This design comes from an exercise in tuning for small area and a short achievable clock period on the open sky130 flow, not from production work.
Where RTL was checked, it was by simulation tests only, not by an equivalence proof against the original.
The series may have gaps, and a smaller design here may also do less where the tests do not look.
Function not checked in runs 5, 11 and 12: the RTL went through the layout flow alone.
No driver is modelled on the clock port, so clocking that relies on it looks cheaper here than on a real chip.
Power is estimated from default activity; no workload was simulated.

==> flow/design.v <==
module Adder(divisor,dividend,carry,difference); 
parameter divisorBITS=8; 
parameter dividendBITS=16;
parameter addBITS=divisorBITS+dividendBITS-1;
input [addBITS-1:0] divisor;
input [addBITS-1:0] dividend;
wire [addBITS-1:0] divisorinv;
output carry;
output [addBITS-1:0] difference;
assign divisorinv=~divisor; 
assign {carry,difference} = dividend+divisorinv+1'b1; 
endmodule 
module Shifter(divisor,shiftby,shiftedvalue);
parameter divisorBITS=8;
parameter dividendBITS=16;
parameter shiftBITS=divisorBITS+dividendBITS-1;
input [shiftBITS-1:0]divisor;
input [31:0]shiftby;
output [shiftBITS-1:0]shiftedvalue;
assign shiftedvalue=divisor<<shiftby; 
endmodule 
module Register(register_divisor_in,register_dividend_in,register_quotient_in,register_divisor_out,register_dividend_out,register_quotient_out,clock);
parameter divisorBITS=8;
parameter dividendBITS=16;
parameter addBITS=divisorBITS+dividendBITS-1;
input [addBITS-1:0]register_dividend_in;
input [addBITS-1:0]register_divisor_in;
input [dividendBITS-1:0]register_quotient_in;
input clock;
output reg [22:0]register_dividend_out;
output reg [22:0]register_divisor_out;
output reg[15:0] register_quotient_out;
always@(posedge clock)     
begin
register_dividend_out<=register_dividend_in; 
register_divisor_out<=register_divisor_in;
register_quotient_out<=register_quotient_in;
end
endmodule
module Stage(divisor,dividend,shiftby,stage_quotient_in,quotient,difference,stage_divisor_out);
parameter divisorBITS=8;
parameter dividendBITS=16;
parameter addBITS=divisorBITS+dividendBITS-1;
input [addBITS-1:0]divisor;
input [addBITS-1:0]dividend;
input [addBITS+divisorBITS:0] shiftby;
input [dividendBITS-1:0]stage_quotient_in;
output [dividendBITS-1:0]quotient;
output [addBITS-1:0]stage_divisor_out;
output signed [addBITS-1:0] difference;
wire [addBITS-1:0] difference1;
wire [addBITS-1:0] shiftedvalue;
wire carry;
Shifter S1 (divisor, shiftby,shiftedvalue); 
Adder A1(shiftedvalue,dividend,carry,difference1);
assign quotient=(carry==1'b1)? ((stage_quotient_in<<1)+1'b1):((stage_quotient_in<<1)+1'b0);
assign difference=(carry==1'b1)?difference1:dividend;	
assign stage_divisor_out=divisor; 
endmodule
module Divider(divisor,dividend,quotient_final,remainder,clock);
parameter divisorBITS=8;
parameter dividendBITS=16;
parameter addBITS=divisorBITS+dividendBITS-1;
input clock;
input [divisorBITS-1:0] divisor;
input [dividendBITS-1:0] dividend;
output [dividendBITS-1:0]quotient_final;
wire [dividendBITS-1:0]quotient[dividendBITS-1:0];
wire [dividendBITS-1:0]quotient_temp[dividendBITS-1:0];
output [addBITS-1:0]remainder;
wire [addBITS-1:0] difference[dividendBITS-1:0];
genvar i;
wire [addBITS-1:0] divisor_int [dividendBITS-1:0];
wire [addBITS-1:0] dividend_int [dividendBITS-1:0];	
wire [addBITS-1:0] stage_divisor_int_out [dividendBITS-1:0];
wire [addBITS-1:0]register_dividend_int_out[dividendBITS-1:0];
wire [addBITS-1:0]register_divisor_int_out[dividendBITS-1:0];
wire [dividendBITS-1:0]register_quotient_int_out[dividendBITS-1:0];
wire [dividendBITS-1:0]stage_quotient_int_in[dividendBITS-1:0];
wire [dividendBITS-1:0]register_quotient_int_in[dividendBITS-1:0];
assign divisor_int[dividendBITS-1]=divisor;
assign dividend_int[dividendBITS-1]=dividend;
assign stage_quotient_int_in[dividendBITS-1] = 'b0;
Stage S1 (divisor_int[dividendBITS-1],dividend_int[dividendBITS-1],dividendBITS-1,stage_quotient_int_in[dividendBITS-1],quotient[dividendBITS-1],difference[dividendBITS-1],stage_divisor_int_out[dividendBITS-1]);  
Register R (stage_divisor_int_out[dividendBITS-1],difference[dividendBITS-1],quotient[dividendBITS-1],register_divisor_int_out[dividendBITS-1],register_dividend_int_out[dividendBITS-1],register_quotient_int_out[dividendBITS-1],clock); 
generate
for (i=dividendBITS-2;i>=0; i=i-1)
begin
Stage S (register_divisor_int_out[i+1],register_dividend_int_out[i+1],i,register_quotient_int_out[i+1],quotient[i],difference[i],stage_divisor_int_out[i]);  
Register R (stage_divisor_int_out[i],difference[i],quotient[i],register_divisor_int_out[i],register_dividend_int_out[i],register_quotient_int_out[i],clock);  
end
endgenerate 
assign quotient_final=register_quotient_int_out[0];  
assign remainder=register_dividend_int_out[0];  
endmodule
==> flow/run.sh <==
#!/bin/bash
# synth_recipe.tcl (not shown) runs the flow's synth.tcl, then flattens the netlist and writes it again
# the make line also repeats each setting of config.mk as NAME=value (left out here)
make -C /OpenROAD-flow-scripts/flow DESIGN_CONFIG=/design/flow/config.mk WORK_HOME=/design/flow/orfs CLKGATE_MAP_FILE= SYNTH_SCRIPT=/design/flow/synth_recipe.tcl finish
==> flow/config.mk <==
export PLATFORM = sky130hd
export DESIGN_NAME = Divider
export DESIGN_NICKNAME = Divider
export VERILOG_FILES = /design/flow/design.v
export SDC_FILE = /design/flow/constraint.sdc
export NUM_CORES = 4
export LEC_CHECK = 0
export CAP_MARGIN = 20
export CORE_MARGIN = 2
export CORE_UTILIZATION = 40
export SLEW_MARGIN = 20
==> flow/constraint.sdc <==
create_clock -name core_clock -period 3.0 [get_ports {clock}]
set_input_delay 0.6000 -clock core_clock [delete_from_list [all_inputs] [get_ports {clock}]]
set_output_delay 0.6000 -clock core_clock [all_outputs]
set_load 0.01 [all_outputs]
==> results.sh, run 1 <==
export IMPL_end_kind="flip-flop"
export IMPL_slew_headroom_pct=57.4
export IMPL_synth_cells=2030
export IMPL_rows=85
export IMPL_pre_cts_slack_ps=370
export IMPL_setup_tns_ps=0
export IMPL_io_pins=64
export IMPL_status="timing/DRC/antenna clean"
export IMPL_crit_top_cell="inv_1"
export IMPL_rsz0062_at_grt="no"
export IMPL_synth_area_leader_cell="dfxtp_1"
export IMPL_synth_flop_cell="dfxtp_1"
export IMPL_worstPathRequired_ps=3460
export IMPL_cts_tree="yes"
export IMPL_track_usage_pct=13.2
export IMPL_start_kind="flip-flop"
export IMPL_maxCapViolations=0
export IMPL_syn_cell_area_um2=21900
export IMPL_timing_fmax_mhz=369
export IMPL_fin_ws_ps=292
export IMPL_yosys_top_cells_area="dfxtp_1, ha_1, xnor2_1, xor2_1, inv_1"
export IMPL_slowest_delay_ps=420
export IMPL_peakVddDrop_uv=627
export IMPL_yosys_register_bits=624
export IMPL_critPathMaxFanout=4
export IMPL_skew_ps=12.0
export IMPL_finalHoldViolCount=0
export IMPL_dr_pass1_iters=5
export IMPL_drv_slew=0
export IMPL_p_leak_nw=11.0
export IMPL_synth_edf_count=0
export IMPL_antenna_found_initial=0
export IMPL_crit_type="flip-flop to flip-flop"
export IMPL_ys_types=75
export IMPL_area_growth_pct=17.1
export IMPL_cts_buffer_depth=3
export IMPL_critPathBufInv=2
export IMPL_htree_levels=3
export IMPL_async_flop_share_pct=0
export IMPL_post_drt_via_cell_ratio=4.81
export IMPL_wl_per_cell_um=12.7
export IMPL_swShare_pct=30.3
export IMPL_grt_max_degree=18
export IMPL_drc=0
export IMPL_die_area_um2=56800
export IMPL_cp_cell_sequence="inv_1 > ha_1 > inv_1 > fa_1 > a211oi_1 > nor2_1 > o41a_1 > a221o_1 > nor4_1 > xor2_1"
export IMPL_io_buffer_count=63
export IMPL_holdBufCountCts=0
export IMPL_ys_warn_count=2
## run 1: Yosys cell counts, types with 7 or more instances
master and instances:
a211oi_1 15, a21o_1 24, a21oi_1 89, a31oi_1 8
buf_2 9, clkbuf_1 10, dfxtp_1 624, fa_1 15
ha_1 122, inv_1 163, mux2_2 46, mux2i_1 9
nand2_1 103, nand2b_1 34, nand3_1 24, nand3b_1 11
nand4b_1 7, nor2_1 135, nor2b_1 37, nor3_1 63
nor4_1 23, o211ai_1 7, o21a_1 37, o21ai_0 102
o31a_1 12, o31ai_1 14, or2_2 7, or3_1 22
or4_1 9, xnor2_1 80, xor2_1 75
## run 1: kinds of logic (layout without fill, tap and decap cells)
logic type | Yosys count | count (layout) | share of synthesized area [%]
other | 1 | 3 | 0.0171
adder cells (fa/ha/maj) | 137 | 137 | 8.32
XOR/XNOR | 155 | 155 | 6.19
AO/OA/AOI/OAI | 358 | 358 | 10.5
flip-flops | 624 | 624 | 56.9
buffers and inverters | 185 | 359 | 3.26
multiplexers | 55 | 55 | 2.77
AND/OR/NAND/NOR | 515 | 515 | 12.1
## run 1: routing by layer
| metal | vias up | routed length, um | global-route usage, % | part of all wire, % |
|---|---|---|---|---|
| li1 | 7183 | - | - | - |
| met1 | 6457 | 15500 | 14.3 | 42 |
| met2 | 222 | 18600 | 24.0 | 50 |
| met3 | 103 | 1310 | 3.16 | 3.6 |
| met4 | 0 | 1390 | 6.65 | 3.8 |
| met5 | - | 0 | 0 | 0 |
## run 1: flip-flops by register name, summed over array words and instances (netlist names)
signal                           count
R.register_divisor_out               8
genblk1.R.register_divisor_out     112
R.register_dividend_out             23
R.register_quotient_out              1
genblk1.R.register_quotient_out    135
genblk1.R.register_dividend_out    345
## run 1: final cells by class
class | instances | area (um^2) | share of cell area, %
clock buffer | 96 | 1940 | 7.55
clock inverter | 23 | 297 | 1.15
inverter | 164 | 616 | 2.40
multi-input combinational | 1223 | 8750 | 34.0
sequential | 624 | 12500 | 48.6
tap | 696 | 871 | 3.39
timing repair buffer | 76 | 728 | 2.83
## run 1: power groups by stage
stage / combinational [W] / clock (W) / sequential (W)
floorplan: 0.00597 / 0 / 0.0116
global route: 0.00866 / 0.00888 / 0.0119
CTS: 0.00773 / 0.00855 / 0.0117
finish: 0.00771 / 0.00824 / 0.0117
detailed placement: 0.00768 / 0 / 0.0119
global placement: 0.00746 / 0 / 0.0118
## run 1: final timing paths
path | startpoint | slack (ps) | endpoint | depth (start not counted)
min | genblk1[1].R.register_quotient_out[11]$_DFF_P_ | 320 | genblk1[0].R.register_quotient_out[12]$_DFF_P_ | 0
max | genblk1[9].R.register_dividend_out[8]$_DFF_P_ | 290 | genblk1[8].R.register_dividend_out[22]$_DFF_P_ | 10
max reg2reg | genblk1[9].R.register_dividend_out[8]$_DFF_P_ | 290 | genblk1[8].R.register_dividend_out[22]$_DFF_P_ | 10
min reg2reg | genblk1[1].R.register_quotient_out[11]$_DFF_P_ | 320 | genblk1[0].R.register_quotient_out[12]$_DFF_P_ | 0
## run 1: stage by stage
stage	utilization (%)	hold slack (ps)	cell area, um^2
floorplan	-	310	22000
global placement	43.4	310	23500
detailed placement	43.4	312	23500
CTS	47.5	315	25700
global route	47.5	324	25700
finish	47.5	318	25700
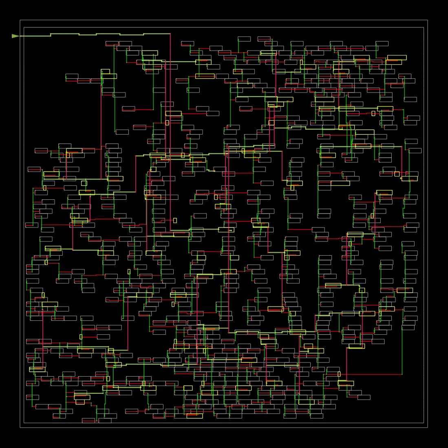
**Above:** run 1 (the clock network).
Num CTS Buffers: 68
CTS sink count: 624
seq_cells: 624
clock buffers: 96

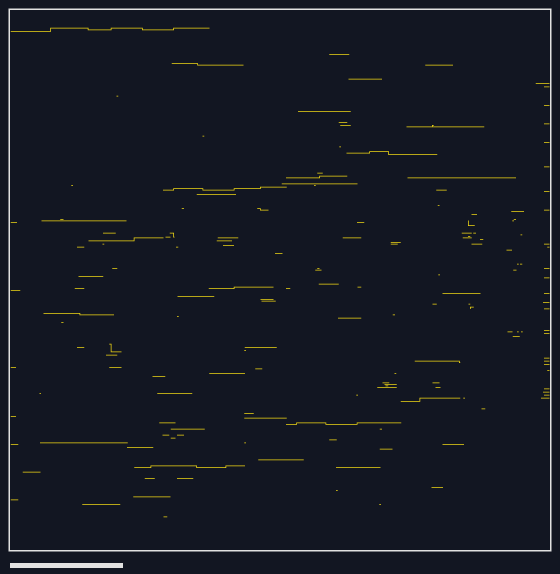
**Above:** run 1 (met3 routing).
Scale bar: 50 um.
main direction: horizontal
nets with wire on the layer: 91
Vias: 13,965
met3 Track Usage GR: 3.16%

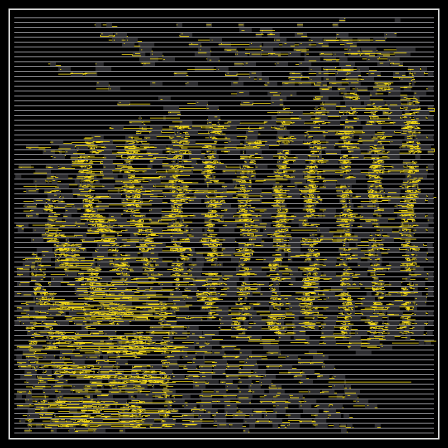
**Above:** run 1 (met1 routing).
Supply wires on this layer in gray.
main direction: horizontal
share of all routed wire: 42%
total wire length: 36,800 um
grt met1 use: 14.3%

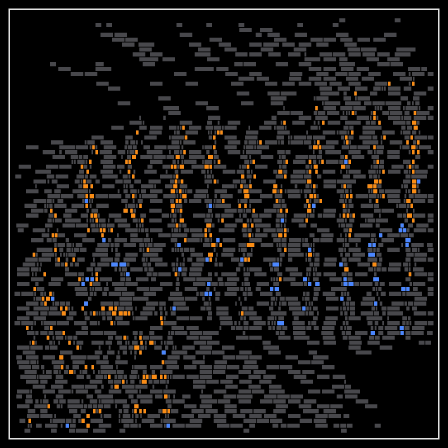
**Above:** run 1 (logic cells by family).
[and/or cells] blue | cells: 57 | most used: or3_1
[aoi and oai cells] orange | cells: 260 | most used: o21ai_0
commonest non-fill, non-tap cell in the layout: dfxtp_1
fraction of area in multi-input gates: 34.0%

--- run 2 (diff from run 1) ---
==> flow/design.v (replaced) <==
module Register(s_in, r_in, d_in, s_out, r_out, d_out, clock);
parameter W = 8;
input  [15:0] s_in;
input  [7:0]  r_in;
input  [7:0]  d_in;
input         clock;
output reg [15:0] s_out;
output     [7:0]  r_out;
output reg [7:0]  d_out;
reg [W-1:0] r_q;
always @(posedge clock) begin
  s_out <= s_in;
  r_q   <= r_in[W-1:0];
  d_out <= d_in;
end
generate
  if (W < 8) begin : pad
    assign r_out = {{(8 - W){1'b0}}, r_q};
  end else begin : full
    assign r_out = r_q;
  end
endgenerate
endmodule
module Stage(s_in, r_in, d, s_out, r_out);
parameter J = 9;
input  [15:0] s_in;
input  [7:0]  r_in;
input  [7:0]  d;
output [15:0] s_out;
output [7:0]  r_out;
localparam WI = (J - 1 < 8) ? J - 1 : 8;
localparam WO = (J < 8) ? J : 8;
wire [8:0] rin_w = (WI == 0) ? 9'd0 : {1'b0, r_in} & ((9'd1 << WI) - 9'd1);
wire [8:0] t     = {rin_w[7:0], s_in[15]};
wire [9:0] diff  = {1'b0, t} - {2'b0, d};
wire       q     = ~diff[9];
wire [8:0] rn    = q ? diff[8:0] : t;
wire       z     = (d == 8'd0);
wire       qrec  = (J <= 8 && z) ? s_in[15] : q;
assign s_out = {s_in[14:0], qrec};
assign r_out = rn[7:0] & ((9'd1 << WO) - 9'd1);
endmodule
module Divider(divisor,dividend,quotient_final,remainder,clock);
input clock;
input [7:0] divisor;
input [15:0] dividend;
output [15:0] quotient_final;
output [22:0] remainder;
wire [15:0] s  [1:15];
wire [7:0]  r  [1:15];
wire [7:0]  d  [1:15];
wire [15:0] sn [1:15];
wire [7:0]  rn [1:15];
reg [15:0] s1;
reg [7:0]  d1;
always @(posedge clock) begin
  s1 <= dividend;
  d1 <= divisor;
end
assign s[1] = s1;
assign r[1] = 8'd0;
assign d[1] = d1;
wire [15:0] sa;
wire [7:0]  ra;
Stage #(.J(1)) S1 (s[1], r[1], d[1], sa, ra);
Stage #(.J(2)) S2 (sa, ra, d[1], sn[1], rn[1]);
Register #(.W(2)) R2 (sn[1], rn[1], d[1], s[2], r[2], d[2], clock);
genvar k;
generate
  for (k = 2; k <= 14; k = k + 1) begin : st
    Stage #(.J(k + 1)) S (s[k], r[k], d[k], sn[k], rn[k]);
    Register #(.W((k + 1 < 8) ? k + 1 : 8)) R (sn[k], rn[k], d[k], s[k+1], r[k+1], d[k+1], clock);
  end
endgenerate
Stage #(.J(16)) S16 (s[15], r[15], d[15], sn[15], rn[15]);
wire z15 = (d[15] == 8'd0);
reg [15:0] qf;
reg [15:0] rf;
always @(posedge clock) begin
  qf <= sn[15] | {16{z15}};
  rf <= {sn[15][15:8] & {8{z15}}, rn[15]};
end
assign quotient_final = qf;
assign remainder = {7'd0, rf};
endmodule
--- a/flow/config.mk
+++ b/flow/config.mk
@@ -10,2 +10,4 @@
 export CORE_UTILIZATION = 40
+export CTS_BUF_LIST = sky130_fd_sc_hd__clkbuf_4 sky130_fd_sc_hd__clkbuf_8
+export SETUP_SLACK_MARGIN = 1.2
 export SLEW_MARGIN = 20
==> results.sh, run 2 <==
export IMPL_htree_levels=3
export IMPL_reg2reg_slack_ps=940
export IMPL_cp_cell_sequence="inv_2 > ha_4 > fa_2 > nand2b_4 > a21o_1 > a211oi_4 > buf_12 > mux2_4"
export IMPL_wl_per_cell_um=12.9
export IMPL_synth_most_common_cell="dfxtp_1"
export IMPL_critPathMaxFanout=8
export IMPL_p_leak_nw=8.98
export IMPL_timing_fmax_mhz=485
export IMPL_reg_top3="st.R.s_out x208, st.R.d_out x104, st.R.r_q x89"
export IMPL_ys_warn_count=8
export IMPL_synth_cells=1305
export IMPL_antenna_found_initial=0
export IMPL_drc=0
export IMPL_yosys_top_cells_area="dfxtp_1, ha_1, mux2_2, inv_1, o21ai_0"
export IMPL_crit_start="st[6].R.s_out[15]$_DFF_P_"
export IMPL_io_pins=64
export IMPL_holdBufCountCts=0
export IMPL_via_count=9644
export IMPL_utilization_pct=52.6
export IMPL_yosys_register_bits=483
export IMPL_end_kind="flip-flop"
export IMPL_area_growth_pct=30.1
export IMPL_status="timing/DRC/antenna clean"
export IMPL_reg2regPathDepth=8
export IMPL_cp_endpoint="st[7].R.r_q[2]$_DFF_P_"
export IMPL_finalHoldViolCount=0
export IMPL_start_kind="flip-flop"
export IMPL_swShare_pct=29.3
export IMPL_rsz0062_at_grt="yes"
export IMPL_setup_tns_ps=0
export IMPL_drv_slew=0
export IMPL_maxCapViolations=0
export IMPL_io_buffer_count=56
export IMPL_dr_pass1_iters=4
export IMPL_cts_tree="yes"
export IMPL_track_usage_pct=13.4
export IMPL_synth_flop_cell="dfxtp_1"
export IMPL_async_flop_share_pct=0
export IMPL_top_register="st.R.s_out"
export IMPL_slowest_delay_ps=340
export IMPL_rows=72
export IMPL_peakVddDrop_uv=538
==> run 2: changes by cell type after synthesis, sizes merged, moves of 24 or more <==
cell	previous run	this run
xnor2	80	16
nand2	103	43
o21ai	103	69
inv	164	140
xor2	75	5
ha	122	98
nor3	66	39
a21oi	89	38
dfxtp	624	483
nor2	135	63
==> run 2: layout make-up <==
class	count	area, um^2	share of cell area, %
Sequential cell	483	9740	48.0
Multi-Input combinational cell	677	6540	32.3
Clock buffer	115	1400	6.92
Timing Repair Buffer	152	1300	6.43
Tap cell	518	648	3.20
Inverter	140	526	2.59
Clock inverter	14	114	0.562
==> run 2: per-layer routing <==
| metal | routed length [um] | vias to the layer above | GRT usage [%] |
|---|---|---|---|
| met5 | 0 | - | 0 |
| met4 | 968 | 0 | 7.09 |
| met3 | 1050 | 67 | 3.69 |
| met2 | 13900 | 143 | 24.2 |
| met1 | 11200 | 4534 | 14.3 |
| li1 | - | 4900 | - |
==> run 2: power groups by stage <==
stage / logic [W] / clock network [W] / registers [W]
after global routing: 0.00769 / 0.00592 / 0.00820
after floorplan: 0.00431 / 0 / 0.00802
after detailed placement: 0.00536 / 0 / 0.00814
final: 0.00701 / 0.00540 / 0.00808
after global placement: 0.00522 / 0 / 0.00813
after CTS: 0.00664 / 0.00565 / 0.00808
==> run 2: what timing repair did <==
item                       in CTS  in global routing
setup buffers                  71                 25
cloned                          1                  1
pin swaps                      83                 46
resized for setup             269                 83
setup endpoints to repair     134                143
==> run 2: metrics by stage <==
step / total power (W) / std cells / area (um^2) / hold WS (ps) / setup WS [ps]
2_1_floorplan: 0.0123 / 1311 / 16000 / 310 / 880
3_3_place_gp: 0.0133 / 1872 / 17100 / 310 / 739
3_5_place_dp: 0.0135 / 1872 / 17100 / 312 / 659
4_1_cts: 0.0204 / 2073 / 20000 / 313 / 950
5_1_grt: 0.0218 / 2099 / 20300 / 319 / 865
6_report: 0.0205 / 2099 / 20300 / 315 / 939
==> run 2: kinds of logic (layout without fill, tap and decap cells) <==
family | count (synthesis) | count (layout) | synth area share, %
flops | 483 | 483 | 62.1
buf+inv | 153 | 421 | 3.90
compound gates | 228 | 230 | 10.5
xor+xnor | 21 | 21 | 1.18
simple gates | 229 | 229 | 7.12
other cells | 1 | 7 | 0.0241
fa+ha+maj | 113 | 113 | 9.80
mux | 77 | 77 | 5.37
==> run 2: worst max-delay path: cells and delay by family, from the launching register on <==
| family | cells | cell delay, ps |
|---|---|---|
| compound gates | 2 | 450 |
| mux | 1 | 290 |
| simple gates | 1 | 150 |
| flops | 1 | 330 |
| fa+ha+maj | 2 | 490 |
| buf+inv | 2 | 220 |
==> run 2: worst min-delay path by stage <==
stage / startpoint / end / slack, ps
after detailed placement: s1[12]$_DFF_P_ / R2.s_out[14]$_DFF_P_ / 310
final: st[3].R.s_out[7]$_DFF_P_ / st[4].R.s_out[8]$_DFF_P_ / 310
after CTS: st[3].R.s_out[7]$_DFF_P_ / st[4].R.s_out[8]$_DFF_P_ / 310
after global routing: st[10].R.s_out[2]$_DFF_P_ / st[11].R.s_out[3]$_DFF_P_ / 320
after global placement: st[2].R.s_out[0]$_DFF_P_ / st[3].R.s_out[1]$_DFF_P_ / 310
after floorplan: st[5].R.s_out[14]$_DFF_P_ / st[6].R.s_out[15]$_DFF_P_ / 310
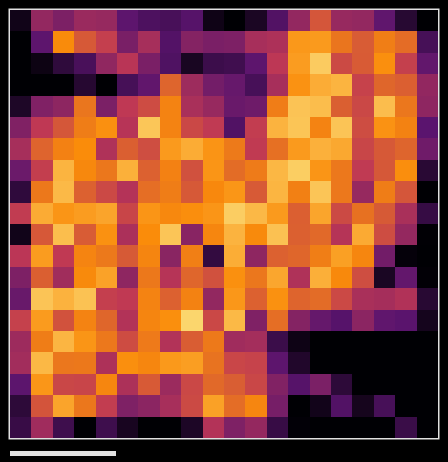
**Above:** run 2 (cell area per tile).
Scale bar: 50 um. The die is cut into 20 by 20 equal tiles; black is low, pale yellow is high, 0 to 100% covered.
tiles over 75% full: 19%
nearly empty tiles: 10%
densest ninth of the die: center
fullest tile: 91%
mean over tiles: 48%
Starting Density: 40.4%
core area: 38,600 um^2

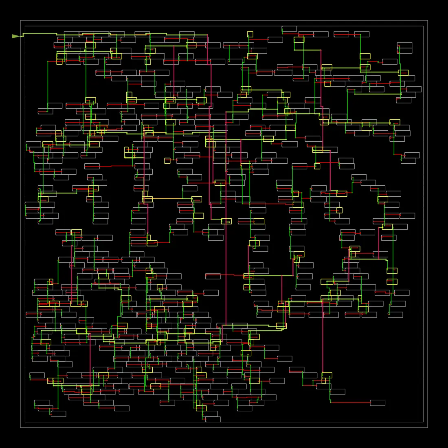
**Above:** run 2 (the clock network).
clock buffers: 115
clock-net power: 0.00540 W
clock latency on the worst-skew pair: 610 ps
Num CTS Buffers: 79
CTS sink count: 483

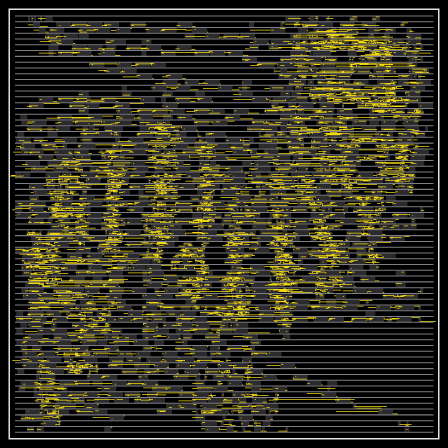
**Above:** run 2 (met1 routing).
Supply wires on this layer in gray.
nets with wire on the layer: 1,599
wire length on this layer: 11,200 um
grt met1 use: 14.3%
total wire length: 27,000 um

--- run 3 (diff from run 2) ---
--- a/flow/config.mk
+++ b/flow/config.mk
@@ -10,4 +10,2 @@
 export CORE_UTILIZATION = 40
-export CTS_BUF_LIST = sky130_fd_sc_hd__clkbuf_4 sky130_fd_sc_hd__clkbuf_8
-export SETUP_SLACK_MARGIN = 1.2
 export SLEW_MARGIN = 20
==> results.sh, run 3 <==
export IMPL_track_usage_pct=12.0
export IMPL_fin_cells=1958
export IMPL_io_buffer_count=56
export IMPL_dp_cells=1872
export IMPL_drc=0
export IMPL_crit_type="flip-flop to flip-flop"
export IMPL_start_kind="flip-flop"
export IMPL_p_leak_nw=8.05
export IMPL_finalInstanceArea_um2=18400
export IMPL_synthTopCellsByCount="dfxtp_1, inv_1, ha_1"
export IMPL_postCtsSetupRepairBufs=0
export IMPL_cts_tree="yes"
export IMPL_maxCapViolations=0
export IMPL_drv_slew=0
export IMPL_post_dp_cell_area_um2=16700
export IMPL_fin_ws_ps=607
export IMPL_muxShareOfSynthArea_pct=5.37
export IMPL_slew_headroom_pct=46.4
export IMPL_ys_warn_count=8
export IMPL_worstPathRequired_ps=3470
export IMPL_grt_max_degree=25
export IMPL_slowest_delay_ps=420
export IMPL_final_common_cell="dfxtp_1"
export IMPL_yosys_top_cells_area="dfxtp_1, ha_1, mux2_2, inv_1, o21ai_0"
export IMPL_status="timing/DRC/antenna clean"
export IMPL_htree_levels=2
export IMPL_min_path_cells=0
export IMPL_top_register="st.R.s_out"
export IMPL_critPathMaxFanout=7
export IMPL_synth_edf_count=0
export IMPL_wirelength_um=23400
export IMPL_area_growth_pct=18.1
export IMPL_setup_tns_ps=0
export IMPL_seqCellArea_um2=9670
export IMPL_synth_cells=1305
export IMPL_synth_xor_area_share_pct=1.18
export IMPL_timing_fmax_mhz=418
export IMPL_die_area_um2=40500
export IMPL_cts_sinks=483
export IMPL_synth_flop_cell="dfxtp_1"
export IMPL_dr_pass1_iters=4
export IMPL_reg_top3="st.R.s_out x208, st.R.d_out x104, st.R.r_q x89"
export IMPL_via_count=9042
export IMPL_holdCritStartpoint="st[2].R.s_out[13]$_DFF_P_"
export IMPL_end_kind="flip-flop"
export IMPL_yosys_area_share_simple_pct=7.12
export IMPL_start_util_pct=40.4
export IMPL_yosys_register_bits=483
export IMPL_reg2regPathDepth=8
export IMPL_skew_ps=18.3
export IMPL_io_pins=64
export IMPL_synthAdderAreaFrac_pct=9.80
export IMPL_rsz0062_at_grt="no"
export IMPL_synth_compound_area_share_pct=10.5
export IMPL_cp_cell_sequence="ha_1 > inv_1 > fa_1 > a211oi_1 > o21ai_0 > a31oi_1 > or2_2 > mux2_2"
export IMPL_finalHoldViolCount=0
export IMPL_antenna_found_initial=0
## run 3: final cells by class
| type | count | share of cell area (%) |
|---|---|---|
| clock inverters | 22 | 1.54 |
| repair buffers | 56 | 3.05 |
| inverters | 140 | 2.86 |
| flip-flops and latches | 483 | 52.6 |
| clock buffers | 64 | 7.52 |
| multi-input cells | 675 | 29.0 |
| well taps | 518 | 3.52 |
## run 3: power groups by stage
stage | combinational, W | clock [W] | sequential (W)
finish | 0.00498 | 0.00613 | 0.00793
global route | 0.00560 | 0.00661 | 0.00806
CTS | 0.00502 | 0.00634 | 0.00795
detailed placement | 0.00498 | 0 | 0.00809
global placement | 0.00484 | 0 | 0.00807
floorplan | 0.00390 | 0 | 0.00799
## run 3: kinds of logic (layout without fill, tap and decap cells)
kind of cell | count (synthesis) | in the layout
AO/OA/AOI/OAI | 228 | 228
XOR/XNOR | 21 | 21
adder cells (fa/ha/maj) | 113 | 113
buffers and inverters | 153 | 282
flip-flops | 483 | 483
multiplexers | 77 | 77
other | 1 | 7
AND/OR/NAND/NOR | 229 | 229
## run 3: worst max path at each step
stage | startpoint | end | slack, ps | cells after the start
4_1_cts | st[5].R.d_out[0]$_DFF_P_ | st[6].R.r_q[3]$_DFF_P_ | 580 | 8
5_1_grt | st[5].R.d_out[0]$_DFF_P_ | st[6].R.r_q[3]$_DFF_P_ | 420 | 8
2_1_floorplan | st[6].R.s_out[15]$_DFF_P_ | st[7].R.r_q[2]$_DFF_P_ | 820 | 7
6_report | st[5].R.d_out[0]$_DFF_P_ | st[6].R.r_q[3]$_DFF_P_ | 610 | 8
3_3_place_gp | st[5].R.d_out[0]$_DFF_P_ | st[6].R.r_q[2]$_DFF_P_ | 650 | 8
3_5_place_dp | st[5].R.d_out[0]$_DFF_P_ | st[6].R.r_q[3]$_DFF_P_ | 600 | 8
## run 3: through the flow
stage / hold slack, ps / utilization [%] / power [W]
CTS: 321 / 47.7 / 0.0193
finish: 321 / 47.7 / 0.0190
detailed placement: 312 / 43.4 / 0.0131
global placement: 310 / 43.4 / 0.0129
global route: 328 / 47.7 / 0.0203
floorplan: 310 / - / 0.0119
## run 3: critical path: cells and delay by family, from the launching register on
kind	cells	cell delay, ps
AOI/OAI and AO/OA	3	620
and+or+nand+nor	1	230
buffers and inverters	1	60
DFF	1	390
adders and majority gates	2	610
muxes	1	350
## run 3: layer usage
| layer | vias to the layer above | track usage [%] | routed length (um) |
|---|---|---|---|
| met5 | - | 0 | 0 |
| met1 | 4191 | 12.5 | 9320 |
| met4 | 0 | 6.25 | 895 |
| met2 | 136 | 22.3 | 12300 |
| li1 | 4646 | - | - |
| met3 | 69 | 2.92 | 910 |
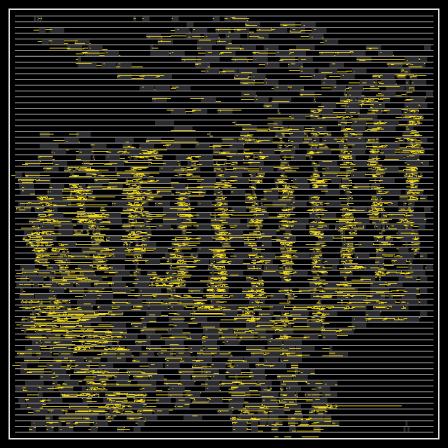
**Above:** run 3 (met1 routing).
Supply wires on this layer in gray.
nets with wire on the layer: 1,474
wire length on this layer: 9,320 um

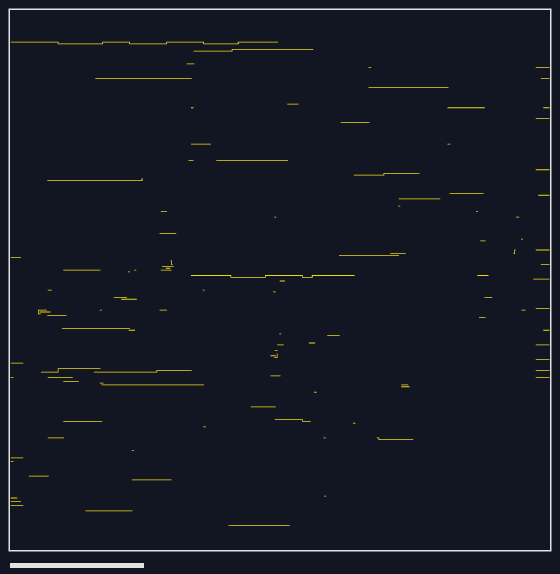
**Above:** run 3 (met3 routing).
Scale bar: 50 um.
nets with wire on the layer: 55
share of all routed wire: 3.9%
main direction: horizontal
longest straight run: 38.0 um
wire length on this layer: 910 um

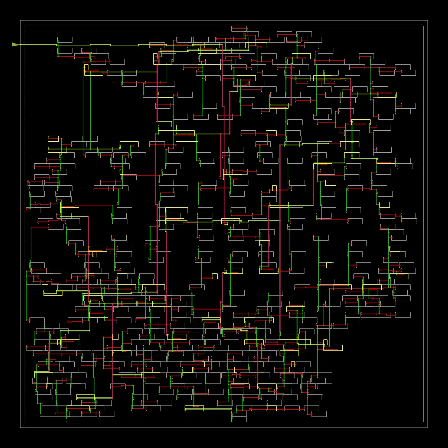
**Above:** run 3 (the clock network).
Num CTS Buffers: 48
clock-net power: 0.00613 W
clock latency on the worst-skew pair: 590 ps

--- run 4 (diff from run 3) ---
==> flow/flow/run.sh (new file) <==
#!/bin/bash
# The standard ORFS layout, with Yosys's full-adder extraction turned off
# (ADDER_MAP_FILE empty) so that ABC maps the divider steps' carry logic
# itself instead of chaining sky130 fa/ha cells.
set -euo pipefail
bash standard.sh ADDER_MAP_FILE= finish > flow_make.log 2>&1
==> flow/standard.sh (new file) <==
#!/bin/bash
# synth_recipe.tcl (not shown) runs the flow's synth.tcl, then flattens the netlist and writes it again
# the make line also repeats each setting of config.mk as NAME=value (left out here)
make -C /OpenROAD-flow-scripts/flow DESIGN_CONFIG=/design/flow/config.mk WORK_HOME=/design/flow/orfs CLKGATE_MAP_FILE= SYNTH_SCRIPT=/design/flow/synth_recipe.tcl "${@:-finish}"
--- a/flow/config.mk
+++ b/flow/config.mk
@@ -10,2 +10,6 @@
 export CORE_UTILIZATION = 40
+export CTS_BUF_LIST = sky130_fd_sc_hd__clkbuf_16
+export CTS_CLUSTER_DIAMETER = 100
+export CTS_CLUSTER_SIZE = 30
+export SETUP_SLACK_MARGIN = 1.4
 export SLEW_MARGIN = 20
removed: flow/run.sh
==> results.sh, run 4 <==
export IMPL_ys_warn_count=8
export IMPL_pre_cts_slack_ps=890
export IMPL_htree_levels=1
export IMPL_status="timing/DRC/antenna clean"
export IMPL_track_usage_pct=10.9
export IMPL_synth_most_common_cell="dfxtp_1"
export IMPL_crit_type="flip-flop to flip-flop"
export IMPL_slew_headroom_pct=49.0
export IMPL_start_util_pct=40.8
export IMPL_critPathBufInv=1
export IMPL_power_total_w=0.0164
export IMPL_crit_start="st[11].R.d_out[1]$_DFF_P_"
export IMPL_timing_fmax_mhz=513
export IMPL_cp_cell_sequence="or2b_1 > o21ai_4 > nor4_4 > o2111a_2 > buf_6 > nor2_4 > xor2_1 > mux2_4"
export IMPL_holdCritStartpoint="st[6].R.s_out[0]$_DFF_P_"
export IMPL_antenna_found_initial=0
export IMPL_synth_flop_cell="dfxtp_1"
export IMPL_peakVddDrop_uv=442
export IMPL_slowest_delay_ps=340
export IMPL_rows=69
export IMPL_worstPathRequired_ps=3440
export IMPL_drv_slew=0
export IMPL_wl_per_cell_um=11.6
export IMPL_drc=0
export IMPL_cts_tree="yes"
export IMPL_maxCapViolations=0
export IMPL_cts_buffers=20
export IMPL_finalHoldViolCount=0
export IMPL_utilization_pct=51.3
export IMPL_cts_sinks=483
export IMPL_core_area_um2=35700
export IMPL_crit_family="compound AO/OA/AOI/OAI gates"
export IMPL_worst_hold_slack_ps=320
export IMPL_p_leak_nw=7.53
export IMPL_holdBufCountCts=0
export IMPL_io_pins=64
export IMPL_cts_buffer_depth=3
export IMPL_rsz0062_at_grt="yes"
export IMPL_end_kind="flip-flop"
export IMPL_critPathMaxFanout=3
export IMPL_ys_types=57
export IMPL_clk_latency_ps=540
export IMPL_largest_reg_flops=208
## run 4: cell types whose count changed in the layout (fill, tap and decap cells not counted), moves of 45 or more
cell     delta
dfxtp_2    +55
dfxtp_1    -66
xor2_1     +45
ha_1       -98
buf_4      +67
o21ai_0    -52
inv_1      -77
xnor2_1    +81
mux2_2     -53
## run 4: timing repair
action | in CTS | in global routing
buffers inserted | 52 | 34
gates resized for setup | 287 | 151
endpoints found under the setup margin | 146 | 139
pin swaps | 74 | 106
## run 4: kinds of logic (layout without fill, tap and decap cells)
group                    count (synthesis)  count (layout)  share of synthesized area, %
AO/OA/AOI/OAI                          129             129                          5.94
XOR/XNOR                               176             176                          10.6
adder cells (fa/ha/maj)                 51              51                          3.62
buffers and inverters                   81             234                          2.27
flip-flops                             483             483                          66.5
multiplexers                             1               1                        0.0774
other                                    1               7                        0.0258
AND/OR/NAND/NOR                        299             299                          11.0
## run 4: power breakdown
group	internal (W)	switching, W	total, W
registers	0.00752	0.000652	0.00818
logic	0.00279	0.00237	0.00517
clock network	0.00124	0.00185	0.00309
total	0.0116	0.00487	0.0164
## run 4: cell type report
cell class	count	area (um^2)	share of cell area, %
clock buffer	20	500	2.74
clock inverter	2	46.3	0.253
inverter	68	255	1.40
multi-input combinational	663	5910	32.3
sequential	483	9780	53.5
tap	461	577	3.15
timing repair buffer	144	1220	6.68
## run 4: stage by stage
stage,std cells,instance area [um^2]
after floorplan,1227,14900
after global placement,1733,16000
after detailed placement,1733,16000
after CTS,1807,17400
after global routing,1841,18300
final,1841,18300
## run 4: final timing paths
kind | endpoint | slack, ps | cells after the start
worst max-delay path | st[12].R.r_q[7]$_DFF_P_ | 1050 | 8
worst min register to register | st[7].R.s_out[1]$_DFF_P_ | 320 | 0
worst max register to register | st[12].R.r_q[7]$_DFF_P_ | 1050 | 8
worst min-delay path | st[7].R.s_out[1]$_DFF_P_ | 320 | 0
## run 4: layer usage
layer	part of all wire (%)	track usage (%)	vias to the layer above
li1	-	-	4229
met1	41	12.1	3716
met2	55	21.4	63
met3	3.1	1.72	22
met4	1.6	2.91	0
met5	0	0	-
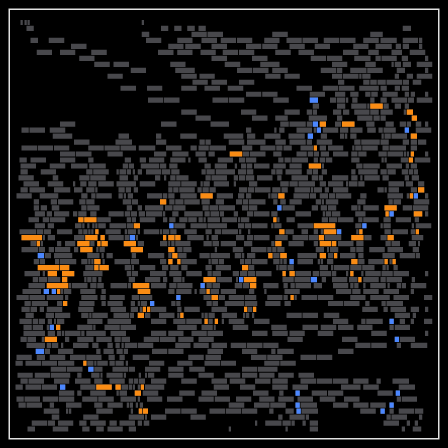
**Above:** run 4 (logic cells by family).
[and/or cells] blue | cells: 33 | most used: and3_1 | where: widely spread
[aoi and oai cells] orange | cells: 100 | most used: a21oi_2

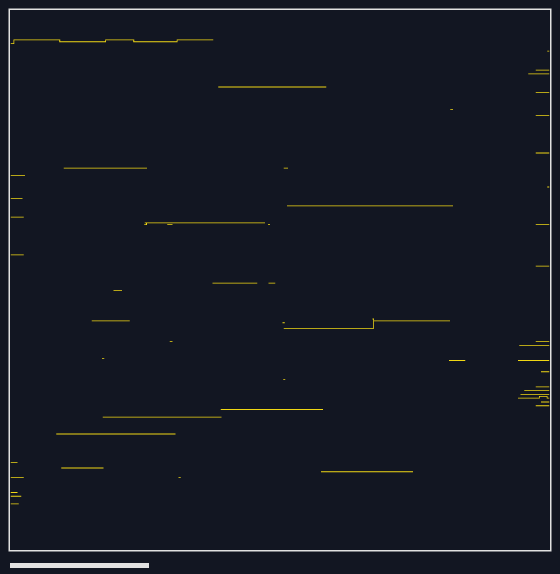
**Above:** run 4 (met3 routing).
Scale bar: 50 um.
main direction: horizontal
longest straight run: 59.6 um
nets with wire on the layer: 36
wire length on this layer: 665 um
share of all routed wire: 3.1%

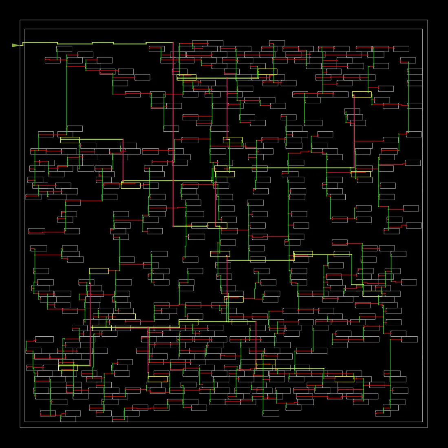
**Above:** run 4 (the clock network).
clock-net power: 0.00309 W
clock buffers: 20

--- run 5 (diff from run 4) ---
--- a/flow/design.v
+++ b/flow/design.v
@@ -23,3 +23,3 @@
 endmodule
-module Stage(s_in, r_in, d, s_out, r_out);
+module Stage(s_in, r_in, nd, s_out, r_out);
 parameter J = 9;
@@ -27,3 +27,3 @@
 input  [7:0]  r_in;
-input  [7:0]  d;
+input  [7:0]  nd;
 output [15:0] s_out;
@@ -32,11 +32,20 @@
 localparam WO = (J < 8) ? J : 8;
-wire [8:0] rin_w = (WI == 0) ? 9'd0 : {1'b0, r_in} & ((9'd1 << WI) - 9'd1);
-wire [8:0] t     = {rin_w[7:0], s_in[15]};
-wire [9:0] diff  = {1'b0, t} - {2'b0, d};
-wire       q     = ~diff[9];
-wire [8:0] rn    = q ? diff[8:0] : t;
-wire       z     = (d == 8'd0);
-wire       qrec  = (J <= 8 && z) ? s_in[15] : q;
+wire [7:0] rin_w = r_in & ((9'd1 << WI) - 9'd1);
+wire [8:0] t     = {rin_w, s_in[15]};
+wire [8:0] c;
+wire [7:0] diff;
+assign c[0] = 1'b1;
+genvar i;
+generate
+  for (i = 0; i < 8; i = i + 1) begin : b
+    assign c[i+1] = (t[i] & nd[i]) | ((t[i] | nd[i]) & c[i]);
+    assign diff[i] = t[i] ^ nd[i] ^ c[i];
+  end
+endgenerate
+wire       q    = t[8] | c[8];
+wire [7:0] rn   = q ? diff : t[7:0];
+wire       z    = (nd == 8'hFF);
+wire       qrec = (J <= 8 && z) ? s_in[15] : q;
 assign s_out = {s_in[14:0], qrec};
-assign r_out = rn[7:0] & ((9'd1 << WO) - 9'd1);
+assign r_out = rn & ((9'd1 << WO) - 9'd1);
 endmodule
@@ -57,3 +66,3 @@
   s1 <= dividend;
-  d1 <= divisor;
+  d1 <= ~divisor;
 end
@@ -75,3 +84,3 @@
 Stage #(.J(16)) S16 (s[15], r[15], d[15], sn[15], rn[15]);
-wire z15 = (d[15] == 8'd0);
+wire z15 = (d[15] == 8'hFF);
 reg [15:0] qf;
==> flow/run.sh (new file) <==
#!/bin/bash
# synth_recipe.tcl (not shown) runs the flow's synth.tcl, then flattens the netlist and writes it again
# the make line also repeats each setting of config.mk as NAME=value (left out here)
make -C /OpenROAD-flow-scripts/flow DESIGN_CONFIG=/design/flow/config.mk WORK_HOME=/design/flow/orfs CLKGATE_MAP_FILE= SYNTH_SCRIPT=/design/flow/synth_recipe.tcl finish
--- a/flow/config.mk
+++ b/flow/config.mk
@@ -10,6 +10,4 @@
 export CORE_UTILIZATION = 40
-export CTS_BUF_LIST = sky130_fd_sc_hd__clkbuf_16
-export CTS_CLUSTER_DIAMETER = 100
-export CTS_CLUSTER_SIZE = 30
-export SETUP_SLACK_MARGIN = 1.4
+export CTS_BUF_LIST = sky130_fd_sc_hd__clkbuf_4 sky130_fd_sc_hd__clkbuf_8
+export SETUP_SLACK_MARGIN = 1.2
 export SLEW_MARGIN = 20
removed: flow/flow/run.sh
removed: flow/standard.sh
==> results.sh, run 5 <==
export IMPL_synthTopCellsByCount="dfxtp_1, inv_1, nand2_1"
export IMPL_dr_pass1_iters=4
export IMPL_peakVddDrop_uv=473
export IMPL_rows=67
export IMPL_finalInstanceArea_um2=17800
export IMPL_synth_flop_cell="dfxtp_1"
export IMPL_end_kind="flip-flop"
export IMPL_pre_cts_slack_ps=-664
export IMPL_cts_buffer_depth=3
export IMPL_cts_sinks=483
export IMPL_p_leak_nw=7.61
export IMPL_synth_most_common_cell="dfxtp_1"
export IMPL_fin_ws_ps=-576
export IMPL_cp_cell_sequence="inv_2 > ha_4 > inv_2 > fa_2 > fa_2 > fa_2 > fa_2 > fa_2 > fa_2 > inv_2 > fa_2 > nor2b_4 > buf_12 > mux2_2"
export IMPL_crit_top_cell="fa_2"
export IMPL_so_faults="negative setup slack"
export IMPL_wl_per_cell_um=11.4
export IMPL_top_register="st.R.s_out"
export IMPL_maxCapViolations=0
export IMPL_timing_fmax_mhz=280
export IMPL_syn_cell_area_um2=13700
export IMPL_final_common_cell="dfxtp_1"
export IMPL_start_util_pct=40.7
export IMPL_synth_edf_count=0
export IMPL_slowest_delay_ps=370
export IMPL_drv_slew=0
export IMPL_min_path_cells=0
export IMPL_yosys_register_bits=483
export IMPL_die_area_um2=35700
export IMPL_setup_viol=82
export IMPL_io_buffer_count=56
export IMPL_ys_types=42
export IMPL_status="complete, but fails checks"
export IMPL_reg2regPathDepth=14
export IMPL_post_dp_cell_area_um2=15400
export IMPL_yosys_top_cells_area="dfxtp_1, fa_1, mux2_2, inv_1, nand2_1"
export IMPL_core_area_um2=33600
export IMPL_skew_ps=18.4
export IMPL_reg_top3="st.R.s_out x208, st.R.d_out x104, st.R.r_q x89"
export IMPL_io_pins=64
==> run 5: worst max-delay path, delay by kind of cell (launching register included) <==
kind                       cells  cell delay [ps]
and+or+nand+nor                1              160
muxes                          1              330
buffers and inverters          4              290
adders and majority gates      8             2390
DFF                            1              320
==> run 5: worst paths after layout <==
kind | from | to | slack [ps]
worst max-delay path | st[11].R.s_out[15]$_DFF_P_ | st[12].R.r_q[1]$_DFF_P_ | -580
worst min register to register | st[5].R.s_out[10]$_DFF_P_ | st[6].R.s_out[11]$_DFF_P_ | 320
worst max register to register | st[11].R.s_out[15]$_DFF_P_ | st[12].R.r_q[1]$_DFF_P_ | -580
worst min-delay path | st[5].R.s_out[10]$_DFF_P_ | st[6].R.s_out[11]$_DFF_P_ | 320
==> run 5: area by class of cell <==
type / count / area (um^2)
fill: 2799 / 15800
sequential: 483 / 9710
multi-input combinational: 368 / 4300
clock buffer: 111 / 1410
timing repair buffer: 125 / 1170
tap: 448 / 561
inverter: 111 / 444
clock inverter: 19 / 235
timing repair inverter: 1 / 6.26
==> run 5: cells by family (layout without fill, tap and decap cells) <==
family / count (synthesis) / count (layout) / synth area share [%]
AO/OA/AOI/OAI: 41 / 41 / 1.66
AND/OR/NAND/NOR: 170 / 170 / 5.96
XOR/XNOR: 1 / 1 / 0.0640
flip-flops: 483 / 483 / 70.7
other: 1 / 7 / 0.0274
multiplexers: 49 / 49 / 4.05
buffers and inverters: 129 / 367 / 3.87
adder cells (fa/ha/maj): 100 / 100 / 13.7
==> run 5: routing by layer <==
layer / track usage, % / routed length (um) / up-vias
li1: - / - / 3390
met1: 11.5 / 7470 / 3206
met2: 19.9 / 10000 / 116
met3: 3.63 / 921 / 47
met4: 6.31 / 538 / 0
met5: 0 / 0 / -
==> run 5: what timing repair did <==
item                                    CTS  global route
resized for setup                       175            68
buffers inserted                         26            17
endpoints found under the setup margin  143           125
hold buffers                              0             0
pin swaps                                20            22
cloned                                    1             0
==> run 5: through the flow <==
| stage | hold slack (ps) | total power (W) |
|---|---|---|
| 2_1_floorplan | 310 | 0.0105 |
| 3_3_place_gp | 310 | 0.0112 |
| 3_5_place_dp | 312 | 0.0114 |
| 4_1_cts | 317 | 0.0177 |
| 5_1_grt | 322 | 0.0187 |
| 6_report | 317 | 0.0175 |
==> run 5: where the power goes <==
part / total, W / switching (W) / internal [W]
Combinational: 0.00365 / 0.00156 / 0.00209
Sequential: 0.00809 / 0.000593 / 0.00750
Clock: 0.00580 / 0.00236 / 0.00344
Total: 0.0175 / 0.00451 / 0.0130
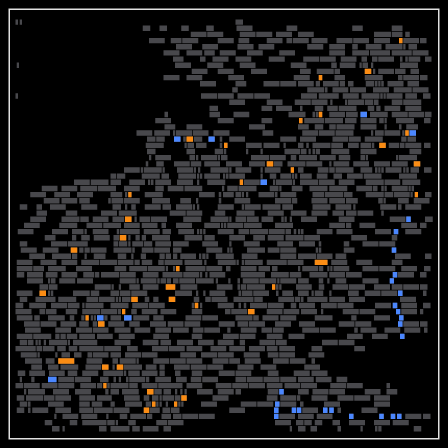
**Above:** run 5 (logic cells by family).
[aoi and oai cells] orange | cells: 39 | most used: o21ai_1 | where: widely spread
[and/or cells] blue | cells: 31 | most used: or2_2
fin cells: 1,666
fraction of area in multi-input gates: 24.1%

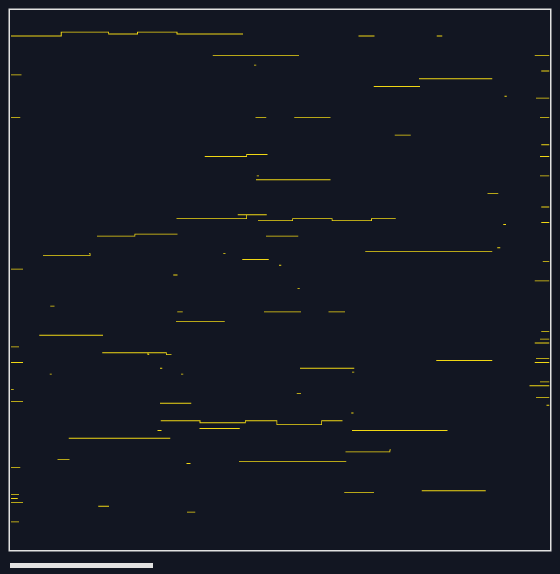
**Above:** run 5 (met3 routing).
Scale bar: 50 um.
main direction: horizontal
share of all routed wire: 4.9%
nets with wire on the layer: 45
longest straight run: 44.2 um
wire length on this layer: 922 um

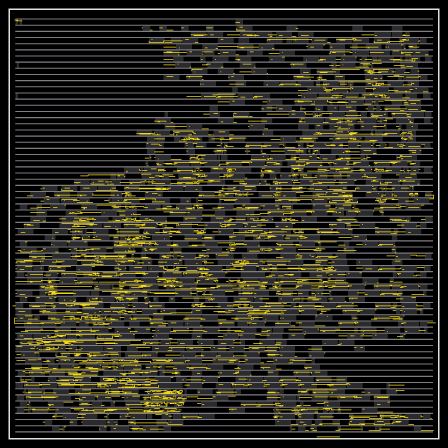
**Above:** run 5 (met1 routing).
Supply wires on this layer in gray.
share of all routed wire: 39%
main direction: horizontal
wire length on this layer: 7,470 um
longest straight run: 32.7 um
nets with wire on the layer: 1,207
grt met1 use: 11.5%
Vias: 6,759
total wire length: 19,000 um

--- run 6 (diff from run 5) ---
--- a/flow/design.v
+++ b/flow/design.v
@@ -34,12 +34,19 @@
 wire [8:0] t     = {rin_w, s_in[15]};
-wire [8:0] c;
-wire [7:0] diff;
-assign c[0] = 1'b1;
-genvar i;
-generate
-  for (i = 0; i < 8; i = i + 1) begin : b
-    assign c[i+1] = (t[i] & nd[i]) | ((t[i] | nd[i]) & c[i]);
-    assign diff[i] = t[i] ^ nd[i] ^ c[i];
-  end
-endgenerate
+wire [7:0] g0, p0;
+assign g0[0] = t[0] | nd[0];
+assign p0[0] = 1'b0;
+assign g0[7:1] = t[7:1] & nd[7:1];
+assign p0[7:1] = t[7:1] | nd[7:1];
+wire [7:0] g1 = {g0[7] | p0[7] & g0[6], g0[6], g0[5] | p0[5] & g0[4], g0[4],
+                 g0[3] | p0[3] & g0[2], g0[2], g0[1] | p0[1] & g0[0], g0[0]};
+wire [7:0] p1 = {p0[7] & p0[6], p0[6], p0[5] & p0[4], p0[4],
+                 p0[3] & p0[2], p0[2], p0[1] & p0[0], p0[0]};
+wire [7:0] g2 = {g1[7] | p1[7] & g1[5], g1[6] | p1[6] & g1[5], g1[5], g1[4],
+                 g1[3] | p1[3] & g1[1], g1[2] | p1[2] & g1[1], g1[1], g1[0]};
+wire [7:0] p2 = {p1[7] & p1[5], p1[6] & p1[5], p1[5], p1[4],
+                 p1[3] & p1[1], p1[2] & p1[1], p1[1], p1[0]};
+wire [7:0] g3 = {g2[7:4] | p2[7:4] & {4{g2[3]}}, g2[3:0]};
+wire [8:0] c  = {g3, 1'b1};
+wire [7:0] x    = nd ^ c[7:0];
+wire [7:0] diff = t[7:0] ^ x;
 wire       q    = t[8] | c[8];
--- a/flow/config.mk
+++ b/flow/config.mk
@@ -10,4 +10,6 @@
 export CORE_UTILIZATION = 40
-export CTS_BUF_LIST = sky130_fd_sc_hd__clkbuf_4 sky130_fd_sc_hd__clkbuf_8
-export SETUP_SLACK_MARGIN = 1.2
+export CTS_BUF_LIST = sky130_fd_sc_hd__clkbuf_8 sky130_fd_sc_hd__clkbuf_16
+export CTS_CLUSTER_DIAMETER = 80
+export CTS_CLUSTER_SIZE = 20
+export SETUP_SLACK_MARGIN = 1.4
 export SLEW_MARGIN = 20
==> results.sh, run 6 <==
export IMPL_status="timing/DRC/antenna clean"
export IMPL_pwr_share_clk_pct=22.0
export IMPL_yosys_top_cells_area="dfxtp_1, fa_1, mux2_2, inv_1, xor2_1"
export IMPL_cts_buffer_depth=3
export IMPL_track_usage_pct=11.0
export IMPL_grt_max_degree=24
export IMPL_setup_tns_ps=0
export IMPL_crit_type="flip-flop to flip-flop"
export IMPL_synth_edf_count=0
export IMPL_critPathMaxFanout=6
export IMPL_drc=0
export IMPL_swShare_pct=27.8
export IMPL_rr_endpoint="st[13].R.r_q[2]$_DFF_P_"
export IMPL_cts_tree="yes"
export IMPL_ys_warn_count=8
export IMPL_holdCritStartpoint="s1[6]$_DFF_P_"
export IMPL_post_drt_via_cell_ratio=4.46
export IMPL_wl_met2_um=10700
export IMPL_pwr_share_comb_pct=28.0
export IMPL_maxCapViolations=0
export IMPL_synth_cells=1118
export IMPL_peakVddDrop_uv=686
export IMPL_io_buffer_count=56
export IMPL_min_path_cells=0
export IMPL_skew_ps=16.3
export IMPL_holdBufCountCts=0
export IMPL_seqPwrFrac_pct=50.0
-- run 6: layer usage --
metal  track usage (%)  vias to the layer above
li1                  -                     3966
met1              13.0                     3658
met2              20.1                       92
met3              2.13                       40
met4              3.62                        0
met5                 0                        -
-- run 6: cells by family (layout without fill, tap and decap cells) --
logic type	after synthesis	after routing	share of synthesized area [%]
AOI/OAI and AO/OA	143	143	6.64
xor gates and xnor gates	56	56	3.41
adders and majority gates	88	88	9.17
buffers and inverters	103	258	2.94
DFF	483	483	67.3
muxes	56	56	4.27
other	1	7	0.0261
and+or+nand+nor	188	188	6.28
-- run 6: final cells by class --
type	instances	area (um^2)
clock buffers	30	739
clock inverters	3	21.3
fillers	3001	17600
inverters	84	323
multi-input cells	538	5280
flip-flops and latches	483	9720
well taps	461	577
repair buffers	141	1270
-- run 6: metrics by stage --
stage               area (um^2)  hold WS (ps)  power [W]
global placement          15900           310     0.0118
floorplan                 14800           310     0.0111
global route              17900           328     0.0177
finish                    17900           322     0.0166
CTS                       17400           325     0.0164
detailed placement        15900           312     0.0119
-- run 6: how the worst max path moves through the flow --
stage | startpoint | endpoint | slack [ps] | depth (start not counted)
2_1_floorplan | st[12].R.s_out[15]$_DFF_P_ | st[13].R.r_q[1]$_DFF_P_ | 570 | 10
3_3_place_gp | st[11].R.s_out[15]$_DFF_P_ | st[12].R.r_q[1]$_DFF_P_ | 440 | 9
3_5_place_dp | st[11].R.d_out[0]$_DFF_P_ | st[12].R.r_q[2]$_DFF_P_ | 380 | 9
4_1_cts | st[12].R.d_out[0]$_DFF_P_ | st[13].R.r_q[2]$_DFF_P_ | 470 | 9
5_1_grt | st[12].R.d_out[0]$_DFF_P_ | st[13].R.r_q[2]$_DFF_P_ | 420 | 9
6_report | st[12].R.d_out[0]$_DFF_P_ | st[13].R.r_q[2]$_DFF_P_ | 470 | 9
-- run 6: what timing repair did --
item                                    in CTS  in global routing
setup buffers                               59                 25
gates resized for setup                    235                 93
endpoints found under the setup margin     143                143
pin swaps                                   55                 68
-- run 6: power by group through the flow --
stage / logic (W) / registers (W) / clock network [W]
after CTS: 0.00424 / 0.00831 / 0.00383
after global placement: 0.00339 / 0.00842 / 0
final: 0.00466 / 0.00832 / 0.00365
after detailed placement: 0.00348 / 0.00844 / 0
after floorplan: 0.00283 / 0.00828 / 0
after global routing: 0.00511 / 0.00850 / 0.00406
-- run 6: critical path, delay by kind of cell (launching register included) --
family / cells / cell delay (ps)
buf+inv: 2 / 90
compound gates: 2 / 550
flops: 1 / 350
mux: 1 / 310
fa+ha+maj: 4 / 1130
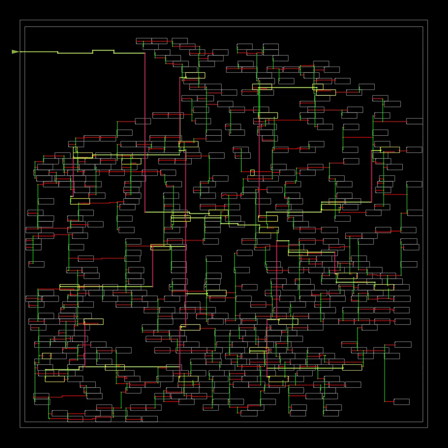
**Above:** run 6 (the clock network).
clock buffers: 30
Num CTS Buffers: 28
clock-net power: 0.00365 W
clock latency on the worst-skew pair: 550 ps

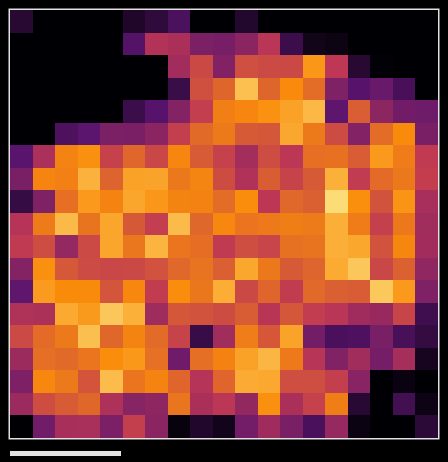
**Above:** run 6 (cell area per tile).
Scale bar: 50 um. The die is cut into 19 by 19 equal tiles; black is low, pale yellow is high, 0 to 100% covered.
nearly empty tiles: 15%
emptiest ninth of the die: north-west
fullest tile: 93%
tiles over 75% full: 14%
mean over tiles: 46%
Starting Density: 40.5%
fin util: 50.5%
core area: 35,500 um^2

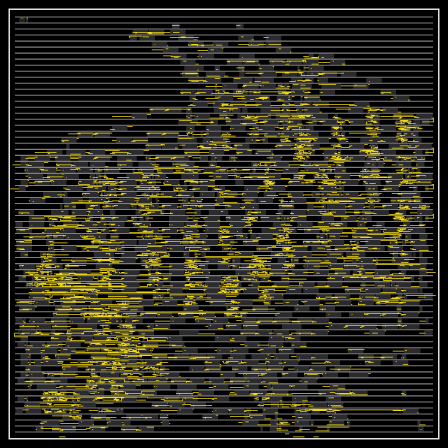
**Above:** run 6 (met1 routing).
Supply wires on this layer in gray.
nets with wire on the layer: 1,266
main direction: horizontal
wire length on this layer: 8,810 um
longest straight run: 40.9 um
grt met1 use: 13.0%
total wire length: 20,800 um
Vias: 7,756

--- run 7 (diff from run 6) ---
--- a/flow/config.mk
+++ b/flow/config.mk
@@ -10,5 +10,5 @@
 export CORE_UTILIZATION = 40
-export CTS_BUF_LIST = sky130_fd_sc_hd__clkbuf_8 sky130_fd_sc_hd__clkbuf_16
-export CTS_CLUSTER_DIAMETER = 80
-export CTS_CLUSTER_SIZE = 20
+export CTS_BUF_LIST = sky130_fd_sc_hd__clkbuf_16
+export CTS_CLUSTER_DIAMETER = 100
+export CTS_CLUSTER_SIZE = 30
 export SETUP_SLACK_MARGIN = 1.4
==> results.sh, run 7 <==
export IMPL_status="timing/DRC/antenna clean"
export IMPL_drv_slew=0
export IMPL_busiest_layer="met2"
export IMPL_io_buffer_count=56
export IMPL_yosys_top_cells_area="dfxtp_1, fa_1, mux2_2, inv_1, xor2_1"
export IMPL_power_total_w=0.0159
export IMPL_pwr_share_clk_pct=19.2
export IMPL_peakVddDrop_uv=630
export IMPL_track_usage_pct=11.0
export IMPL_p_sw_w=0.00450
export IMPL_worstPathRequired_ps=3430
export IMPL_rsz0062_at_grt="yes"
export IMPL_async_flop_share_pct=0
export IMPL_critPathMaxFanout=7
export IMPL_seqPwrFrac_pct=52.2
export IMPL_synth_most_common_cell="dfxtp_1"
export IMPL_largest_reg_flops=208
export IMPL_htree_levels=1
export IMPL_io_pins=64
export IMPL_skew_ps=19.9
export IMPL_post_dp_cell_area_um2=15900
export IMPL_finalHoldViolCount=0
export IMPL_start_util_pct=40.5
export IMPL_yosys_register_bits=483
export IMPL_ys_types=59
export IMPL_setup_tns_ps=0
export IMPL_core_area_um2=35500
export IMPL_cts_sinks=483
## run 7: cell counts after synthesis
No cell type changed its count.
## run 7: metrics by stage
stage / std cells / hold slack, ps
6_report: 1728 / 321
5_1_grt: 1728 / 328
4_1_cts: 1707 / 327
3_5_place_dp: 1623 / 312
3_3_place_gp: 1623 / 310
2_1_floorplan: 1124 / 310
## run 7: final timing paths
path | start | end | slack (ps) | depth (start not counted)
setup / recovery | st[12].R.s_out[15]$_DFF_P_ | st[13].R.r_q[2]$_DFF_P_ | 500 | 9
hold reg to reg | st[3].R.s_out[7]$_DFF_P_ | st[4].R.s_out[8]$_DFF_P_ | 320 | 0
hold / removal | st[3].R.s_out[7]$_DFF_P_ | st[4].R.s_out[8]$_DFF_P_ | 320 | 0
setup reg to reg | st[12].R.s_out[15]$_DFF_P_ | st[13].R.r_q[2]$_DFF_P_ | 500 | 9
## run 7: cell families (layout without fill, tap and decap cells)
family / count (synthesis) / in the layout / share of synthesized area (%)
AO/OA/AOI/OAI: 143 / 143 / 6.64
buffers and inverters: 103 / 246 / 2.94
flip-flops: 483 / 483 / 67.3
multiplexers: 56 / 56 / 4.27
other: 1 / 7 / 0.0261
AND/OR/NAND/NOR: 188 / 188 / 6.28
adder cells (fa/ha/maj): 88 / 88 / 9.17
XOR/XNOR: 56 / 56 / 3.41
## run 7: final cells by class
class / instances / area [um^2]
Clock buffer: 20 / 500
Clock inverter: 4 / 50.0
Fill cell: 3024 / 17800
Inverter: 84 / 323
Multi-Input combinational cell: 538 / 5260
Sequential cell: 483 / 9720
Tap cell: 461 / 577
Timing Repair Buffer: 138 / 1240
## run 7: timing repair
action / in CTS / in global routing
hold buffers: 0 / 0
cloned: 0 / 0
gates resized for setup: 235 / 88
setup endpoints to repair: 144 / 142
endpoints found under the hold margin: 0 / 0
pin swaps: 44 / 51
setup buffers: 60 / 21
## run 7: critical path, cell delays in order, from the launching register on
cell and delay (ps):
dfxtp_2 340, inv_2 60, ha_4 120, inv_2 30
fa_2 360, maj3_2 300, maj3_2 340, a2bb2oi_4 160
a211o_4 380, mux2_4 300
## run 7: metal layers
metal  vias up  routed length [um]
li1       3942                   -
met1      3589                8730
met2        84               10600
met3        35                 716
met4         0                 512
met5         -                   0
## run 7: power by group through the flow
stage | clock, W | combinational, W | sequential (W)
finish | 0.00306 | 0.00456 | 0.00832
global route | 0.00348 | 0.00500 | 0.00849
CTS | 0.00324 | 0.00421 | 0.00831
detailed placement | 0 | 0.00348 | 0.00844
global placement | 0 | 0.00339 | 0.00842
floorplan | 0 | 0.00283 | 0.00828
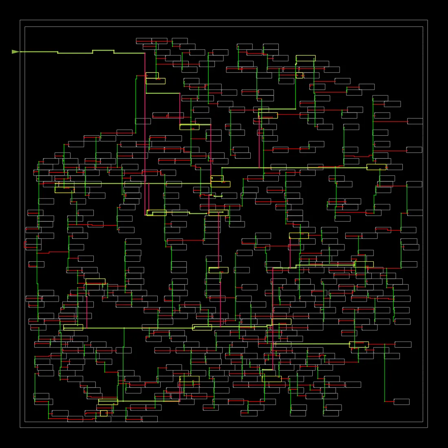
**Above:** run 7 (the clock network).
clock latency on the worst-skew pair: 540 ps
Num CTS Buffers: 20
clock buffers: 20

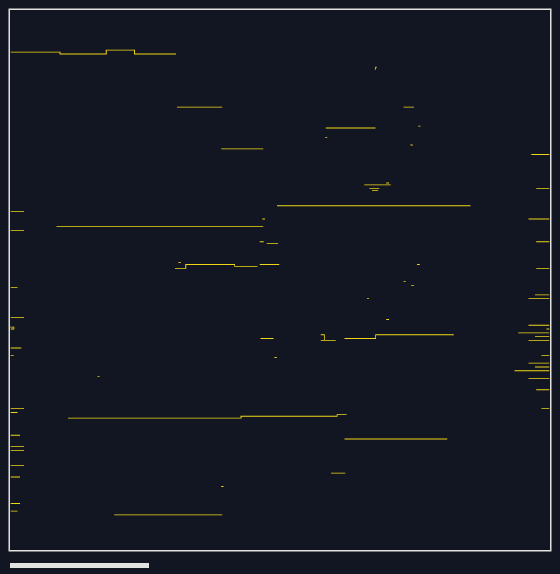
**Above:** run 7 (met3 routing).
Scale bar: 50 um.
wire length on this layer: 716 um
longest straight run: 73.8 um
main direction: horizontal
nets with wire on the layer: 48
share of all routed wire: 3.5%
total wire length: 20,500 um
Vias: 7,650
met3 Track Usage GR: 1.99%

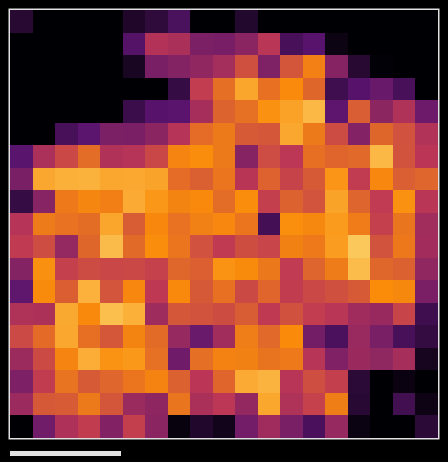
**Above:** run 7 (cell area per tile).
Scale bar: 50 um. The die is cut into 19 by 19 equal tiles; black is low, pale yellow is high, 0 to 100% covered.
mean over tiles: 46%
nearly empty tiles: 14%
emptiest ninth of the die: north-west

--- run 8 (diff from run 7) ---
==> flow/flow/run.sh (new file) <==
#!/bin/bash
# The standard ORFS layout, with Yosys's full-adder extraction turned off
# (ADDER_MAP_FILE empty) so that ABC maps the divider steps' carry logic
# itself instead of chaining sky130 fa/ha cells.
set -euo pipefail
bash standard.sh ADDER_MAP_FILE= finish > flow_make.log 2>&1
==> flow/standard.sh (new file) <==
#!/bin/bash
# synth_recipe.tcl (not shown) runs the flow's synth.tcl, then flattens the netlist and writes it again
# the make line also repeats each setting of config.mk as NAME=value (left out here)
make -C /OpenROAD-flow-scripts/flow DESIGN_CONFIG=/design/flow/config.mk WORK_HOME=/design/flow/orfs CLKGATE_MAP_FILE= SYNTH_SCRIPT=/design/flow/synth_recipe.tcl "${@:-finish}"
removed: flow/run.sh
==> results.sh, run 8 <==
export IMPL_cts_tree="yes"
export IMPL_top_register="st.R.s_out"
export IMPL_dr_pass1_iters=4
export IMPL_drc=0
export IMPL_antenna_found_initial=1
export IMPL_rr_endpoint="st[7].R.r_q[4]$_DFF_P_"
export IMPL_synth_edf_count=0
export IMPL_cp_cell_sequence="o21ai_4 > a211o_4 > a21oi_4 > a31oi_4 > o211ai_4 > buf_4 > nand3_2 > xnor2_1"
export IMPL_post_drt_via_cell_ratio=4.46
export IMPL_min_path_cells=0
export IMPL_slowest_delay_ps=410
export IMPL_reg_top3="st.R.s_out x208, st.R.d_out x104, st.R.r_q x89"
export IMPL_drv_slew=0
export IMPL_timing_fmax_mhz=500
export IMPL_wirelength_um=20300
export IMPL_largest_reg_flops=208
export IMPL_io_buffer_count=56
export IMPL_syn_cell_area_um2=14000
export IMPL_start_kind="flip-flop"
export IMPL_worstPathRequired_ps=3460
export IMPL_r2r_start="st[6].R.d_out[1]$_DFF_P_"
export IMPL_cts_buffer_depth=3
export IMPL_peakVddDrop_uv=493
export IMPL_status="timing/DRC/antenna clean"
export IMPL_cts_sinks=483
export IMPL_synth_area_leader_cell="dfxtp_1"
export IMPL_dp_cells=1627
export IMPL_ys_warn_count=8
export IMPL_area_growth_pct=24.7
export IMPL_rsz0062_at_grt="yes"
export IMPL_setup_viol=0
export IMPL_via_count=7805
export IMPL_grt_max_degree=32
export IMPL_end_kind="flip-flop"
export IMPL_synth_most_common_cell="dfxtp_1"
export IMPL_clk_latency_ps=540
export IMPL_hold_end="st[4].R.s_out[12]$_DFF_P_"
export IMPL_rows=68
export IMPL_synthTopCellsByCount="dfxtp_1, nand2_1, xnor2_1"
export IMPL_cts_buffers=20
export IMPL_wl_per_cell_um=11.6
export IMPL_slew_headroom_pct=44.8
export IMPL_htree_levels=1
export IMPL_slowest_stage="dfxtp_4"
export IMPL_track_usage_pct=11.1
export IMPL_io_pins=64
export IMPL_p_leak_nw=6.92
export IMPL_yosys_register_bits=483
export IMPL_setup_tns_ps=0
export IMPL_yosys_top_cells_area="dfxtp_1, xnor2_1, xor2_1, nand2_1, nor2_1"
export IMPL_crit_type="flip-flop to flip-flop"
run 8: cell types whose count changed in the layout (fill, tap and decap cells not counted), sizes merged, moves of 16 or more:
cell   delta
ha       -16
mux2     -34
xor2     +41
inv      -67
mux2i    -18
buf      +18
fa       -38
nand2    +46
xnor2    +60
run 8: layout make-up:
| type | instances | area, um^2 |
|---|---|---|
| Fill cell | 3078 | 17100 |
| Sequential cell | 483 | 9890 |
| Tap cell | 455 | 569 |
| Clock inverter | 5 | 57.6 |
| Clock buffer | 20 | 500 |
| Timing Repair Buffer | 156 | 1340 |
| Multi-Input combinational cell | 617 | 5060 |
| Inverter | 15 | 56.3 |
run 8: worst max-delay path by stage:
| stage | to | from |
|---|---|---|
| finish | st[7].R.r_q[4]$_DFF_P_ | st[6].R.d_out[1]$_DFF_P_ |
| CTS | st[14].R.r_q[0]$_DFF_P_ | st[13].R.d_out[1]$_DFF_P_ |
| floorplan | st[10].R.r_q[5]$_DFF_P_ | st[9].R.s_out[15]$_DFF_P_ |
| global route | st[7].R.s_out[0]$_DFF_P_ | st[6].R.d_out[1]$_DFF_P_ |
| detailed placement | st[11].R.r_q[2]$_DFF_P_ | st[10].R.d_out[0]$_DFF_P_ |
| global placement | st[11].R.r_q[4]$_DFF_P_ | st[10].R.d_out[0]$_DFF_P_ |
run 8: power breakdown:
part | internal, W | switching (W) | total, W
logic | 0.00251 | 0.00186 | 0.00436
registers | 0.00755 | 0.000842 | 0.00839
clock network | 0.00124 | 0.00184 | 0.00308
run 8: what timing repair did:
item                                    CTS  global route
setup buffers                            58            41
endpoints found under the setup margin  134           136
pin swaps                                94            85
resized for setup                       285           109
run 8: logic make-up (layout without fill, tap and decap cells):
logic type,after synthesis,in the layout,synth area share [%]
other cells,1,7,0.0268
buf+inv,25,196,0.866
mux,4,4,0.286
compound gates,153,153,8.41
flops,483,483,69.0
fa+ha+maj,30,30,2.27
simple gates,266,266,9.29
xor+xnor,157,157,9.82
run 8: routing by layer:
| metal | share of wire, % | track usage, % |
|---|---|---|
| met5 | 0 | 0 |
| met2 | 57 | 23.1 |
| met4 | 2.3 | 3.08 |
| met3 | 2.6 | 1.67 |
| met1 | 38 | 11.1 |
run 8: metrics by stage:
stage               area [um^2]  setup slack, ps  power, W
global route              17500              909    0.0168
finish                    17500             1000    0.0158
global placement          15300              990    0.0116
CTS                       16800             1050    0.0154
floorplan                 14300             1230    0.0109
detailed placement        15300              968    0.0117
run 8: critical path: cells and delay by family, from the launching register on:
family,cells,cell delay [ps]
AO/OA/AOI/OAI,5,1120
XOR/XNOR,1,130
buffers and inverters,1,170
flip-flops,1,410
AND/OR/NAND/NOR,1,80
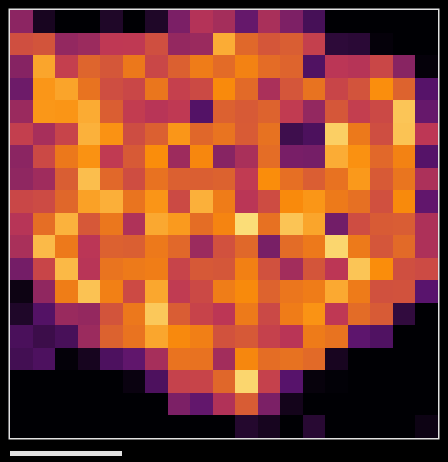
**Above:** run 8 (cell area per tile).
Scale bar: 50 um. The die is cut into 19 by 19 equal tiles; black is low, pale yellow is high, 0 to 100% covered.
nearly empty tiles: 16%
mean over tiles: 46%
fullest tile: 93%
tiles over 75% full: 12%
fin util: 50.6%
Starting Density: 40.5%
core area: 34,500 um^2

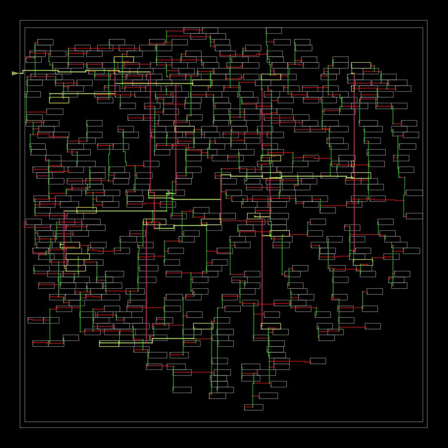
**Above:** run 8 (the clock network).
clock-net power: 0.00308 W
seq_cells: 483
final worst clock skew: 28.1 ps

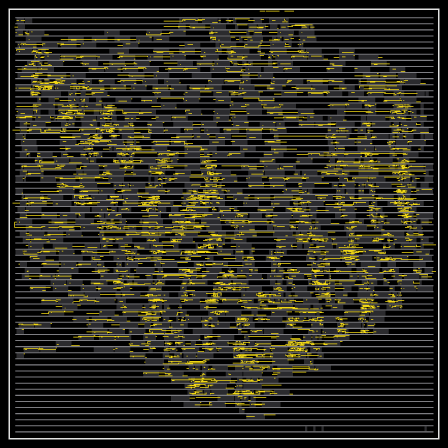
**Above:** run 8 (met1 routing).
Supply wires on this layer in gray.
main direction: horizontal
longest straight run: 37.3 um
wire length on this layer: 7,650 um
nets with wire on the layer: 1,215
share of all routed wire: 38%

--- run 9 (diff from run 8) ---
==> flow/flow/run.sh (replaced) <==
#!/bin/bash
# The standard ORFS layout with two changes to synthesis: Yosys's full-adder
# extraction is off (ADDER_MAP_FILE empty), and ABC maps for delay with the
# script in flow/abc_speed.script (map -D) instead of ORFS's default. ORFS's
# scripts are copied here so that only that one ABC script differs.
set -euo pipefail
rm -rf scripts_local
cp -r "$FLOW_HOME/scripts" scripts_local
cp flow/abc_speed.script scripts_local/abc_speed.script
bash standard.sh ADDER_MAP_FILE= SCRIPTS_DIR="$PWD/scripts_local" finish > flow_make.log 2>&1
==> flow/flow/abc_speed.script (new file) <==
strash
dch
map -D 700
topo
stime -c
buffer -c
upsize -c
dnsize -c
==> results.sh, run 9 <==
export IMPL_synth_most_common_cell="dfxtp_1"
export IMPL_start_util_pct=40.7
export IMPL_status="timing/DRC/antenna clean"
export IMPL_cts_tree="yes"
export IMPL_synth_area_leader_cell="dfxtp_1"
export IMPL_synth_edf_count=0
export IMPL_cts_sinks=483
export IMPL_setup_tns_ps=0
export IMPL_synth_cells=1677
export IMPL_cp_cell_sequence="buf_6"
export IMPL_yosys_register_bits=483
export IMPL_drc=0
export IMPL_final_common_cell="dfxtp_1"
export IMPL_async_flop_share_pct=0
export IMPL_area_growth_pct=11.9
export IMPL_cts_buffers=20
export IMPL_wl_per_cell_um=11.5
export IMPL_slowest_delay_ps=340
export IMPL_multi_input_area_um2=5470
export IMPL_drv_slew=0
export IMPL_seqPwrFrac_pct=50.3
export IMPL_end_kind="primary output"
export IMPL_reg2reg_slack_ps=1420
export IMPL_track_usage_pct=12.1
export IMPL_fin_ws_ps=1410
export IMPL_fillers=3640
export IMPL_ys_types=55
export IMPL_maxCapViolations=0
export IMPL_antenna_found_initial=1
export IMPL_die_area_um2=41000
export IMPL_io_buffer_count=56
export IMPL_critPathBufInv=1
export IMPL_wirelength_um=26200
export IMPL_pwr_share_comb_pct=30.5
export IMPL_largest_reg_flops=208
export IMPL_crit_type="flip-flop to primary output"
export IMPL_reg2regPathDepth=6
export IMPL_rr_endpoint="st[10].R.s_out[0]$_DFF_P_"
export IMPL_critPathMaxFanout=1
export IMPL_pre_cts_slack_ps=1260
export IMPL_post_drt_via_cell_ratio=4.62
==> run 9: final cells by class <==
type,count,share of cell area (%)
multi-input combinational,987,31.0
clock inverter,3,0.255
inverter,194,4.13
timing repair buffer,71,3.16
clock buffer,20,2.84
sequential,483,55.0
tap,518,3.67
==> run 9: timing repair <==
item	in CTS	in global routing
endpoints found under the setup margin	45	126
resized for setup	133	83
cloned	0	5
setup buffers	0	15
pin swaps	0	12
==> run 9: cells by family after synthesis <==
logic type	Yosys count	synth area share [%]
simple gates	674	19.9
flops	483	61.3
compound gates	276	11.4
buf+inv	218	5.97
xor+xnor	25	1.39
other cells	1	0.0238
==> run 9: metal layers <==
| layer | track usage (%) | vias to the layer above | routed length [um] |
|---|---|---|---|
| li1 | - | 5602 | - |
| met3 | 1.88 | 63 | 997 |
| met1 | 14.9 | 4656 | 11600 |
| met5 | 0 | - | 13 |
| met4 | 3.55 | 2 | 834 |
| met2 | 21.8 | 181 | 12700 |
==> run 9: power groups by stage <==
| stage | logic, W | registers (W) | clock network (W) |
|---|---|---|---|
| after floorplan | 0.00377 | 0.00810 | 0 |
| after global placement | 0.00444 | 0.00822 | 0 |
| after detailed placement | 0.00455 | 0.00822 | 0 |
| after CTS | 0.00447 | 0.00807 | 0.00327 |
| after global routing | 0.00555 | 0.00825 | 0.00350 |
| final | 0.00491 | 0.00811 | 0.00309 |
==> run 9: how the worst max path moves through the flow <==
stage / startpoint / depth (start not counted) / end
global placement: st[14].R.d_out[1]$_DFF_P_ / 4 / qf[7]$_DFF_P_
detailed placement: st[14].R.d_out[1]$_DFF_P_ / 4 / qf[7]$_DFF_P_
floorplan: st[13].R.d_out[4]$_DFF_P_ / 9 / st[14].R.r_q[4]$_DFF_P_
global route: st[9].R.d_out[6]$_DFF_P_ / 6 / st[10].R.s_out[0]$_DFF_P_
finish: qf[10]$_DFF_P_ / 1 / quotient_final[10]
CTS: qf[10]$_DFF_P_ / 1 / quotient_final[10]
==> run 9: stage by stage <==
stage / total power, W / utilization, % / cells / instance area (um^2) / hold slack [ps]
after floorplan: 0.0119 / - / 1683 / 15800 / 310
after global placement: 0.0127 / 43.3 / 2233 / 16800 / 310
after detailed placement: 0.0128 / 43.3 / 2233 / 16800 / 312
after CTS: 0.0158 / 44.4 / 2256 / 17200 / 306
after global routing: 0.0173 / 45.5 / 2276 / 17600 / 304
final: 0.0161 / 45.5 / 2276 / 17600 / 308
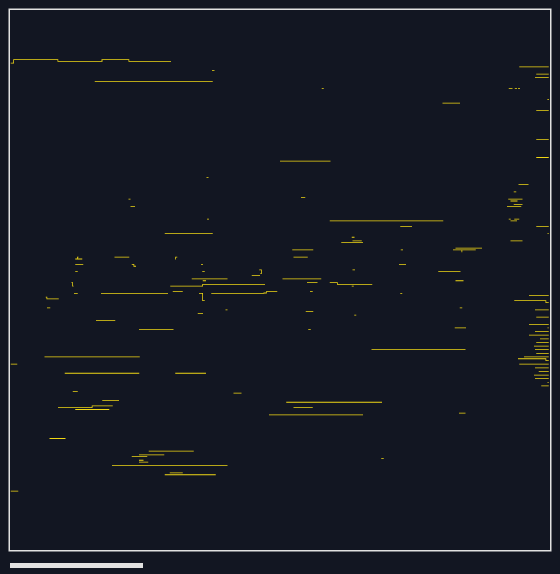
**Above:** run 9 (met3 routing).
Scale bar: 50 um.
wire length on this layer: 997 um
main direction: horizontal
share of all routed wire: 3.8%
nets with wire on the layer: 90
longest straight run: 43.9 um

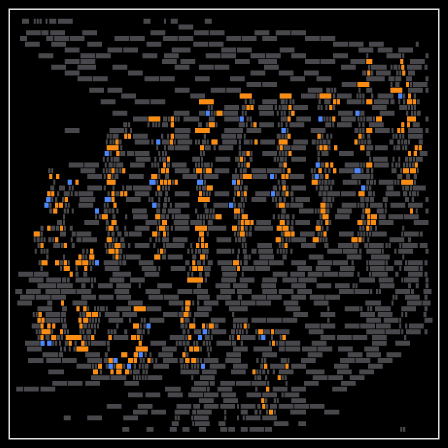
**Above:** run 9 (logic cells by family).
[aoi and oai cells] orange | cells: 270 | most used: o21ai_0
[and/or cells] blue | cells: 36
fraction of area in multi-input gates: 31.0%
fin cells: 2,276

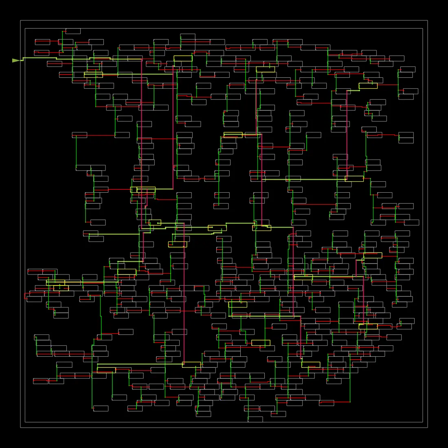
**Above:** run 9 (the clock network).
final worst clock skew: 20.5 ps
clock-net power: 0.00309 W

--- run 10 (diff from run 9) ---
==> flow/flow/abc_speed.script (replaced) <==
strash
dch
map -D 900
topo
stime -c
buffer -c
upsize -c
dnsize -c
==> results.sh, run 10 <==
export IMPL_status="timing/DRC/antenna clean"
export IMPL_track_usage_pct=11.8
export IMPL_largest_reg_flops=208
export IMPL_r2r_start="st[5].R.d_out[1]$_DFF_P_"
export IMPL_syn_cell_area_um2=14900
export IMPL_slowest_stage="dfxtp_2"
export IMPL_critPathBufInv=1
export IMPL_use_met1_pct=14.3
export IMPL_worstPathRequired_ps=2400
export IMPL_cp_cell_sequence="buf_6"
export IMPL_start_kind="flip-flop"
export IMPL_hold_end="st[11].R.s_out[13]$_DFF_P_"
export IMPL_synth_area_leader_cell="dfxtp_1"
export IMPL_cts_buffer_depth=3
export IMPL_synth_most_common_cell="dfxtp_1"
export IMPL_ys_types=61
export IMPL_reg2reg_slack_ps=1450
export IMPL_p_leak_nw=7.72
export IMPL_drv_slew=0
export IMPL_wl_per_cell_um=11.4
export IMPL_finalHoldViolCount=0
export IMPL_ys_warn_count=8
export IMPL_end_kind="primary output"
export IMPL_holdCritStartpoint="st[10].R.s_out[12]$_DFF_P_"
export IMPL_reg_top3="st.R.s_out x208, st.R.d_out x104, st.R.r_q x89"
export IMPL_dr_pass1_iters=5
export IMPL_io_buffer_count=56
export IMPL_use_met3_pct=1.90
export IMPL_cts_buffers=20
export IMPL_async_flop_share_pct=0
export IMPL_maxCapViolations=0
export IMPL_reg2regPathDepth=9
export IMPL_post_drt_via_cell_ratio=4.50
export IMPL_crit_type="flip-flop to primary output"
export IMPL_min_path_cells=0
export IMPL_yosys_register_bits=483
export IMPL_synth_edf_count=0
-- run 10: cell count changes after synthesis, moves of 13 or more --
cell	delta
a21oi_1	-15
inv_1	-32
nand2_1	-44
nand3_1	-44
nand3_2	-14
nand4_1	-41
nor2_1	+30
o21ai_1	-29
o21ai_2	+18
or2_1	-13
xor2_1	+35
-- run 10: cell families (layout without fill, tap and decap cells) --
kind of cell	count (synthesis)	after routing	synth area share, %
AND/OR/NAND/NOR	531	539	15.4
flip-flops	483	483	65.1
AO/OA/AOI/OAI	231	232	10.8
buffers and inverters	178	288	5.08
XOR/XNOR	60	60	3.54
other	1	7	0.0252
multiplexers	1	1	0.0758
-- run 10: per-stage QoR --
| stage | area, um^2 | cells | hold slack [ps] | total power (W) | worst slack, ps |
|---|---|---|---|---|---|
| 2_1_floorplan | 14900 | 1491 | 310 | 0.0112 | 1530 |
| 3_3_place_gp | 15900 | 1998 | 310 | 0.0120 | 1150 |
| 3_5_place_dp | 15900 | 1998 | 312 | 0.0121 | 1110 |
| 4_1_cts | 16600 | 2039 | 330 | 0.0155 | 1360 |
| 5_1_grt | 17500 | 2078 | 332 | 0.0172 | 1340 |
| 6_report | 17500 | 2078 | 322 | 0.0161 | 1410 |
-- run 10: power by group --
| group | total (W) | internal, W | switching, W |
|---|---|---|---|
| clock | 0.00310 | 0.00124 | 0.00186 |
| combinational | 0.00486 | 0.00211 | 0.00275 |
| sequential | 0.00811 | 0.00750 | 0.000606 |
-- run 10: worst max-delay path by stage --
| stage | depth (start not counted) | end | start | slack, ps |
|---|---|---|---|---|
| 2_1_floorplan | 9 | st[10].R.r_q[3]$_DFF_P_ | st[9].R.d_out[0]$_DFF_P_ | 1530 |
| 3_3_place_gp | 8 | st[6].R.r_q[0]$_DFF_P_ | st[5].R.d_out[1]$_DFF_P_ | 1150 |
| 3_5_place_dp | 8 | st[8].R.r_q[7]$_DFF_P_ | st[7].R.d_out[0]$_DFF_P_ | 1110 |
| 4_1_cts | 1 | quotient_final[14] | qf[14]$_DFF_P_ | 1360 |
| 5_1_grt | 7 | st[11].R.r_q[5]$_DFF_P_ | st[10].R.d_out[1]$_DFF_P_ | 1340 |
| 6_report | 1 | quotient_final[4] | qf[4]$_DFF_P_ | 1410 |
-- run 10: area by class of cell --
cell class,count,area (um^2)
clock inverters,4,47.5
inverters,161,612
clock buffers,20,500
flip-flops and latches,483,9760
well taps,468,586
fillers,3287,19100
multi-input cells,839,5150
repair buffers,103,847
-- run 10: layer usage --
layer	vias to the layer above	wire [um]	share of wire, %
li1	4946	-	-
met1	4226	10400	44
met2	140	11700	49
met3	48	963	4.1
met4	0	655	2.8
met5	-	0	0
-- run 10: what timing repair did --
item,4_1_cts,5_1_grt
gates resized for setup,189,200
setup buffers,13,34
pin swaps,11,60
gates cloned,4,5
endpoints found under the setup margin,114,130
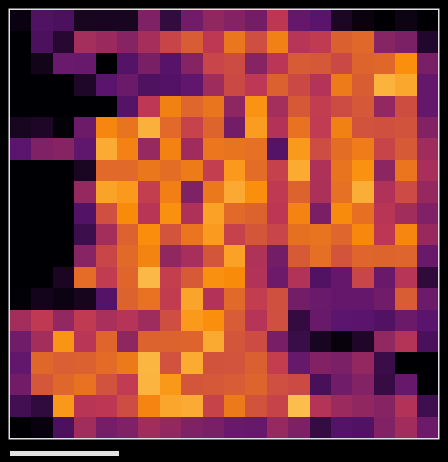
**Above:** run 10 (cell area per tile).
Scale bar: 50 um. The die is cut into 20 by 20 equal tiles; black is low, pale yellow is high, 0 to 100% covered.
mean over tiles: 44%
emptiest ninth of the die: north-west
tiles over 75% full: 9.0%
fullest tile: 86%
nearly empty tiles: 9.0%
core area: 36,600 um^2
fin util: 47.8%
Starting Density: 40.6%

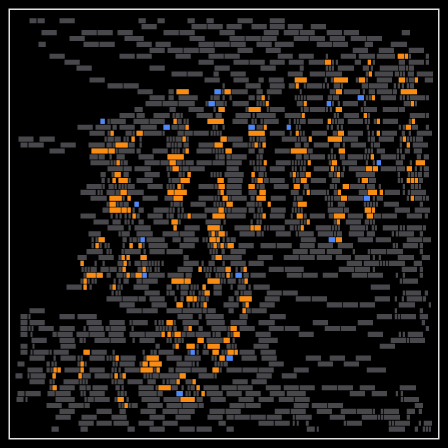
**Above:** run 10 (logic cells by family).
[and/or cells] blue | cells: 18 | most used: or2_4
[aoi and oai cells] orange | cells: 217 | most used: o21ai_0
fin cells: 2,078
fraction of area in multi-input gates: 29.4%

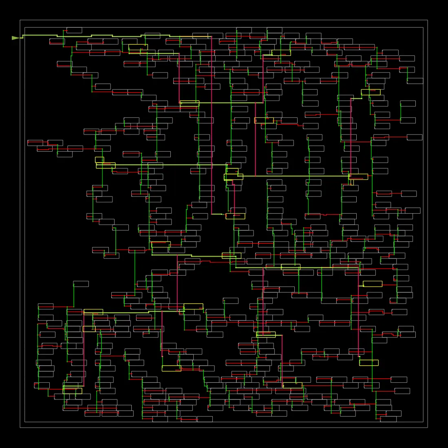
**Above:** run 10 (the clock network).
final worst clock skew: 26.4 ps
clock-net power: 0.00310 W
clock latency on the worst-skew pair: 550 ps

--- run 11 (diff from run 10) ---
--- a/flow/design.v
+++ b/flow/design.v
@@ -34,24 +34,15 @@
 wire [8:0] t     = {rin_w, s_in[15]};
-wire [7:0] g0, p0;
-assign g0[0] = t[0] | nd[0];
-assign p0[0] = 1'b0;
-assign g0[7:1] = t[7:1] & nd[7:1];
-assign p0[7:1] = t[7:1] | nd[7:1];
-wire [7:0] g1 = {g0[7] | p0[7] & g0[6], g0[6], g0[5] | p0[5] & g0[4], g0[4],
-                 g0[3] | p0[3] & g0[2], g0[2], g0[1] | p0[1] & g0[0], g0[0]};
-wire [7:0] p1 = {p0[7] & p0[6], p0[6], p0[5] & p0[4], p0[4],
-                 p0[3] & p0[2], p0[2], p0[1] & p0[0], p0[0]};
-wire [7:0] g2 = {g1[7] | p1[7] & g1[5], g1[6] | p1[6] & g1[5], g1[5], g1[4],
-                 g1[3] | p1[3] & g1[1], g1[2] | p1[2] & g1[1], g1[1], g1[0]};
-wire [7:0] p2 = {p1[7] & p1[5], p1[6] & p1[5], p1[5], p1[4],
-                 p1[3] & p1[1], p1[2] & p1[1], p1[1], p1[0]};
-wire [7:0] g3 = {g2[7:4] | p2[7:4] & {4{g2[3]}}, g2[3:0]};
-wire [8:0] c  = {g3, 1'b1};
-wire [7:0] x    = nd ^ c[7:0];
-wire [7:0] diff = t[7:0] ^ x;
-wire       q    = t[8] | c[8];
-wire [7:0] rn   = q ? diff : t[7:0];
-wire       z    = (nd == 8'hFF);
-wire       qrec = (J <= 8 && z) ? s_in[15] : q;
-assign s_out = {s_in[14:0], qrec};
+wire [8:0] c;
+wire [7:0] sum;
+assign c[0] = 1'b0;
+genvar i;
+generate
+  for (i = 0; i < 8; i = i + 1) begin : b
+    assign c[i+1] = (t[i] & nd[i]) | ((t[i] | nd[i]) & c[i]);
+    assign sum[i] = t[i] ^ nd[i] ^ c[i];
+  end
+endgenerate
+wire       q     = t[8] | c[8];
+wire [7:0] rn    = q ? sum : t[7:0];
+assign s_out = {s_in[14:0], q};
 assign r_out = rn & ((9'd1 << WO) - 9'd1);
@@ -73,3 +64,3 @@
   s1 <= dividend;
-  d1 <= ~divisor;
+  d1 <= 8'd0 - divisor;
 end
@@ -91,3 +82,3 @@
 Stage #(.J(16)) S16 (s[15], r[15], d[15], sn[15], rn[15]);
-wire z15 = (d[15] == 8'hFF);
+wire z15 = (d[15] == 8'd0);
 reg [15:0] qf;
@@ -96,3 +87,3 @@
   qf <= sn[15] | {16{z15}};
-  rf <= {sn[15][15:8] & {8{z15}}, rn[15]};
+  rf <= {sn[15][7:0] & {8{z15}}, rn[15]};
 end
--- a/flow/config.mk
+++ b/flow/config.mk
@@ -9,3 +9,3 @@
 export CORE_MARGIN = 2
-export CORE_UTILIZATION = 40
+export CORE_UTILIZATION = 60
 export CTS_BUF_LIST = sky130_fd_sc_hd__clkbuf_16
==> results.sh, run 11 <==
export IMPL_cts_tree="yes"
export IMPL_synth_cells=1430
export IMPL_ys_types=43
export IMPL_cts_sinks=483
export IMPL_drc=0
export IMPL_setup_tns_ps=0
export IMPL_dr_pass1_iters=4
export IMPL_status="timing/DRC/antenna clean"
export IMPL_synthTopCellsByCount="dfxtp_1, nand2_1, inv_1"
export IMPL_crit_type="flip-flop to flip-flop"
export IMPL_holdBufCountCts=0
export IMPL_end_kind="flip-flop"
export IMPL_critPathMaxFanout=7
export IMPL_final_common_cell="dfxtp_1"
export IMPL_slew_headroom_pct=61.3
export IMPL_yosys_register_bits=483
export IMPL_synth_edf_count=0
export IMPL_timing_fmax_mhz=583
export IMPL_maxCapViolations=0
export IMPL_largest_reg_flops=208
export IMPL_synth_most_common_cell="dfxtp_1"
export IMPL_synth_area_leader_cell="dfxtp_1"
export IMPL_die_area_um2=25900
export IMPL_drv_slew=0
export IMPL_finalHoldViolCount=0
export IMPL_wirelength_um=22400
export IMPL_cts_buffer_depth=3
export IMPL_synth_flop_cell="dfxtp_1"
export IMPL_power_total_w=0.0172
export IMPL_setup_viol=0
export IMPL_io_buffer_count=56
export IMPL_yosys_top_cells_area="dfxtp_1, nand2_1, inv_1, xor2_1, nand3_2"
export IMPL_start_kind="flip-flop"
export IMPL_fillers=1737
export IMPL_htree_levels=1
export IMPL_track_usage_pct=16.3
export IMPL_p_leak_nw=8.05
export IMPL_start_util_pct=61.0
export IMPL_via_count=9222
export IMPL_top_register="st.R.s_out"
export IMPL_area_growth_pct=19.8
export IMPL_worstPathRequired_ps=3420
export IMPL_wl_per_cell_um=11.7
export IMPL_peakVddDrop_uv=569
export IMPL_hpwl_um=14300
export IMPL_finalInstanceArea_um2=17700
export IMPL_io_pins=64
export IMPL_worst_hold_slack_ps=313
export IMPL_skew_ps=23.0
export IMPL_min_path_cells=0
-- run 11: changes by cell type after synthesis, moves of 34 or more --
cell	previous run	this run
nand3_2	3	37
nand2_1	253	317
nor2_1	175	79
inv_1	159	105
or2_2	6	46
nand3_1	25	72
-- run 11: final cells by class --
type                    count  area, um^2  share of cell area [%]
clock buffers              20         500                    2.83
clock inverters             3        48.8                   0.275
inverters                 105         399                    2.25
multi-input cells         828        5230                    29.5
flip-flops and latches    483        9730                    54.9
well taps                 324         405                    2.29
repair buffers            149        1400                    7.88
-- run 11: worst max-delay path: stages (launching register included) --
cell and delay [ps]:
dfxtp_2 340, o211ai_1 240, nand3_2 130, nand3_2 90, nand3_2 80, nand3_2 100
nand3_2 100, a31oi_4 250, clkbuf_16 210, o21ai_1 70
-- run 11: where the power goes --
part | total [W] | switching [W] | internal (W)
Clock | 0.00303 | 0.00179 | 0.00124
Sequential | 0.00821 | 0.000625 | 0.00759
Combinational | 0.00591 | 0.00305 | 0.00286
-- run 11: worst paths after layout --
path | from | endpoint | slack, ps
worst max-delay path | st[10].R.d_out[1]$_DFF_P_ | st[11].R.r_q[1]$_DFF_P_ | 1280
worst min-delay path | s1[9]$_DFF_P_ | R2.s_out[11]$_DFF_P_ | 310
worst max register to register | st[10].R.d_out[1]$_DFF_P_ | st[11].R.r_q[1]$_DFF_P_ | 1280
worst min register to register | s1[9]$_DFF_P_ | R2.s_out[11]$_DFF_P_ | 310
-- run 11: metrics by stage --
step / setup slack (ps) / util [%] / cells
6_report: 1280 / 73.1 / 1912
4_1_cts: 1290 / 69.5 / 1881
2_1_floorplan: 1300 / - / 1436
3_3_place_gp: 792 / 64.4 / 1795
3_5_place_dp: 716 / 64.4 / 1795
5_1_grt: 1180 / 73.1 / 1912
-- run 11: what timing repair did --
| action | 4_1_cts | 5_1_grt |
|---|---|---|
| buffers inserted | 59 | 27 |
| pin swaps | 51 | 67 |
| endpoints found under the setup margin | 137 | 150 |
| gates cloned | 4 | 4 |
| gates resized for setup | 199 | 190 |
-- run 11: routing by layer --
| layer | share of wire (%) | wire length (um) | track usage, % |
|---|---|---|---|
| met1 | 44 | 9770 | 19.9 |
| met2 | 51 | 11500 | 30.2 |
| met3 | 2.7 | 606 | 2.11 |
| met4 | 2.4 | 529 | 4.87 |
| met5 | 0 | 0 | 0 |
-- run 11: logic make-up (layout without fill, tap and decap cells) --
group	count (synthesis)	count (layout)	share of synthesized area [%]
DFF	483	483	65.4
other	1	7	0.0254
AOI/OAI and AO/OA	158	159	7.70
and+or+nand+nor	586	586	18.6
buffers and inverters	126	277	3.82
xor gates and xnor gates	76	76	4.50
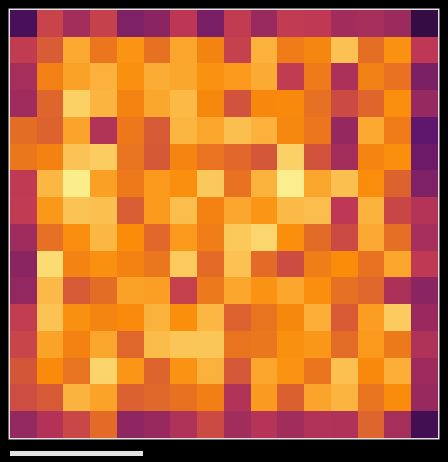
**Above:** run 11 (cell area per tile).
Scale bar: 50 um. The die is cut into 16 by 16 equal tiles; black is low, pale yellow is high, 0 to 100% covered.
fullest tile: 96%
tiles over 75% full: 40%
mean over tiles: 67%

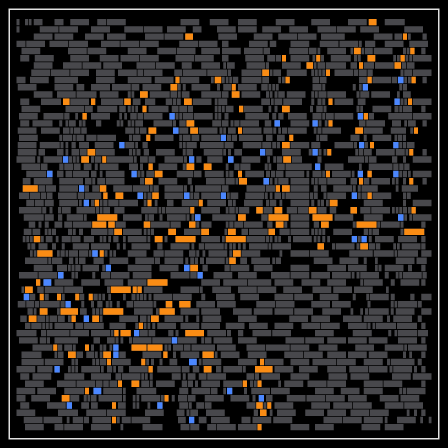
**Above:** run 11 (logic cells by family).
[aoi and oai cells] orange | cells: 159 | most used: o21ai_1 | where: widely spread
[and/or cells] blue | cells: 54 | most used: or2_2 | where: widely spread

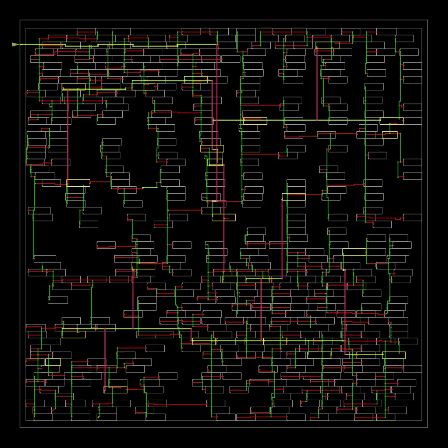
**Above:** run 11 (the clock network).
clock-net power: 0.00303 W
clock latency on the worst-skew pair: 540 ps

--- run 12 (diff from run 11) ---
--- a/flow/config.mk
+++ b/flow/config.mk
@@ -9,3 +9,3 @@
 export CORE_MARGIN = 2
-export CORE_UTILIZATION = 60
+export CORE_UTILIZATION = 40
 export CTS_BUF_LIST = sky130_fd_sc_hd__clkbuf_16
==> results.sh, run 12 <==
export IMPL_status="timing/DRC/antenna clean"
export IMPL_clk_latency_ps=540
export IMPL_p_int_w=0.0117
export IMPL_wl_per_cell_um=10.8
export IMPL_synth_edf_count=0
export IMPL_ys_types=43
export IMPL_power_total_w=0.0172
export IMPL_slew_headroom_pct=64.8
export IMPL_p_sw_w=0.00549
export IMPL_synth_area_leader_cell="dfxtp_1"
export IMPL_end_kind="flip-flop"
export IMPL_area_growth_pct=21.1
export IMPL_skew_ps=19.0
export IMPL_cts_buffers=20
export IMPL_grt_max_degree=31
export IMPL_io_pins=64
export IMPL_met1Wirelength_um=9040
export IMPL_crit_top_cell="nand3_4"
export IMPL_worstPathRequired_ps=3440
export IMPL_cts_tree="yes"
export IMPL_cts_sinks=483
export IMPL_setup_viol=0
export IMPL_largest_reg_flops=208
export IMPL_start_kind="flip-flop"
export IMPL_wl_met3_um=849
export IMPL_p_leak_nw=8.04
export IMPL_pwr_share_clk_pct=18.3
export IMPL_drc=0
export IMPL_core_area_um2=36500
export IMPL_async_flop_share_pct=0
export IMPL_wl_met2_um=11800
export IMPL_dr_pass1_iters=6
export IMPL_peakVddDrop_uv=487
run 12: cell counts after synthesis:
Identical to the previous run, type by type.
run 12: cells by family after synthesis:
group | count (synthesis) | synth area share (%)
simple gates | 586 | 18.6
flops | 483 | 65.4
compound gates | 158 | 7.70
buf+inv | 126 | 3.82
xor+xnor | 76 | 4.50
other cells | 1 | 0.0254
run 12: critical path: cells and delay by family, from the launching register on:
kind / cells / cell delay [ps]
buffers and inverters: 1 / 210
AND/OR/NAND/NOR: 5 / 500
flip-flops: 1 / 330
AO/OA/AOI/OAI: 3 / 600
run 12: power by group through the flow:
stage | Sequential [W] | Clock [W] | Combinational, W
finish | 0.00816 | 0.00314 | 0.00589
detailed placement | 0.00823 | 0 | 0.00410
CTS | 0.00808 | 0.00332 | 0.00473
global route | 0.00830 | 0.00353 | 0.00652
floorplan | 0.00817 | 0 | 0.00337
global placement | 0.00820 | 0 | 0.00398
run 12: layout make-up:
cell class | count | share of cell area [%]
Timing Repair Buffer | 145 | 7.87
Tap cell | 468 | 3.27
Inverter | 105 | 2.21
Clock buffer | 21 | 2.93
Multi-Input combinational cell | 828 | 29.1
Sequential cell | 483 | 54.4
Clock inverter | 3 | 0.231
run 12: path summary, 6_finish.rpt:
check	slack [ps]	to	start	depth (start not counted)
setup reg to reg	1260	st[13].R.r_q[4]$_DFF_P_	st[12].R.d_out[1]$_DFF_P_	9
setup / recovery	1260	st[13].R.r_q[4]$_DFF_P_	st[12].R.d_out[1]$_DFF_P_	9
hold reg to reg	310	st[4].R.s_out[12]$_DFF_P_	st[3].R.s_out[11]$_DFF_P_	0
hold / removal	310	st[4].R.s_out[12]$_DFF_P_	st[3].R.s_out[11]$_DFF_P_	0
run 12: metal layers:
layer / vias up / global-route usage, %
li1: 4885 / -
met1: 4175 / 11.0
met2: 112 / 20.9
met3: 48 / 2.08
met4: 0 / 3.45
met5: - / 0
run 12: timing repair:
action | CTS | global route
resized for setup | 199 | 182
pin swaps | 40 | 73
cloned | 1 | 9
setup buffers | 41 | 39
setup endpoints to repair | 155 | 142
hold buffers | 0 | 0
run 12: through the flow:
stage | utilization, % | instances | hold WS [ps] | setup WS (ps) | instance area [um^2]
finish | 49.0 | 2053 | 310 | 1260 | 17900
global route | 49.0 | 2053 | 308 | 1130 | 17900
CTS | 46.1 | 2005 | 308 | 1270 | 16900
detailed placement | 43.2 | 1939 | 312 | 769 | 15800
global placement | 43.2 | 1939 | 310 | 768 | 15800
floorplan | - | 1436 | 310 | 1300 | 14800
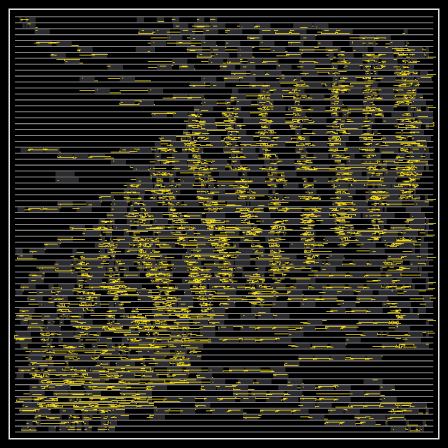
**Above:** run 12 (met1 routing).
Supply wires on this layer in gray.
wire length on this layer: 9,040 um
longest straight run: 40.9 um
main direction: horizontal
nets with wire on the layer: 1,524
total wire length: 22,200 um
grt met1 use: 11.0%

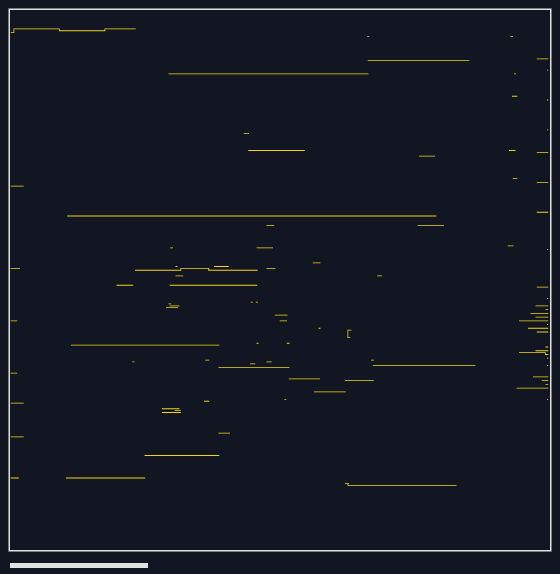
**Above:** run 12 (met3 routing).
Scale bar: 50 um.
main direction: horizontal
share of all routed wire: 3.8%

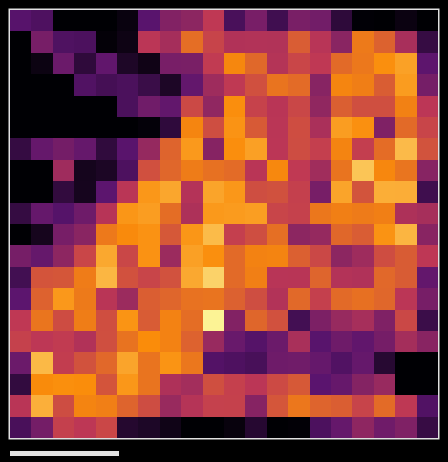
**Above:** run 12 (cell area per tile).
Scale bar: 50 um. The die is cut into 20 by 20 equal tiles; black is low, pale yellow is high, 0 to 100% covered.
fullest tile: 98%
tiles over 75% full: 12%
densest ninth of the die: center
emptiest ninth of the die: north-west

--- run 13 (diff from run 12) ---
--- a/flow/design.v
+++ b/flow/design.v
@@ -34,15 +34,24 @@
 wire [8:0] t     = {rin_w, s_in[15]};
-wire [8:0] c;
-wire [7:0] sum;
-assign c[0] = 1'b0;
-genvar i;
-generate
-  for (i = 0; i < 8; i = i + 1) begin : b
-    assign c[i+1] = (t[i] & nd[i]) | ((t[i] | nd[i]) & c[i]);
-    assign sum[i] = t[i] ^ nd[i] ^ c[i];
-  end
-endgenerate
-wire       q     = t[8] | c[8];
-wire [7:0] rn    = q ? sum : t[7:0];
-assign s_out = {s_in[14:0], q};
+wire [7:0] g0, p0;
+assign g0[0] = t[0] | nd[0];
+assign p0[0] = 1'b0;
+assign g0[7:1] = t[7:1] & nd[7:1];
+assign p0[7:1] = t[7:1] | nd[7:1];
+wire [7:0] g1 = {g0[7] | p0[7] & g0[6], g0[6], g0[5] | p0[5] & g0[4], g0[4],
+                 g0[3] | p0[3] & g0[2], g0[2], g0[1] | p0[1] & g0[0], g0[0]};
+wire [7:0] p1 = {p0[7] & p0[6], p0[6], p0[5] & p0[4], p0[4],
+                 p0[3] & p0[2], p0[2], p0[1] & p0[0], p0[0]};
+wire [7:0] g2 = {g1[7] | p1[7] & g1[5], g1[6] | p1[6] & g1[5], g1[5], g1[4],
+                 g1[3] | p1[3] & g1[1], g1[2] | p1[2] & g1[1], g1[1], g1[0]};
+wire [7:0] p2 = {p1[7] & p1[5], p1[6] & p1[5], p1[5], p1[4],
+                 p1[3] & p1[1], p1[2] & p1[1], p1[1], p1[0]};
+wire [7:0] g3 = {g2[7:4] | p2[7:4] & {4{g2[3]}}, g2[3:0]};
+wire [8:0] c  = {g3, 1'b1};
+wire [7:0] x    = nd ^ c[7:0];
+wire [7:0] diff = t[7:0] ^ x;
+wire       q    = t[8] | c[8];
+wire [7:0] rn   = q ? diff : t[7:0];
+wire       z    = (nd == 8'hFF);
+wire       qrec = (J <= 8 && z) ? s_in[15] : q;
+assign s_out = {s_in[14:0], qrec};
 assign r_out = rn & ((9'd1 << WO) - 9'd1);
@@ -64,3 +73,3 @@
   s1 <= dividend;
-  d1 <= 8'd0 - divisor;
+  d1 <= ~divisor;
 end
@@ -82,3 +91,3 @@
 Stage #(.J(16)) S16 (s[15], r[15], d[15], sn[15], rn[15]);
-wire z15 = (d[15] == 8'd0);
+wire z15 = (d[15] == 8'hFF);
 reg [15:0] qf;
@@ -87,3 +96,3 @@
   qf <= sn[15] | {16{z15}};
-  rf <= {sn[15][7:0] & {8{z15}}, rn[15]};
+  rf <= {sn[15][15:8] & {8{z15}}, rn[15]};
 end
==> flow/flow/run.sh (replaced) <==
#!/bin/bash
# The standard ORFS layout with these changes:
# - synthesis: Yosys's full-adder extraction is off (ADDER_MAP_FILE empty),
#   and ABC maps for delay with flow/abc_speed.script (map -D) instead of
#   ORFS's default script;
# - clock tree: right after TritonCTS builds the tree, its root buffer (which
#   only drives the two first-level buffers) is removed, so the clock port
#   drives those two buffers itself (flow/rmroot.tcl).
# ORFS's scripts are copied here and only those two points differ.
set -euo pipefail
rm -rf scripts_local
cp -r "$FLOW_HOME/scripts" scripts_local
cp flow/abc_speed.script scripts_local/abc_speed.script
cp flow/rmroot.tcl scripts_local/rmroot.tcl
python3 - <<'PY'
p = "scripts_local/cts.tcl"
s = open(p).read()
anchor = "log_cmd clock_tree_synthesis {*}$cts_args\n"
assert anchor in s
s = s.replace(anchor, anchor + "source $::env(SCRIPTS_DIR)/rmroot.tcl\nremove_clock_root\n")
open(p, "w").write(s)
PY
bash standard.sh ADDER_MAP_FILE= SCRIPTS_DIR="$PWD/scripts_local" finish > flow_make.log 2>&1
==> flow/flow/abc_speed.script (replaced) <==
strash
dch
map -D 850
topo
stime -c
buffer -c
upsize -c
dnsize -c
==> flow/flow/rmroot.tcl (new file) <==
# remove the CTS root buffer: connect the clock port net straight to its loads
proc remove_clock_root {} {
  set block [ord::get_db_block]
  set cnet [$block findNet clock]
  set roots {}
  foreach it [$cnet getITerms] {
    set inst [$it getInst]
    if {[[$it getMTerm] getIoType] eq "INPUT"} { lappend roots $inst }
  }
  puts "clock port loads: [llength $roots]"
  foreach inst $roots {
    set onet ""
    foreach it [$inst getITerms] {
      if {[[$it getMTerm] getIoType] eq "OUTPUT"} { set onet [$it getNet] }
    }
    set sinks {}
    foreach it [$onet getITerms] {
      if {[[$it getMTerm] getIoType] eq "INPUT"} { lappend sinks $it }
    }
    puts "root [$inst getName] drives [llength $sinks]"
    foreach it $sinks { $it disconnect; $it connect $cnet }
    odb::dbInst_destroy $inst
    odb::dbNet_destroy $onet
  }
}
--- a/flow/config.mk
+++ b/flow/config.mk
@@ -13,3 +13,3 @@
 export CTS_CLUSTER_SIZE = 30
-export SETUP_SLACK_MARGIN = 1.4
+export SETUP_SLACK_MARGIN = 1.5
 export SLEW_MARGIN = 20
==> results.sh, run 13 <==
export IMPL_drv_slew=0
export IMPL_crit_top_cell="nand2_2"
export IMPL_core_area_um2=36400
export IMPL_synthTopCellsByCount="dfxtp_1, nand2_1, nor2_1"
export IMPL_post_drt_via_cell_ratio=4.65
export IMPL_maxCapViolations=0
export IMPL_finalHoldViolCount=0
export IMPL_cts_tree="yes"
export IMPL_power_total_w=0.0167
export IMPL_crit_type="flip-flop to flip-flop"
export IMPL_io_pins=64
export IMPL_async_flop_share_pct=0
export IMPL_yosys_top_cells_area="dfxtp_1, nand2_1, nor2_1, inv_1, o21ai_0"
export IMPL_rsz0062_at_grt="yes"
export IMPL_antenna_found_initial=2
export IMPL_grt_max_degree=31
export IMPL_wl_per_cell_um=11.9
export IMPL_syn_cell_area_um2=14700
export IMPL_status="timing/DRC/antenna clean"
export IMPL_crit_family="simple AND/OR/NAND/NOR gates"
export IMPL_end_kind="flip-flop"
export IMPL_slowest_stage="dfxtp_4"
export IMPL_hpwl_um=15700
export IMPL_area_growth_pct=23.3
export IMPL_reg_top3="st.R.s_out x208, st.R.d_out x104, st.R.r_q x89"
export IMPL_fillers=3238
[run 13: cell type report]
class | count | area share, %
Sequential cell | 483 | 54.1
Multi-Input combinational cell | 875 | 31.0
Timing Repair Buffer | 115 | 5.16
Inverter | 168 | 3.51
Tap cell | 468 | 3.22
Clock buffer | 19 | 2.62
Clock inverter | 4 | 0.393
Timing Repair inverter | 1 | 0.0344
[run 13: through the flow]
stage               std cells  hold WS, ps  setup slack [ps]  instance area [um^2]
global placement         2038          310              1170                 15800
floorplan                1528          310              1550                 14800
global route             2133          301              1370                 18200
detailed placement       2038          312              1080                 15800
finish                   2133          303              1450                 18200
CTS                      2100          294              1340                 17100
[run 13: what timing repair did]
action                                  in CTS  in global routing
gates cloned                                11                  2
pin swaps                                   39                 84
endpoints found under the setup margin     157                147
setup buffers                               28                 31
gates resized for setup                    286                267
[run 13: final timing paths]
path,end,slack (ps),depth (start not counted)
worst max-delay path,rf[3]$_DFF_P_,1450,9
worst max register to register,rf[3]$_DFF_P_,1450,9
worst min register to register,st[4].R.s_out[12]$_DFF_P_,300,0
worst min-delay path,st[4].R.s_out[12]$_DFF_P_,300,0
[run 13: logic make-up (layout without fill, tap and decap cells)]
kind of cell	Yosys count	after routing	synth area share [%]
compound gates	224	226	9.02
xor+xnor	58	58	3.45
buf+inv	182	307	4.97
flops	483	483	65.6
other cells	1	7	0.0254
simple gates	574	584	16.9
[run 13: layer usage]
layer | part of all wire, % | vias to the layer above | global-route usage [%]
li1 | - | 5137 | -
met1 | 40 | 4588 | 13.3
met2 | 54 | 128 | 24.3
met3 | 3.5 | 55 | 2.41
met4 | 2.7 | 2 | 5.25
met5 | 0.051 | - | 0
[run 13: report_power, final]
part	internal [W]	switching, W
Combinational	0.00235	0.00304
Clock	0.00127	0.00186
Sequential	0.00754	0.000685
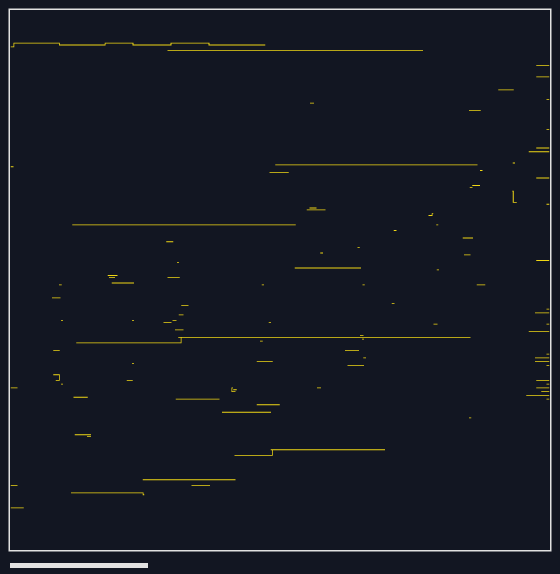
**Above:** run 13 (met3 routing).
Scale bar: 50 um.
longest straight run: 106 um
wire length on this layer: 891 um
main direction: horizontal
share of all routed wire: 3.5%
met3 Track Usage GR: 2.41%
Vias: 9,910
total wire length: 25,500 um

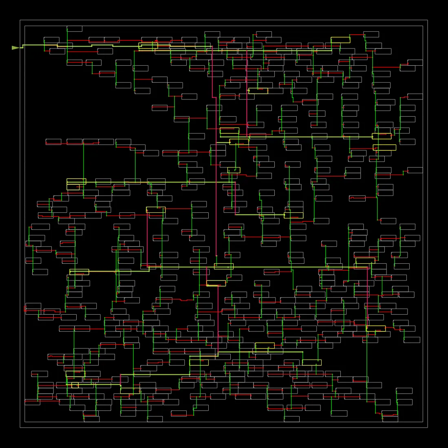
**Above:** run 13 (the clock network).
clock buffers: 19
clock latency on the worst-skew pair: 420 ps
final worst clock skew: 28.1 ps

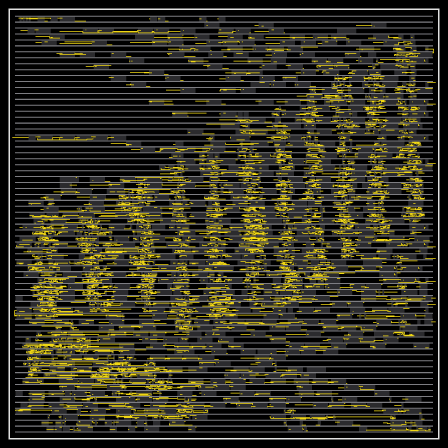
**Above:** run 13 (met1 routing).
Supply wires on this layer in gray.
share of all routed wire: 40%
nets with wire on the layer: 1,626
grt met1 use: 13.3%

--- run 14 (diff from run 13) ---
==> flow/flow/abc_speed.script (replaced) <==
strash
dch
map -D 900
topo
stime -c
buffer -c
upsize -c
dnsize -c
==> results.sh, run 14 <==
export IMPL_cp_depth=8
export IMPL_synth_compound_area_share_pct=10.8
export IMPL_yosys_register_bits=483
export IMPL_ys_warn_count=8
export IMPL_yosys_top_cells_area="dfxtp_1, nand2_1, nor2_1, inv_1, o21ai_0"
export IMPL_peakVddDrop_uv=443
export IMPL_finalHoldViolCount=0
export IMPL_setup_tns_ps=0
export IMPL_seqPwrFrac_pct=48.6
export IMPL_r2r_start="st[7].R.d_out[6]$_DFF_P_"
export IMPL_largest_reg_flops=208
export IMPL_cts_buffers=20
export IMPL_skew_ps=28.5
export IMPL_p_leak_nw=8.09
export IMPL_track_usage_pct=12.2
export IMPL_fin_ws_ps=1460
export IMPL_critPathBufInv=1
export IMPL_syn_cell_area_um2=14900
export IMPL_synth_edf_count=0
export IMPL_p_sw_w=0.00564
export IMPL_synth_most_common_cell="dfxtp_1"
export IMPL_dr_pass1_iters=6
export IMPL_io_pins=64
export IMPL_cts_tree="yes"
export IMPL_crit_family="compound AO/OA/AOI/OAI gates"
export IMPL_maxCapViolations=0
export IMPL_synth_area_leader_cell="dfxtp_1"
export IMPL_p_int_w=0.0113
export IMPL_synthTopCellsByCount="dfxtp_1, nand2_1, nor2_1"
export IMPL_drv_slew=0
export IMPL_start_kind="flip-flop"
export IMPL_ys_types=61
export IMPL_setup_viol=0
export IMPL_area_growth_pct=24.4
export IMPL_wl_per_cell_um=11.8
export IMPL_status="timing/DRC/antenna clean"
export IMPL_grt_max_degree=31
export IMPL_synthAdderAreaFrac_pct=0
run 14: cell types whose count changed after synthesis, moves of 17 or more:
cell	change
o21ai_0	-19
o21ai_2	+29
xnor2_1	-17
xor2_1	+19
nand3_1	-27
nand2_1	-30
run 14: routing by layer:
layer / GRT usage, % / share of wire (%) / vias to the layer above
li1: - / - / 5043
met1: 14.5 / 43 / 4402
met2: 22.5 / 50 / 140
met3: 1.87 / 3.8 / 56
met4: 4.20 / 3.3 / 0
met5: 0 / 0 / -
run 14: cell families (layout without fill, tap and decap cells):
logic type,Yosys count,count (layout)
buf+inv,178,333
xor+xnor,60,60
mux,1,1
other cells,1,7
compound gates,231,231
simple gates,531,541
flops,483,483
run 14: cell type report:
class	count	area [um^2]
Clock buffer	19	475
Tap cell	468	586
Fill cell	3176	18100
Multi-Input combinational cell	840	5710
Timing Repair Buffer	149	1220
Sequential cell	483	9830
Inverter	161	614
Clock inverter	4	47.5
run 14: worst reg2reg max path, delay by kind of cell (launching register included):
| kind | cells | cell delay [ps] |
|---|---|---|
| flops | 1 | 360 |
| simple gates | 4 | 470 |
| compound gates | 3 | 490 |
| buf+inv | 1 | 100 |
run 14: how the worst max path moves through the flow:
| stage | slack (ps) | to |
|---|---|---|
| global route | 1360 | st[8].R.r_q[7]$_DFF_P_ |
| detailed placement | 1110 | st[8].R.r_q[7]$_DFF_P_ |
| CTS | 1450 | st[8].R.r_q[7]$_DFF_P_ |
| floorplan | 1530 | st[10].R.r_q[3]$_DFF_P_ |
| global placement | 1150 | st[6].R.r_q[0]$_DFF_P_ |
| finish | 1460 | st[8].R.r_q[0]$_DFF_P_ |
run 14: per-stage QoR:
stage               util [%]  total power (W)  instances  instance area [um^2]
floorplan                  -           0.0112       1491                 14900
global placement        43.4           0.0120       1998                 15900
detailed placement      43.4           0.0121       1998                 15900
CTS                     47.0           0.0159       2076                 17200
global route            50.5           0.0180       2124                 18500
finish                  50.5           0.0169       2124                 18500
run 14: repair_timing:
action | CTS | global route
buffers inserted | 48 | 44
setup endpoints to repair | 153 | 136
pin swaps | 51 | 118
gates resized for setup | 300 | 312
gates cloned | 7 | 4
run 14: power groups by stage:
stage                     Combinational (W)  Sequential (W)  Clock (W)
after global routing                0.00623         0.00836    0.00341
after CTS                           0.00466         0.00806    0.00318
after floorplan                     0.00318         0.00806          0
final                               0.00566         0.00823    0.00303
after global placement              0.00381         0.00815          0
after detailed placement            0.00393         0.00816          0
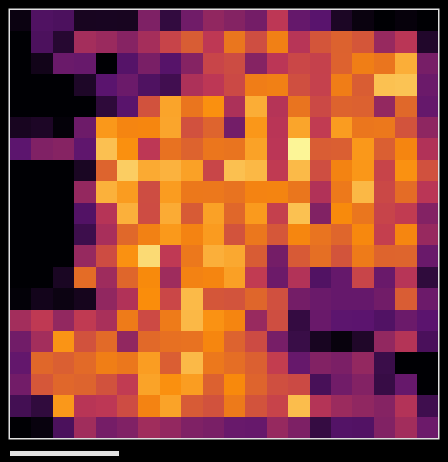
**Above:** run 14 (cell area per tile).
Scale bar: 50 um. The die is cut into 20 by 20 equal tiles; black is low, pale yellow is high, 0 to 100% covered.
mean over tiles: 46%
densest ninth of the die: center
fullest tile: 98%
tiles over 75% full: 14%

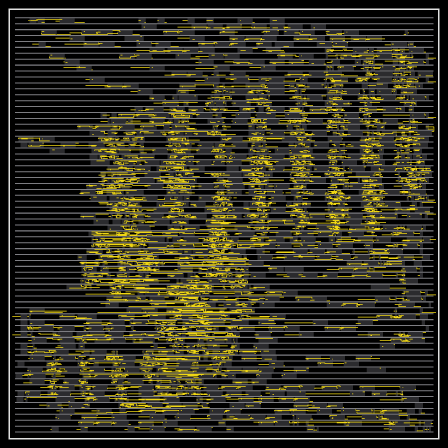
**Above:** run 14 (met1 routing).
Supply wires on this layer in gray.
nets with wire on the layer: 1,602
main direction: horizontal
wire length on this layer: 10,800 um
share of all routed wire: 43%
grt met1 use: 14.5%
Vias: 9,641
total wire length: 25,100 um

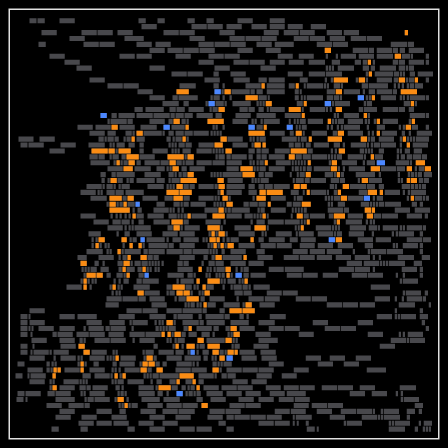
**Above:** run 14 (logic cells by family).
[aoi and oai cells] orange | cells: 216 | most used: o21ai_2
[and/or cells] blue | cells: 18 | most used: or2_4


==> layout pictures side by side <==
The clock network.
Plate I
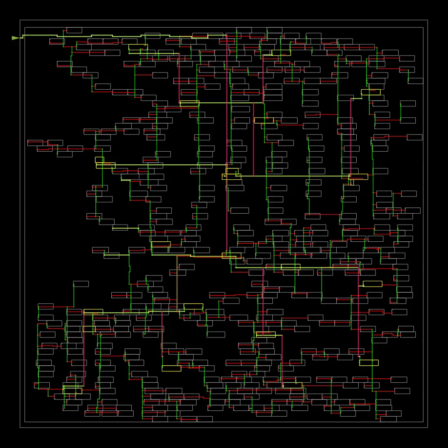
Plate II
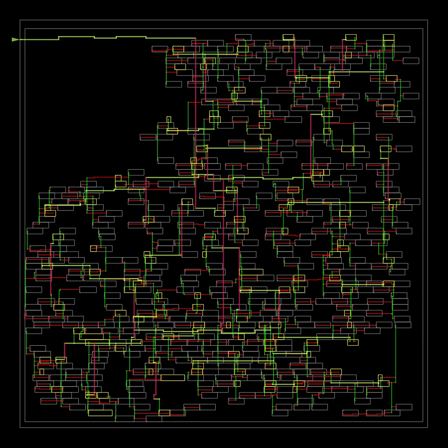
Plate III
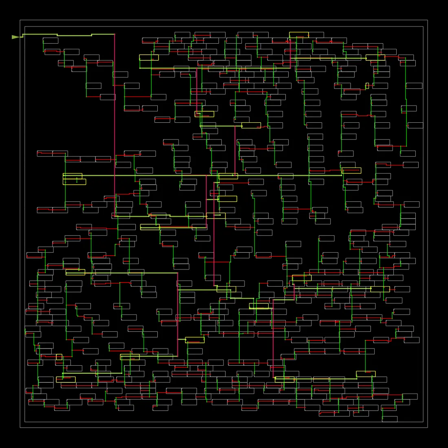
run 14: Plate I
run 12: Plate III
run 5: Plate II
The one with the most clock buffers is Plate II.

==> afterwards: timing with drivers on the ports <==
The flow's constraints put no driver on any port. The routed layouts listed below were extracted and timed again, unchanged, in two steps. Step 1 (the two cells are an assumption about what drives the block):
set clk [get_ports {clock}]
set_driving_cell -lib_cell sky130_fd_sc_hd__clkbuf_16 $clk
set_driving_cell -lib_cell sky130_fd_sc_hd__buf_2 [delete_from_list [all_inputs] $clk]
Step 2 moves the port delays by t, midway between the first and last clock arrival at a register: inputs arrive t later, outputs are due t later. That takes back most of the time a late clock gives input paths. Three values: no drivers, after step 1, after step 2; two values: the first two.
run	t (ns)	setup WS [ns]	worst setup path after step 2
run 1	0.642	0.292 / 0.292 / 0.292	register to register
run 2	0.651	0.939 / 0.939 / 0.939	register to register
run 3	0.629	0.607 / 0.607 / 0.607	register to register
run 4	0.574	1.049 / 1.049 / 1.049	register to register
run 5	0.618	-0.576 / -0.576 / -0.576	register to register
run 6	0.591	0.473 / 0.473 / 0.473	register to register
run 7	0.577	0.504 / 0.504 / 0.504	register to register
run 8	0.583	1.001 / 1.001 / 1.001	register to register
run 9	0.586	1.407 / 1.356 / 1.420	register to register
run 10	0.587	1.413 / 1.363 / 1.454	register to register
run 11	0.570	1.284 / 1.284 / 0.938	input to register
run 12	0.583	1.255 / 1.255 / 0.973	input to register
run 13	0.470	1.447 / 1.447 / 1.447	register to register
run 14	0.478	1.457 / 1.457 / 1.457	register to register
The setup slack of run 11, which loses most, moves by 0.000 ns with the drivers and by -0.346 ns with both steps.
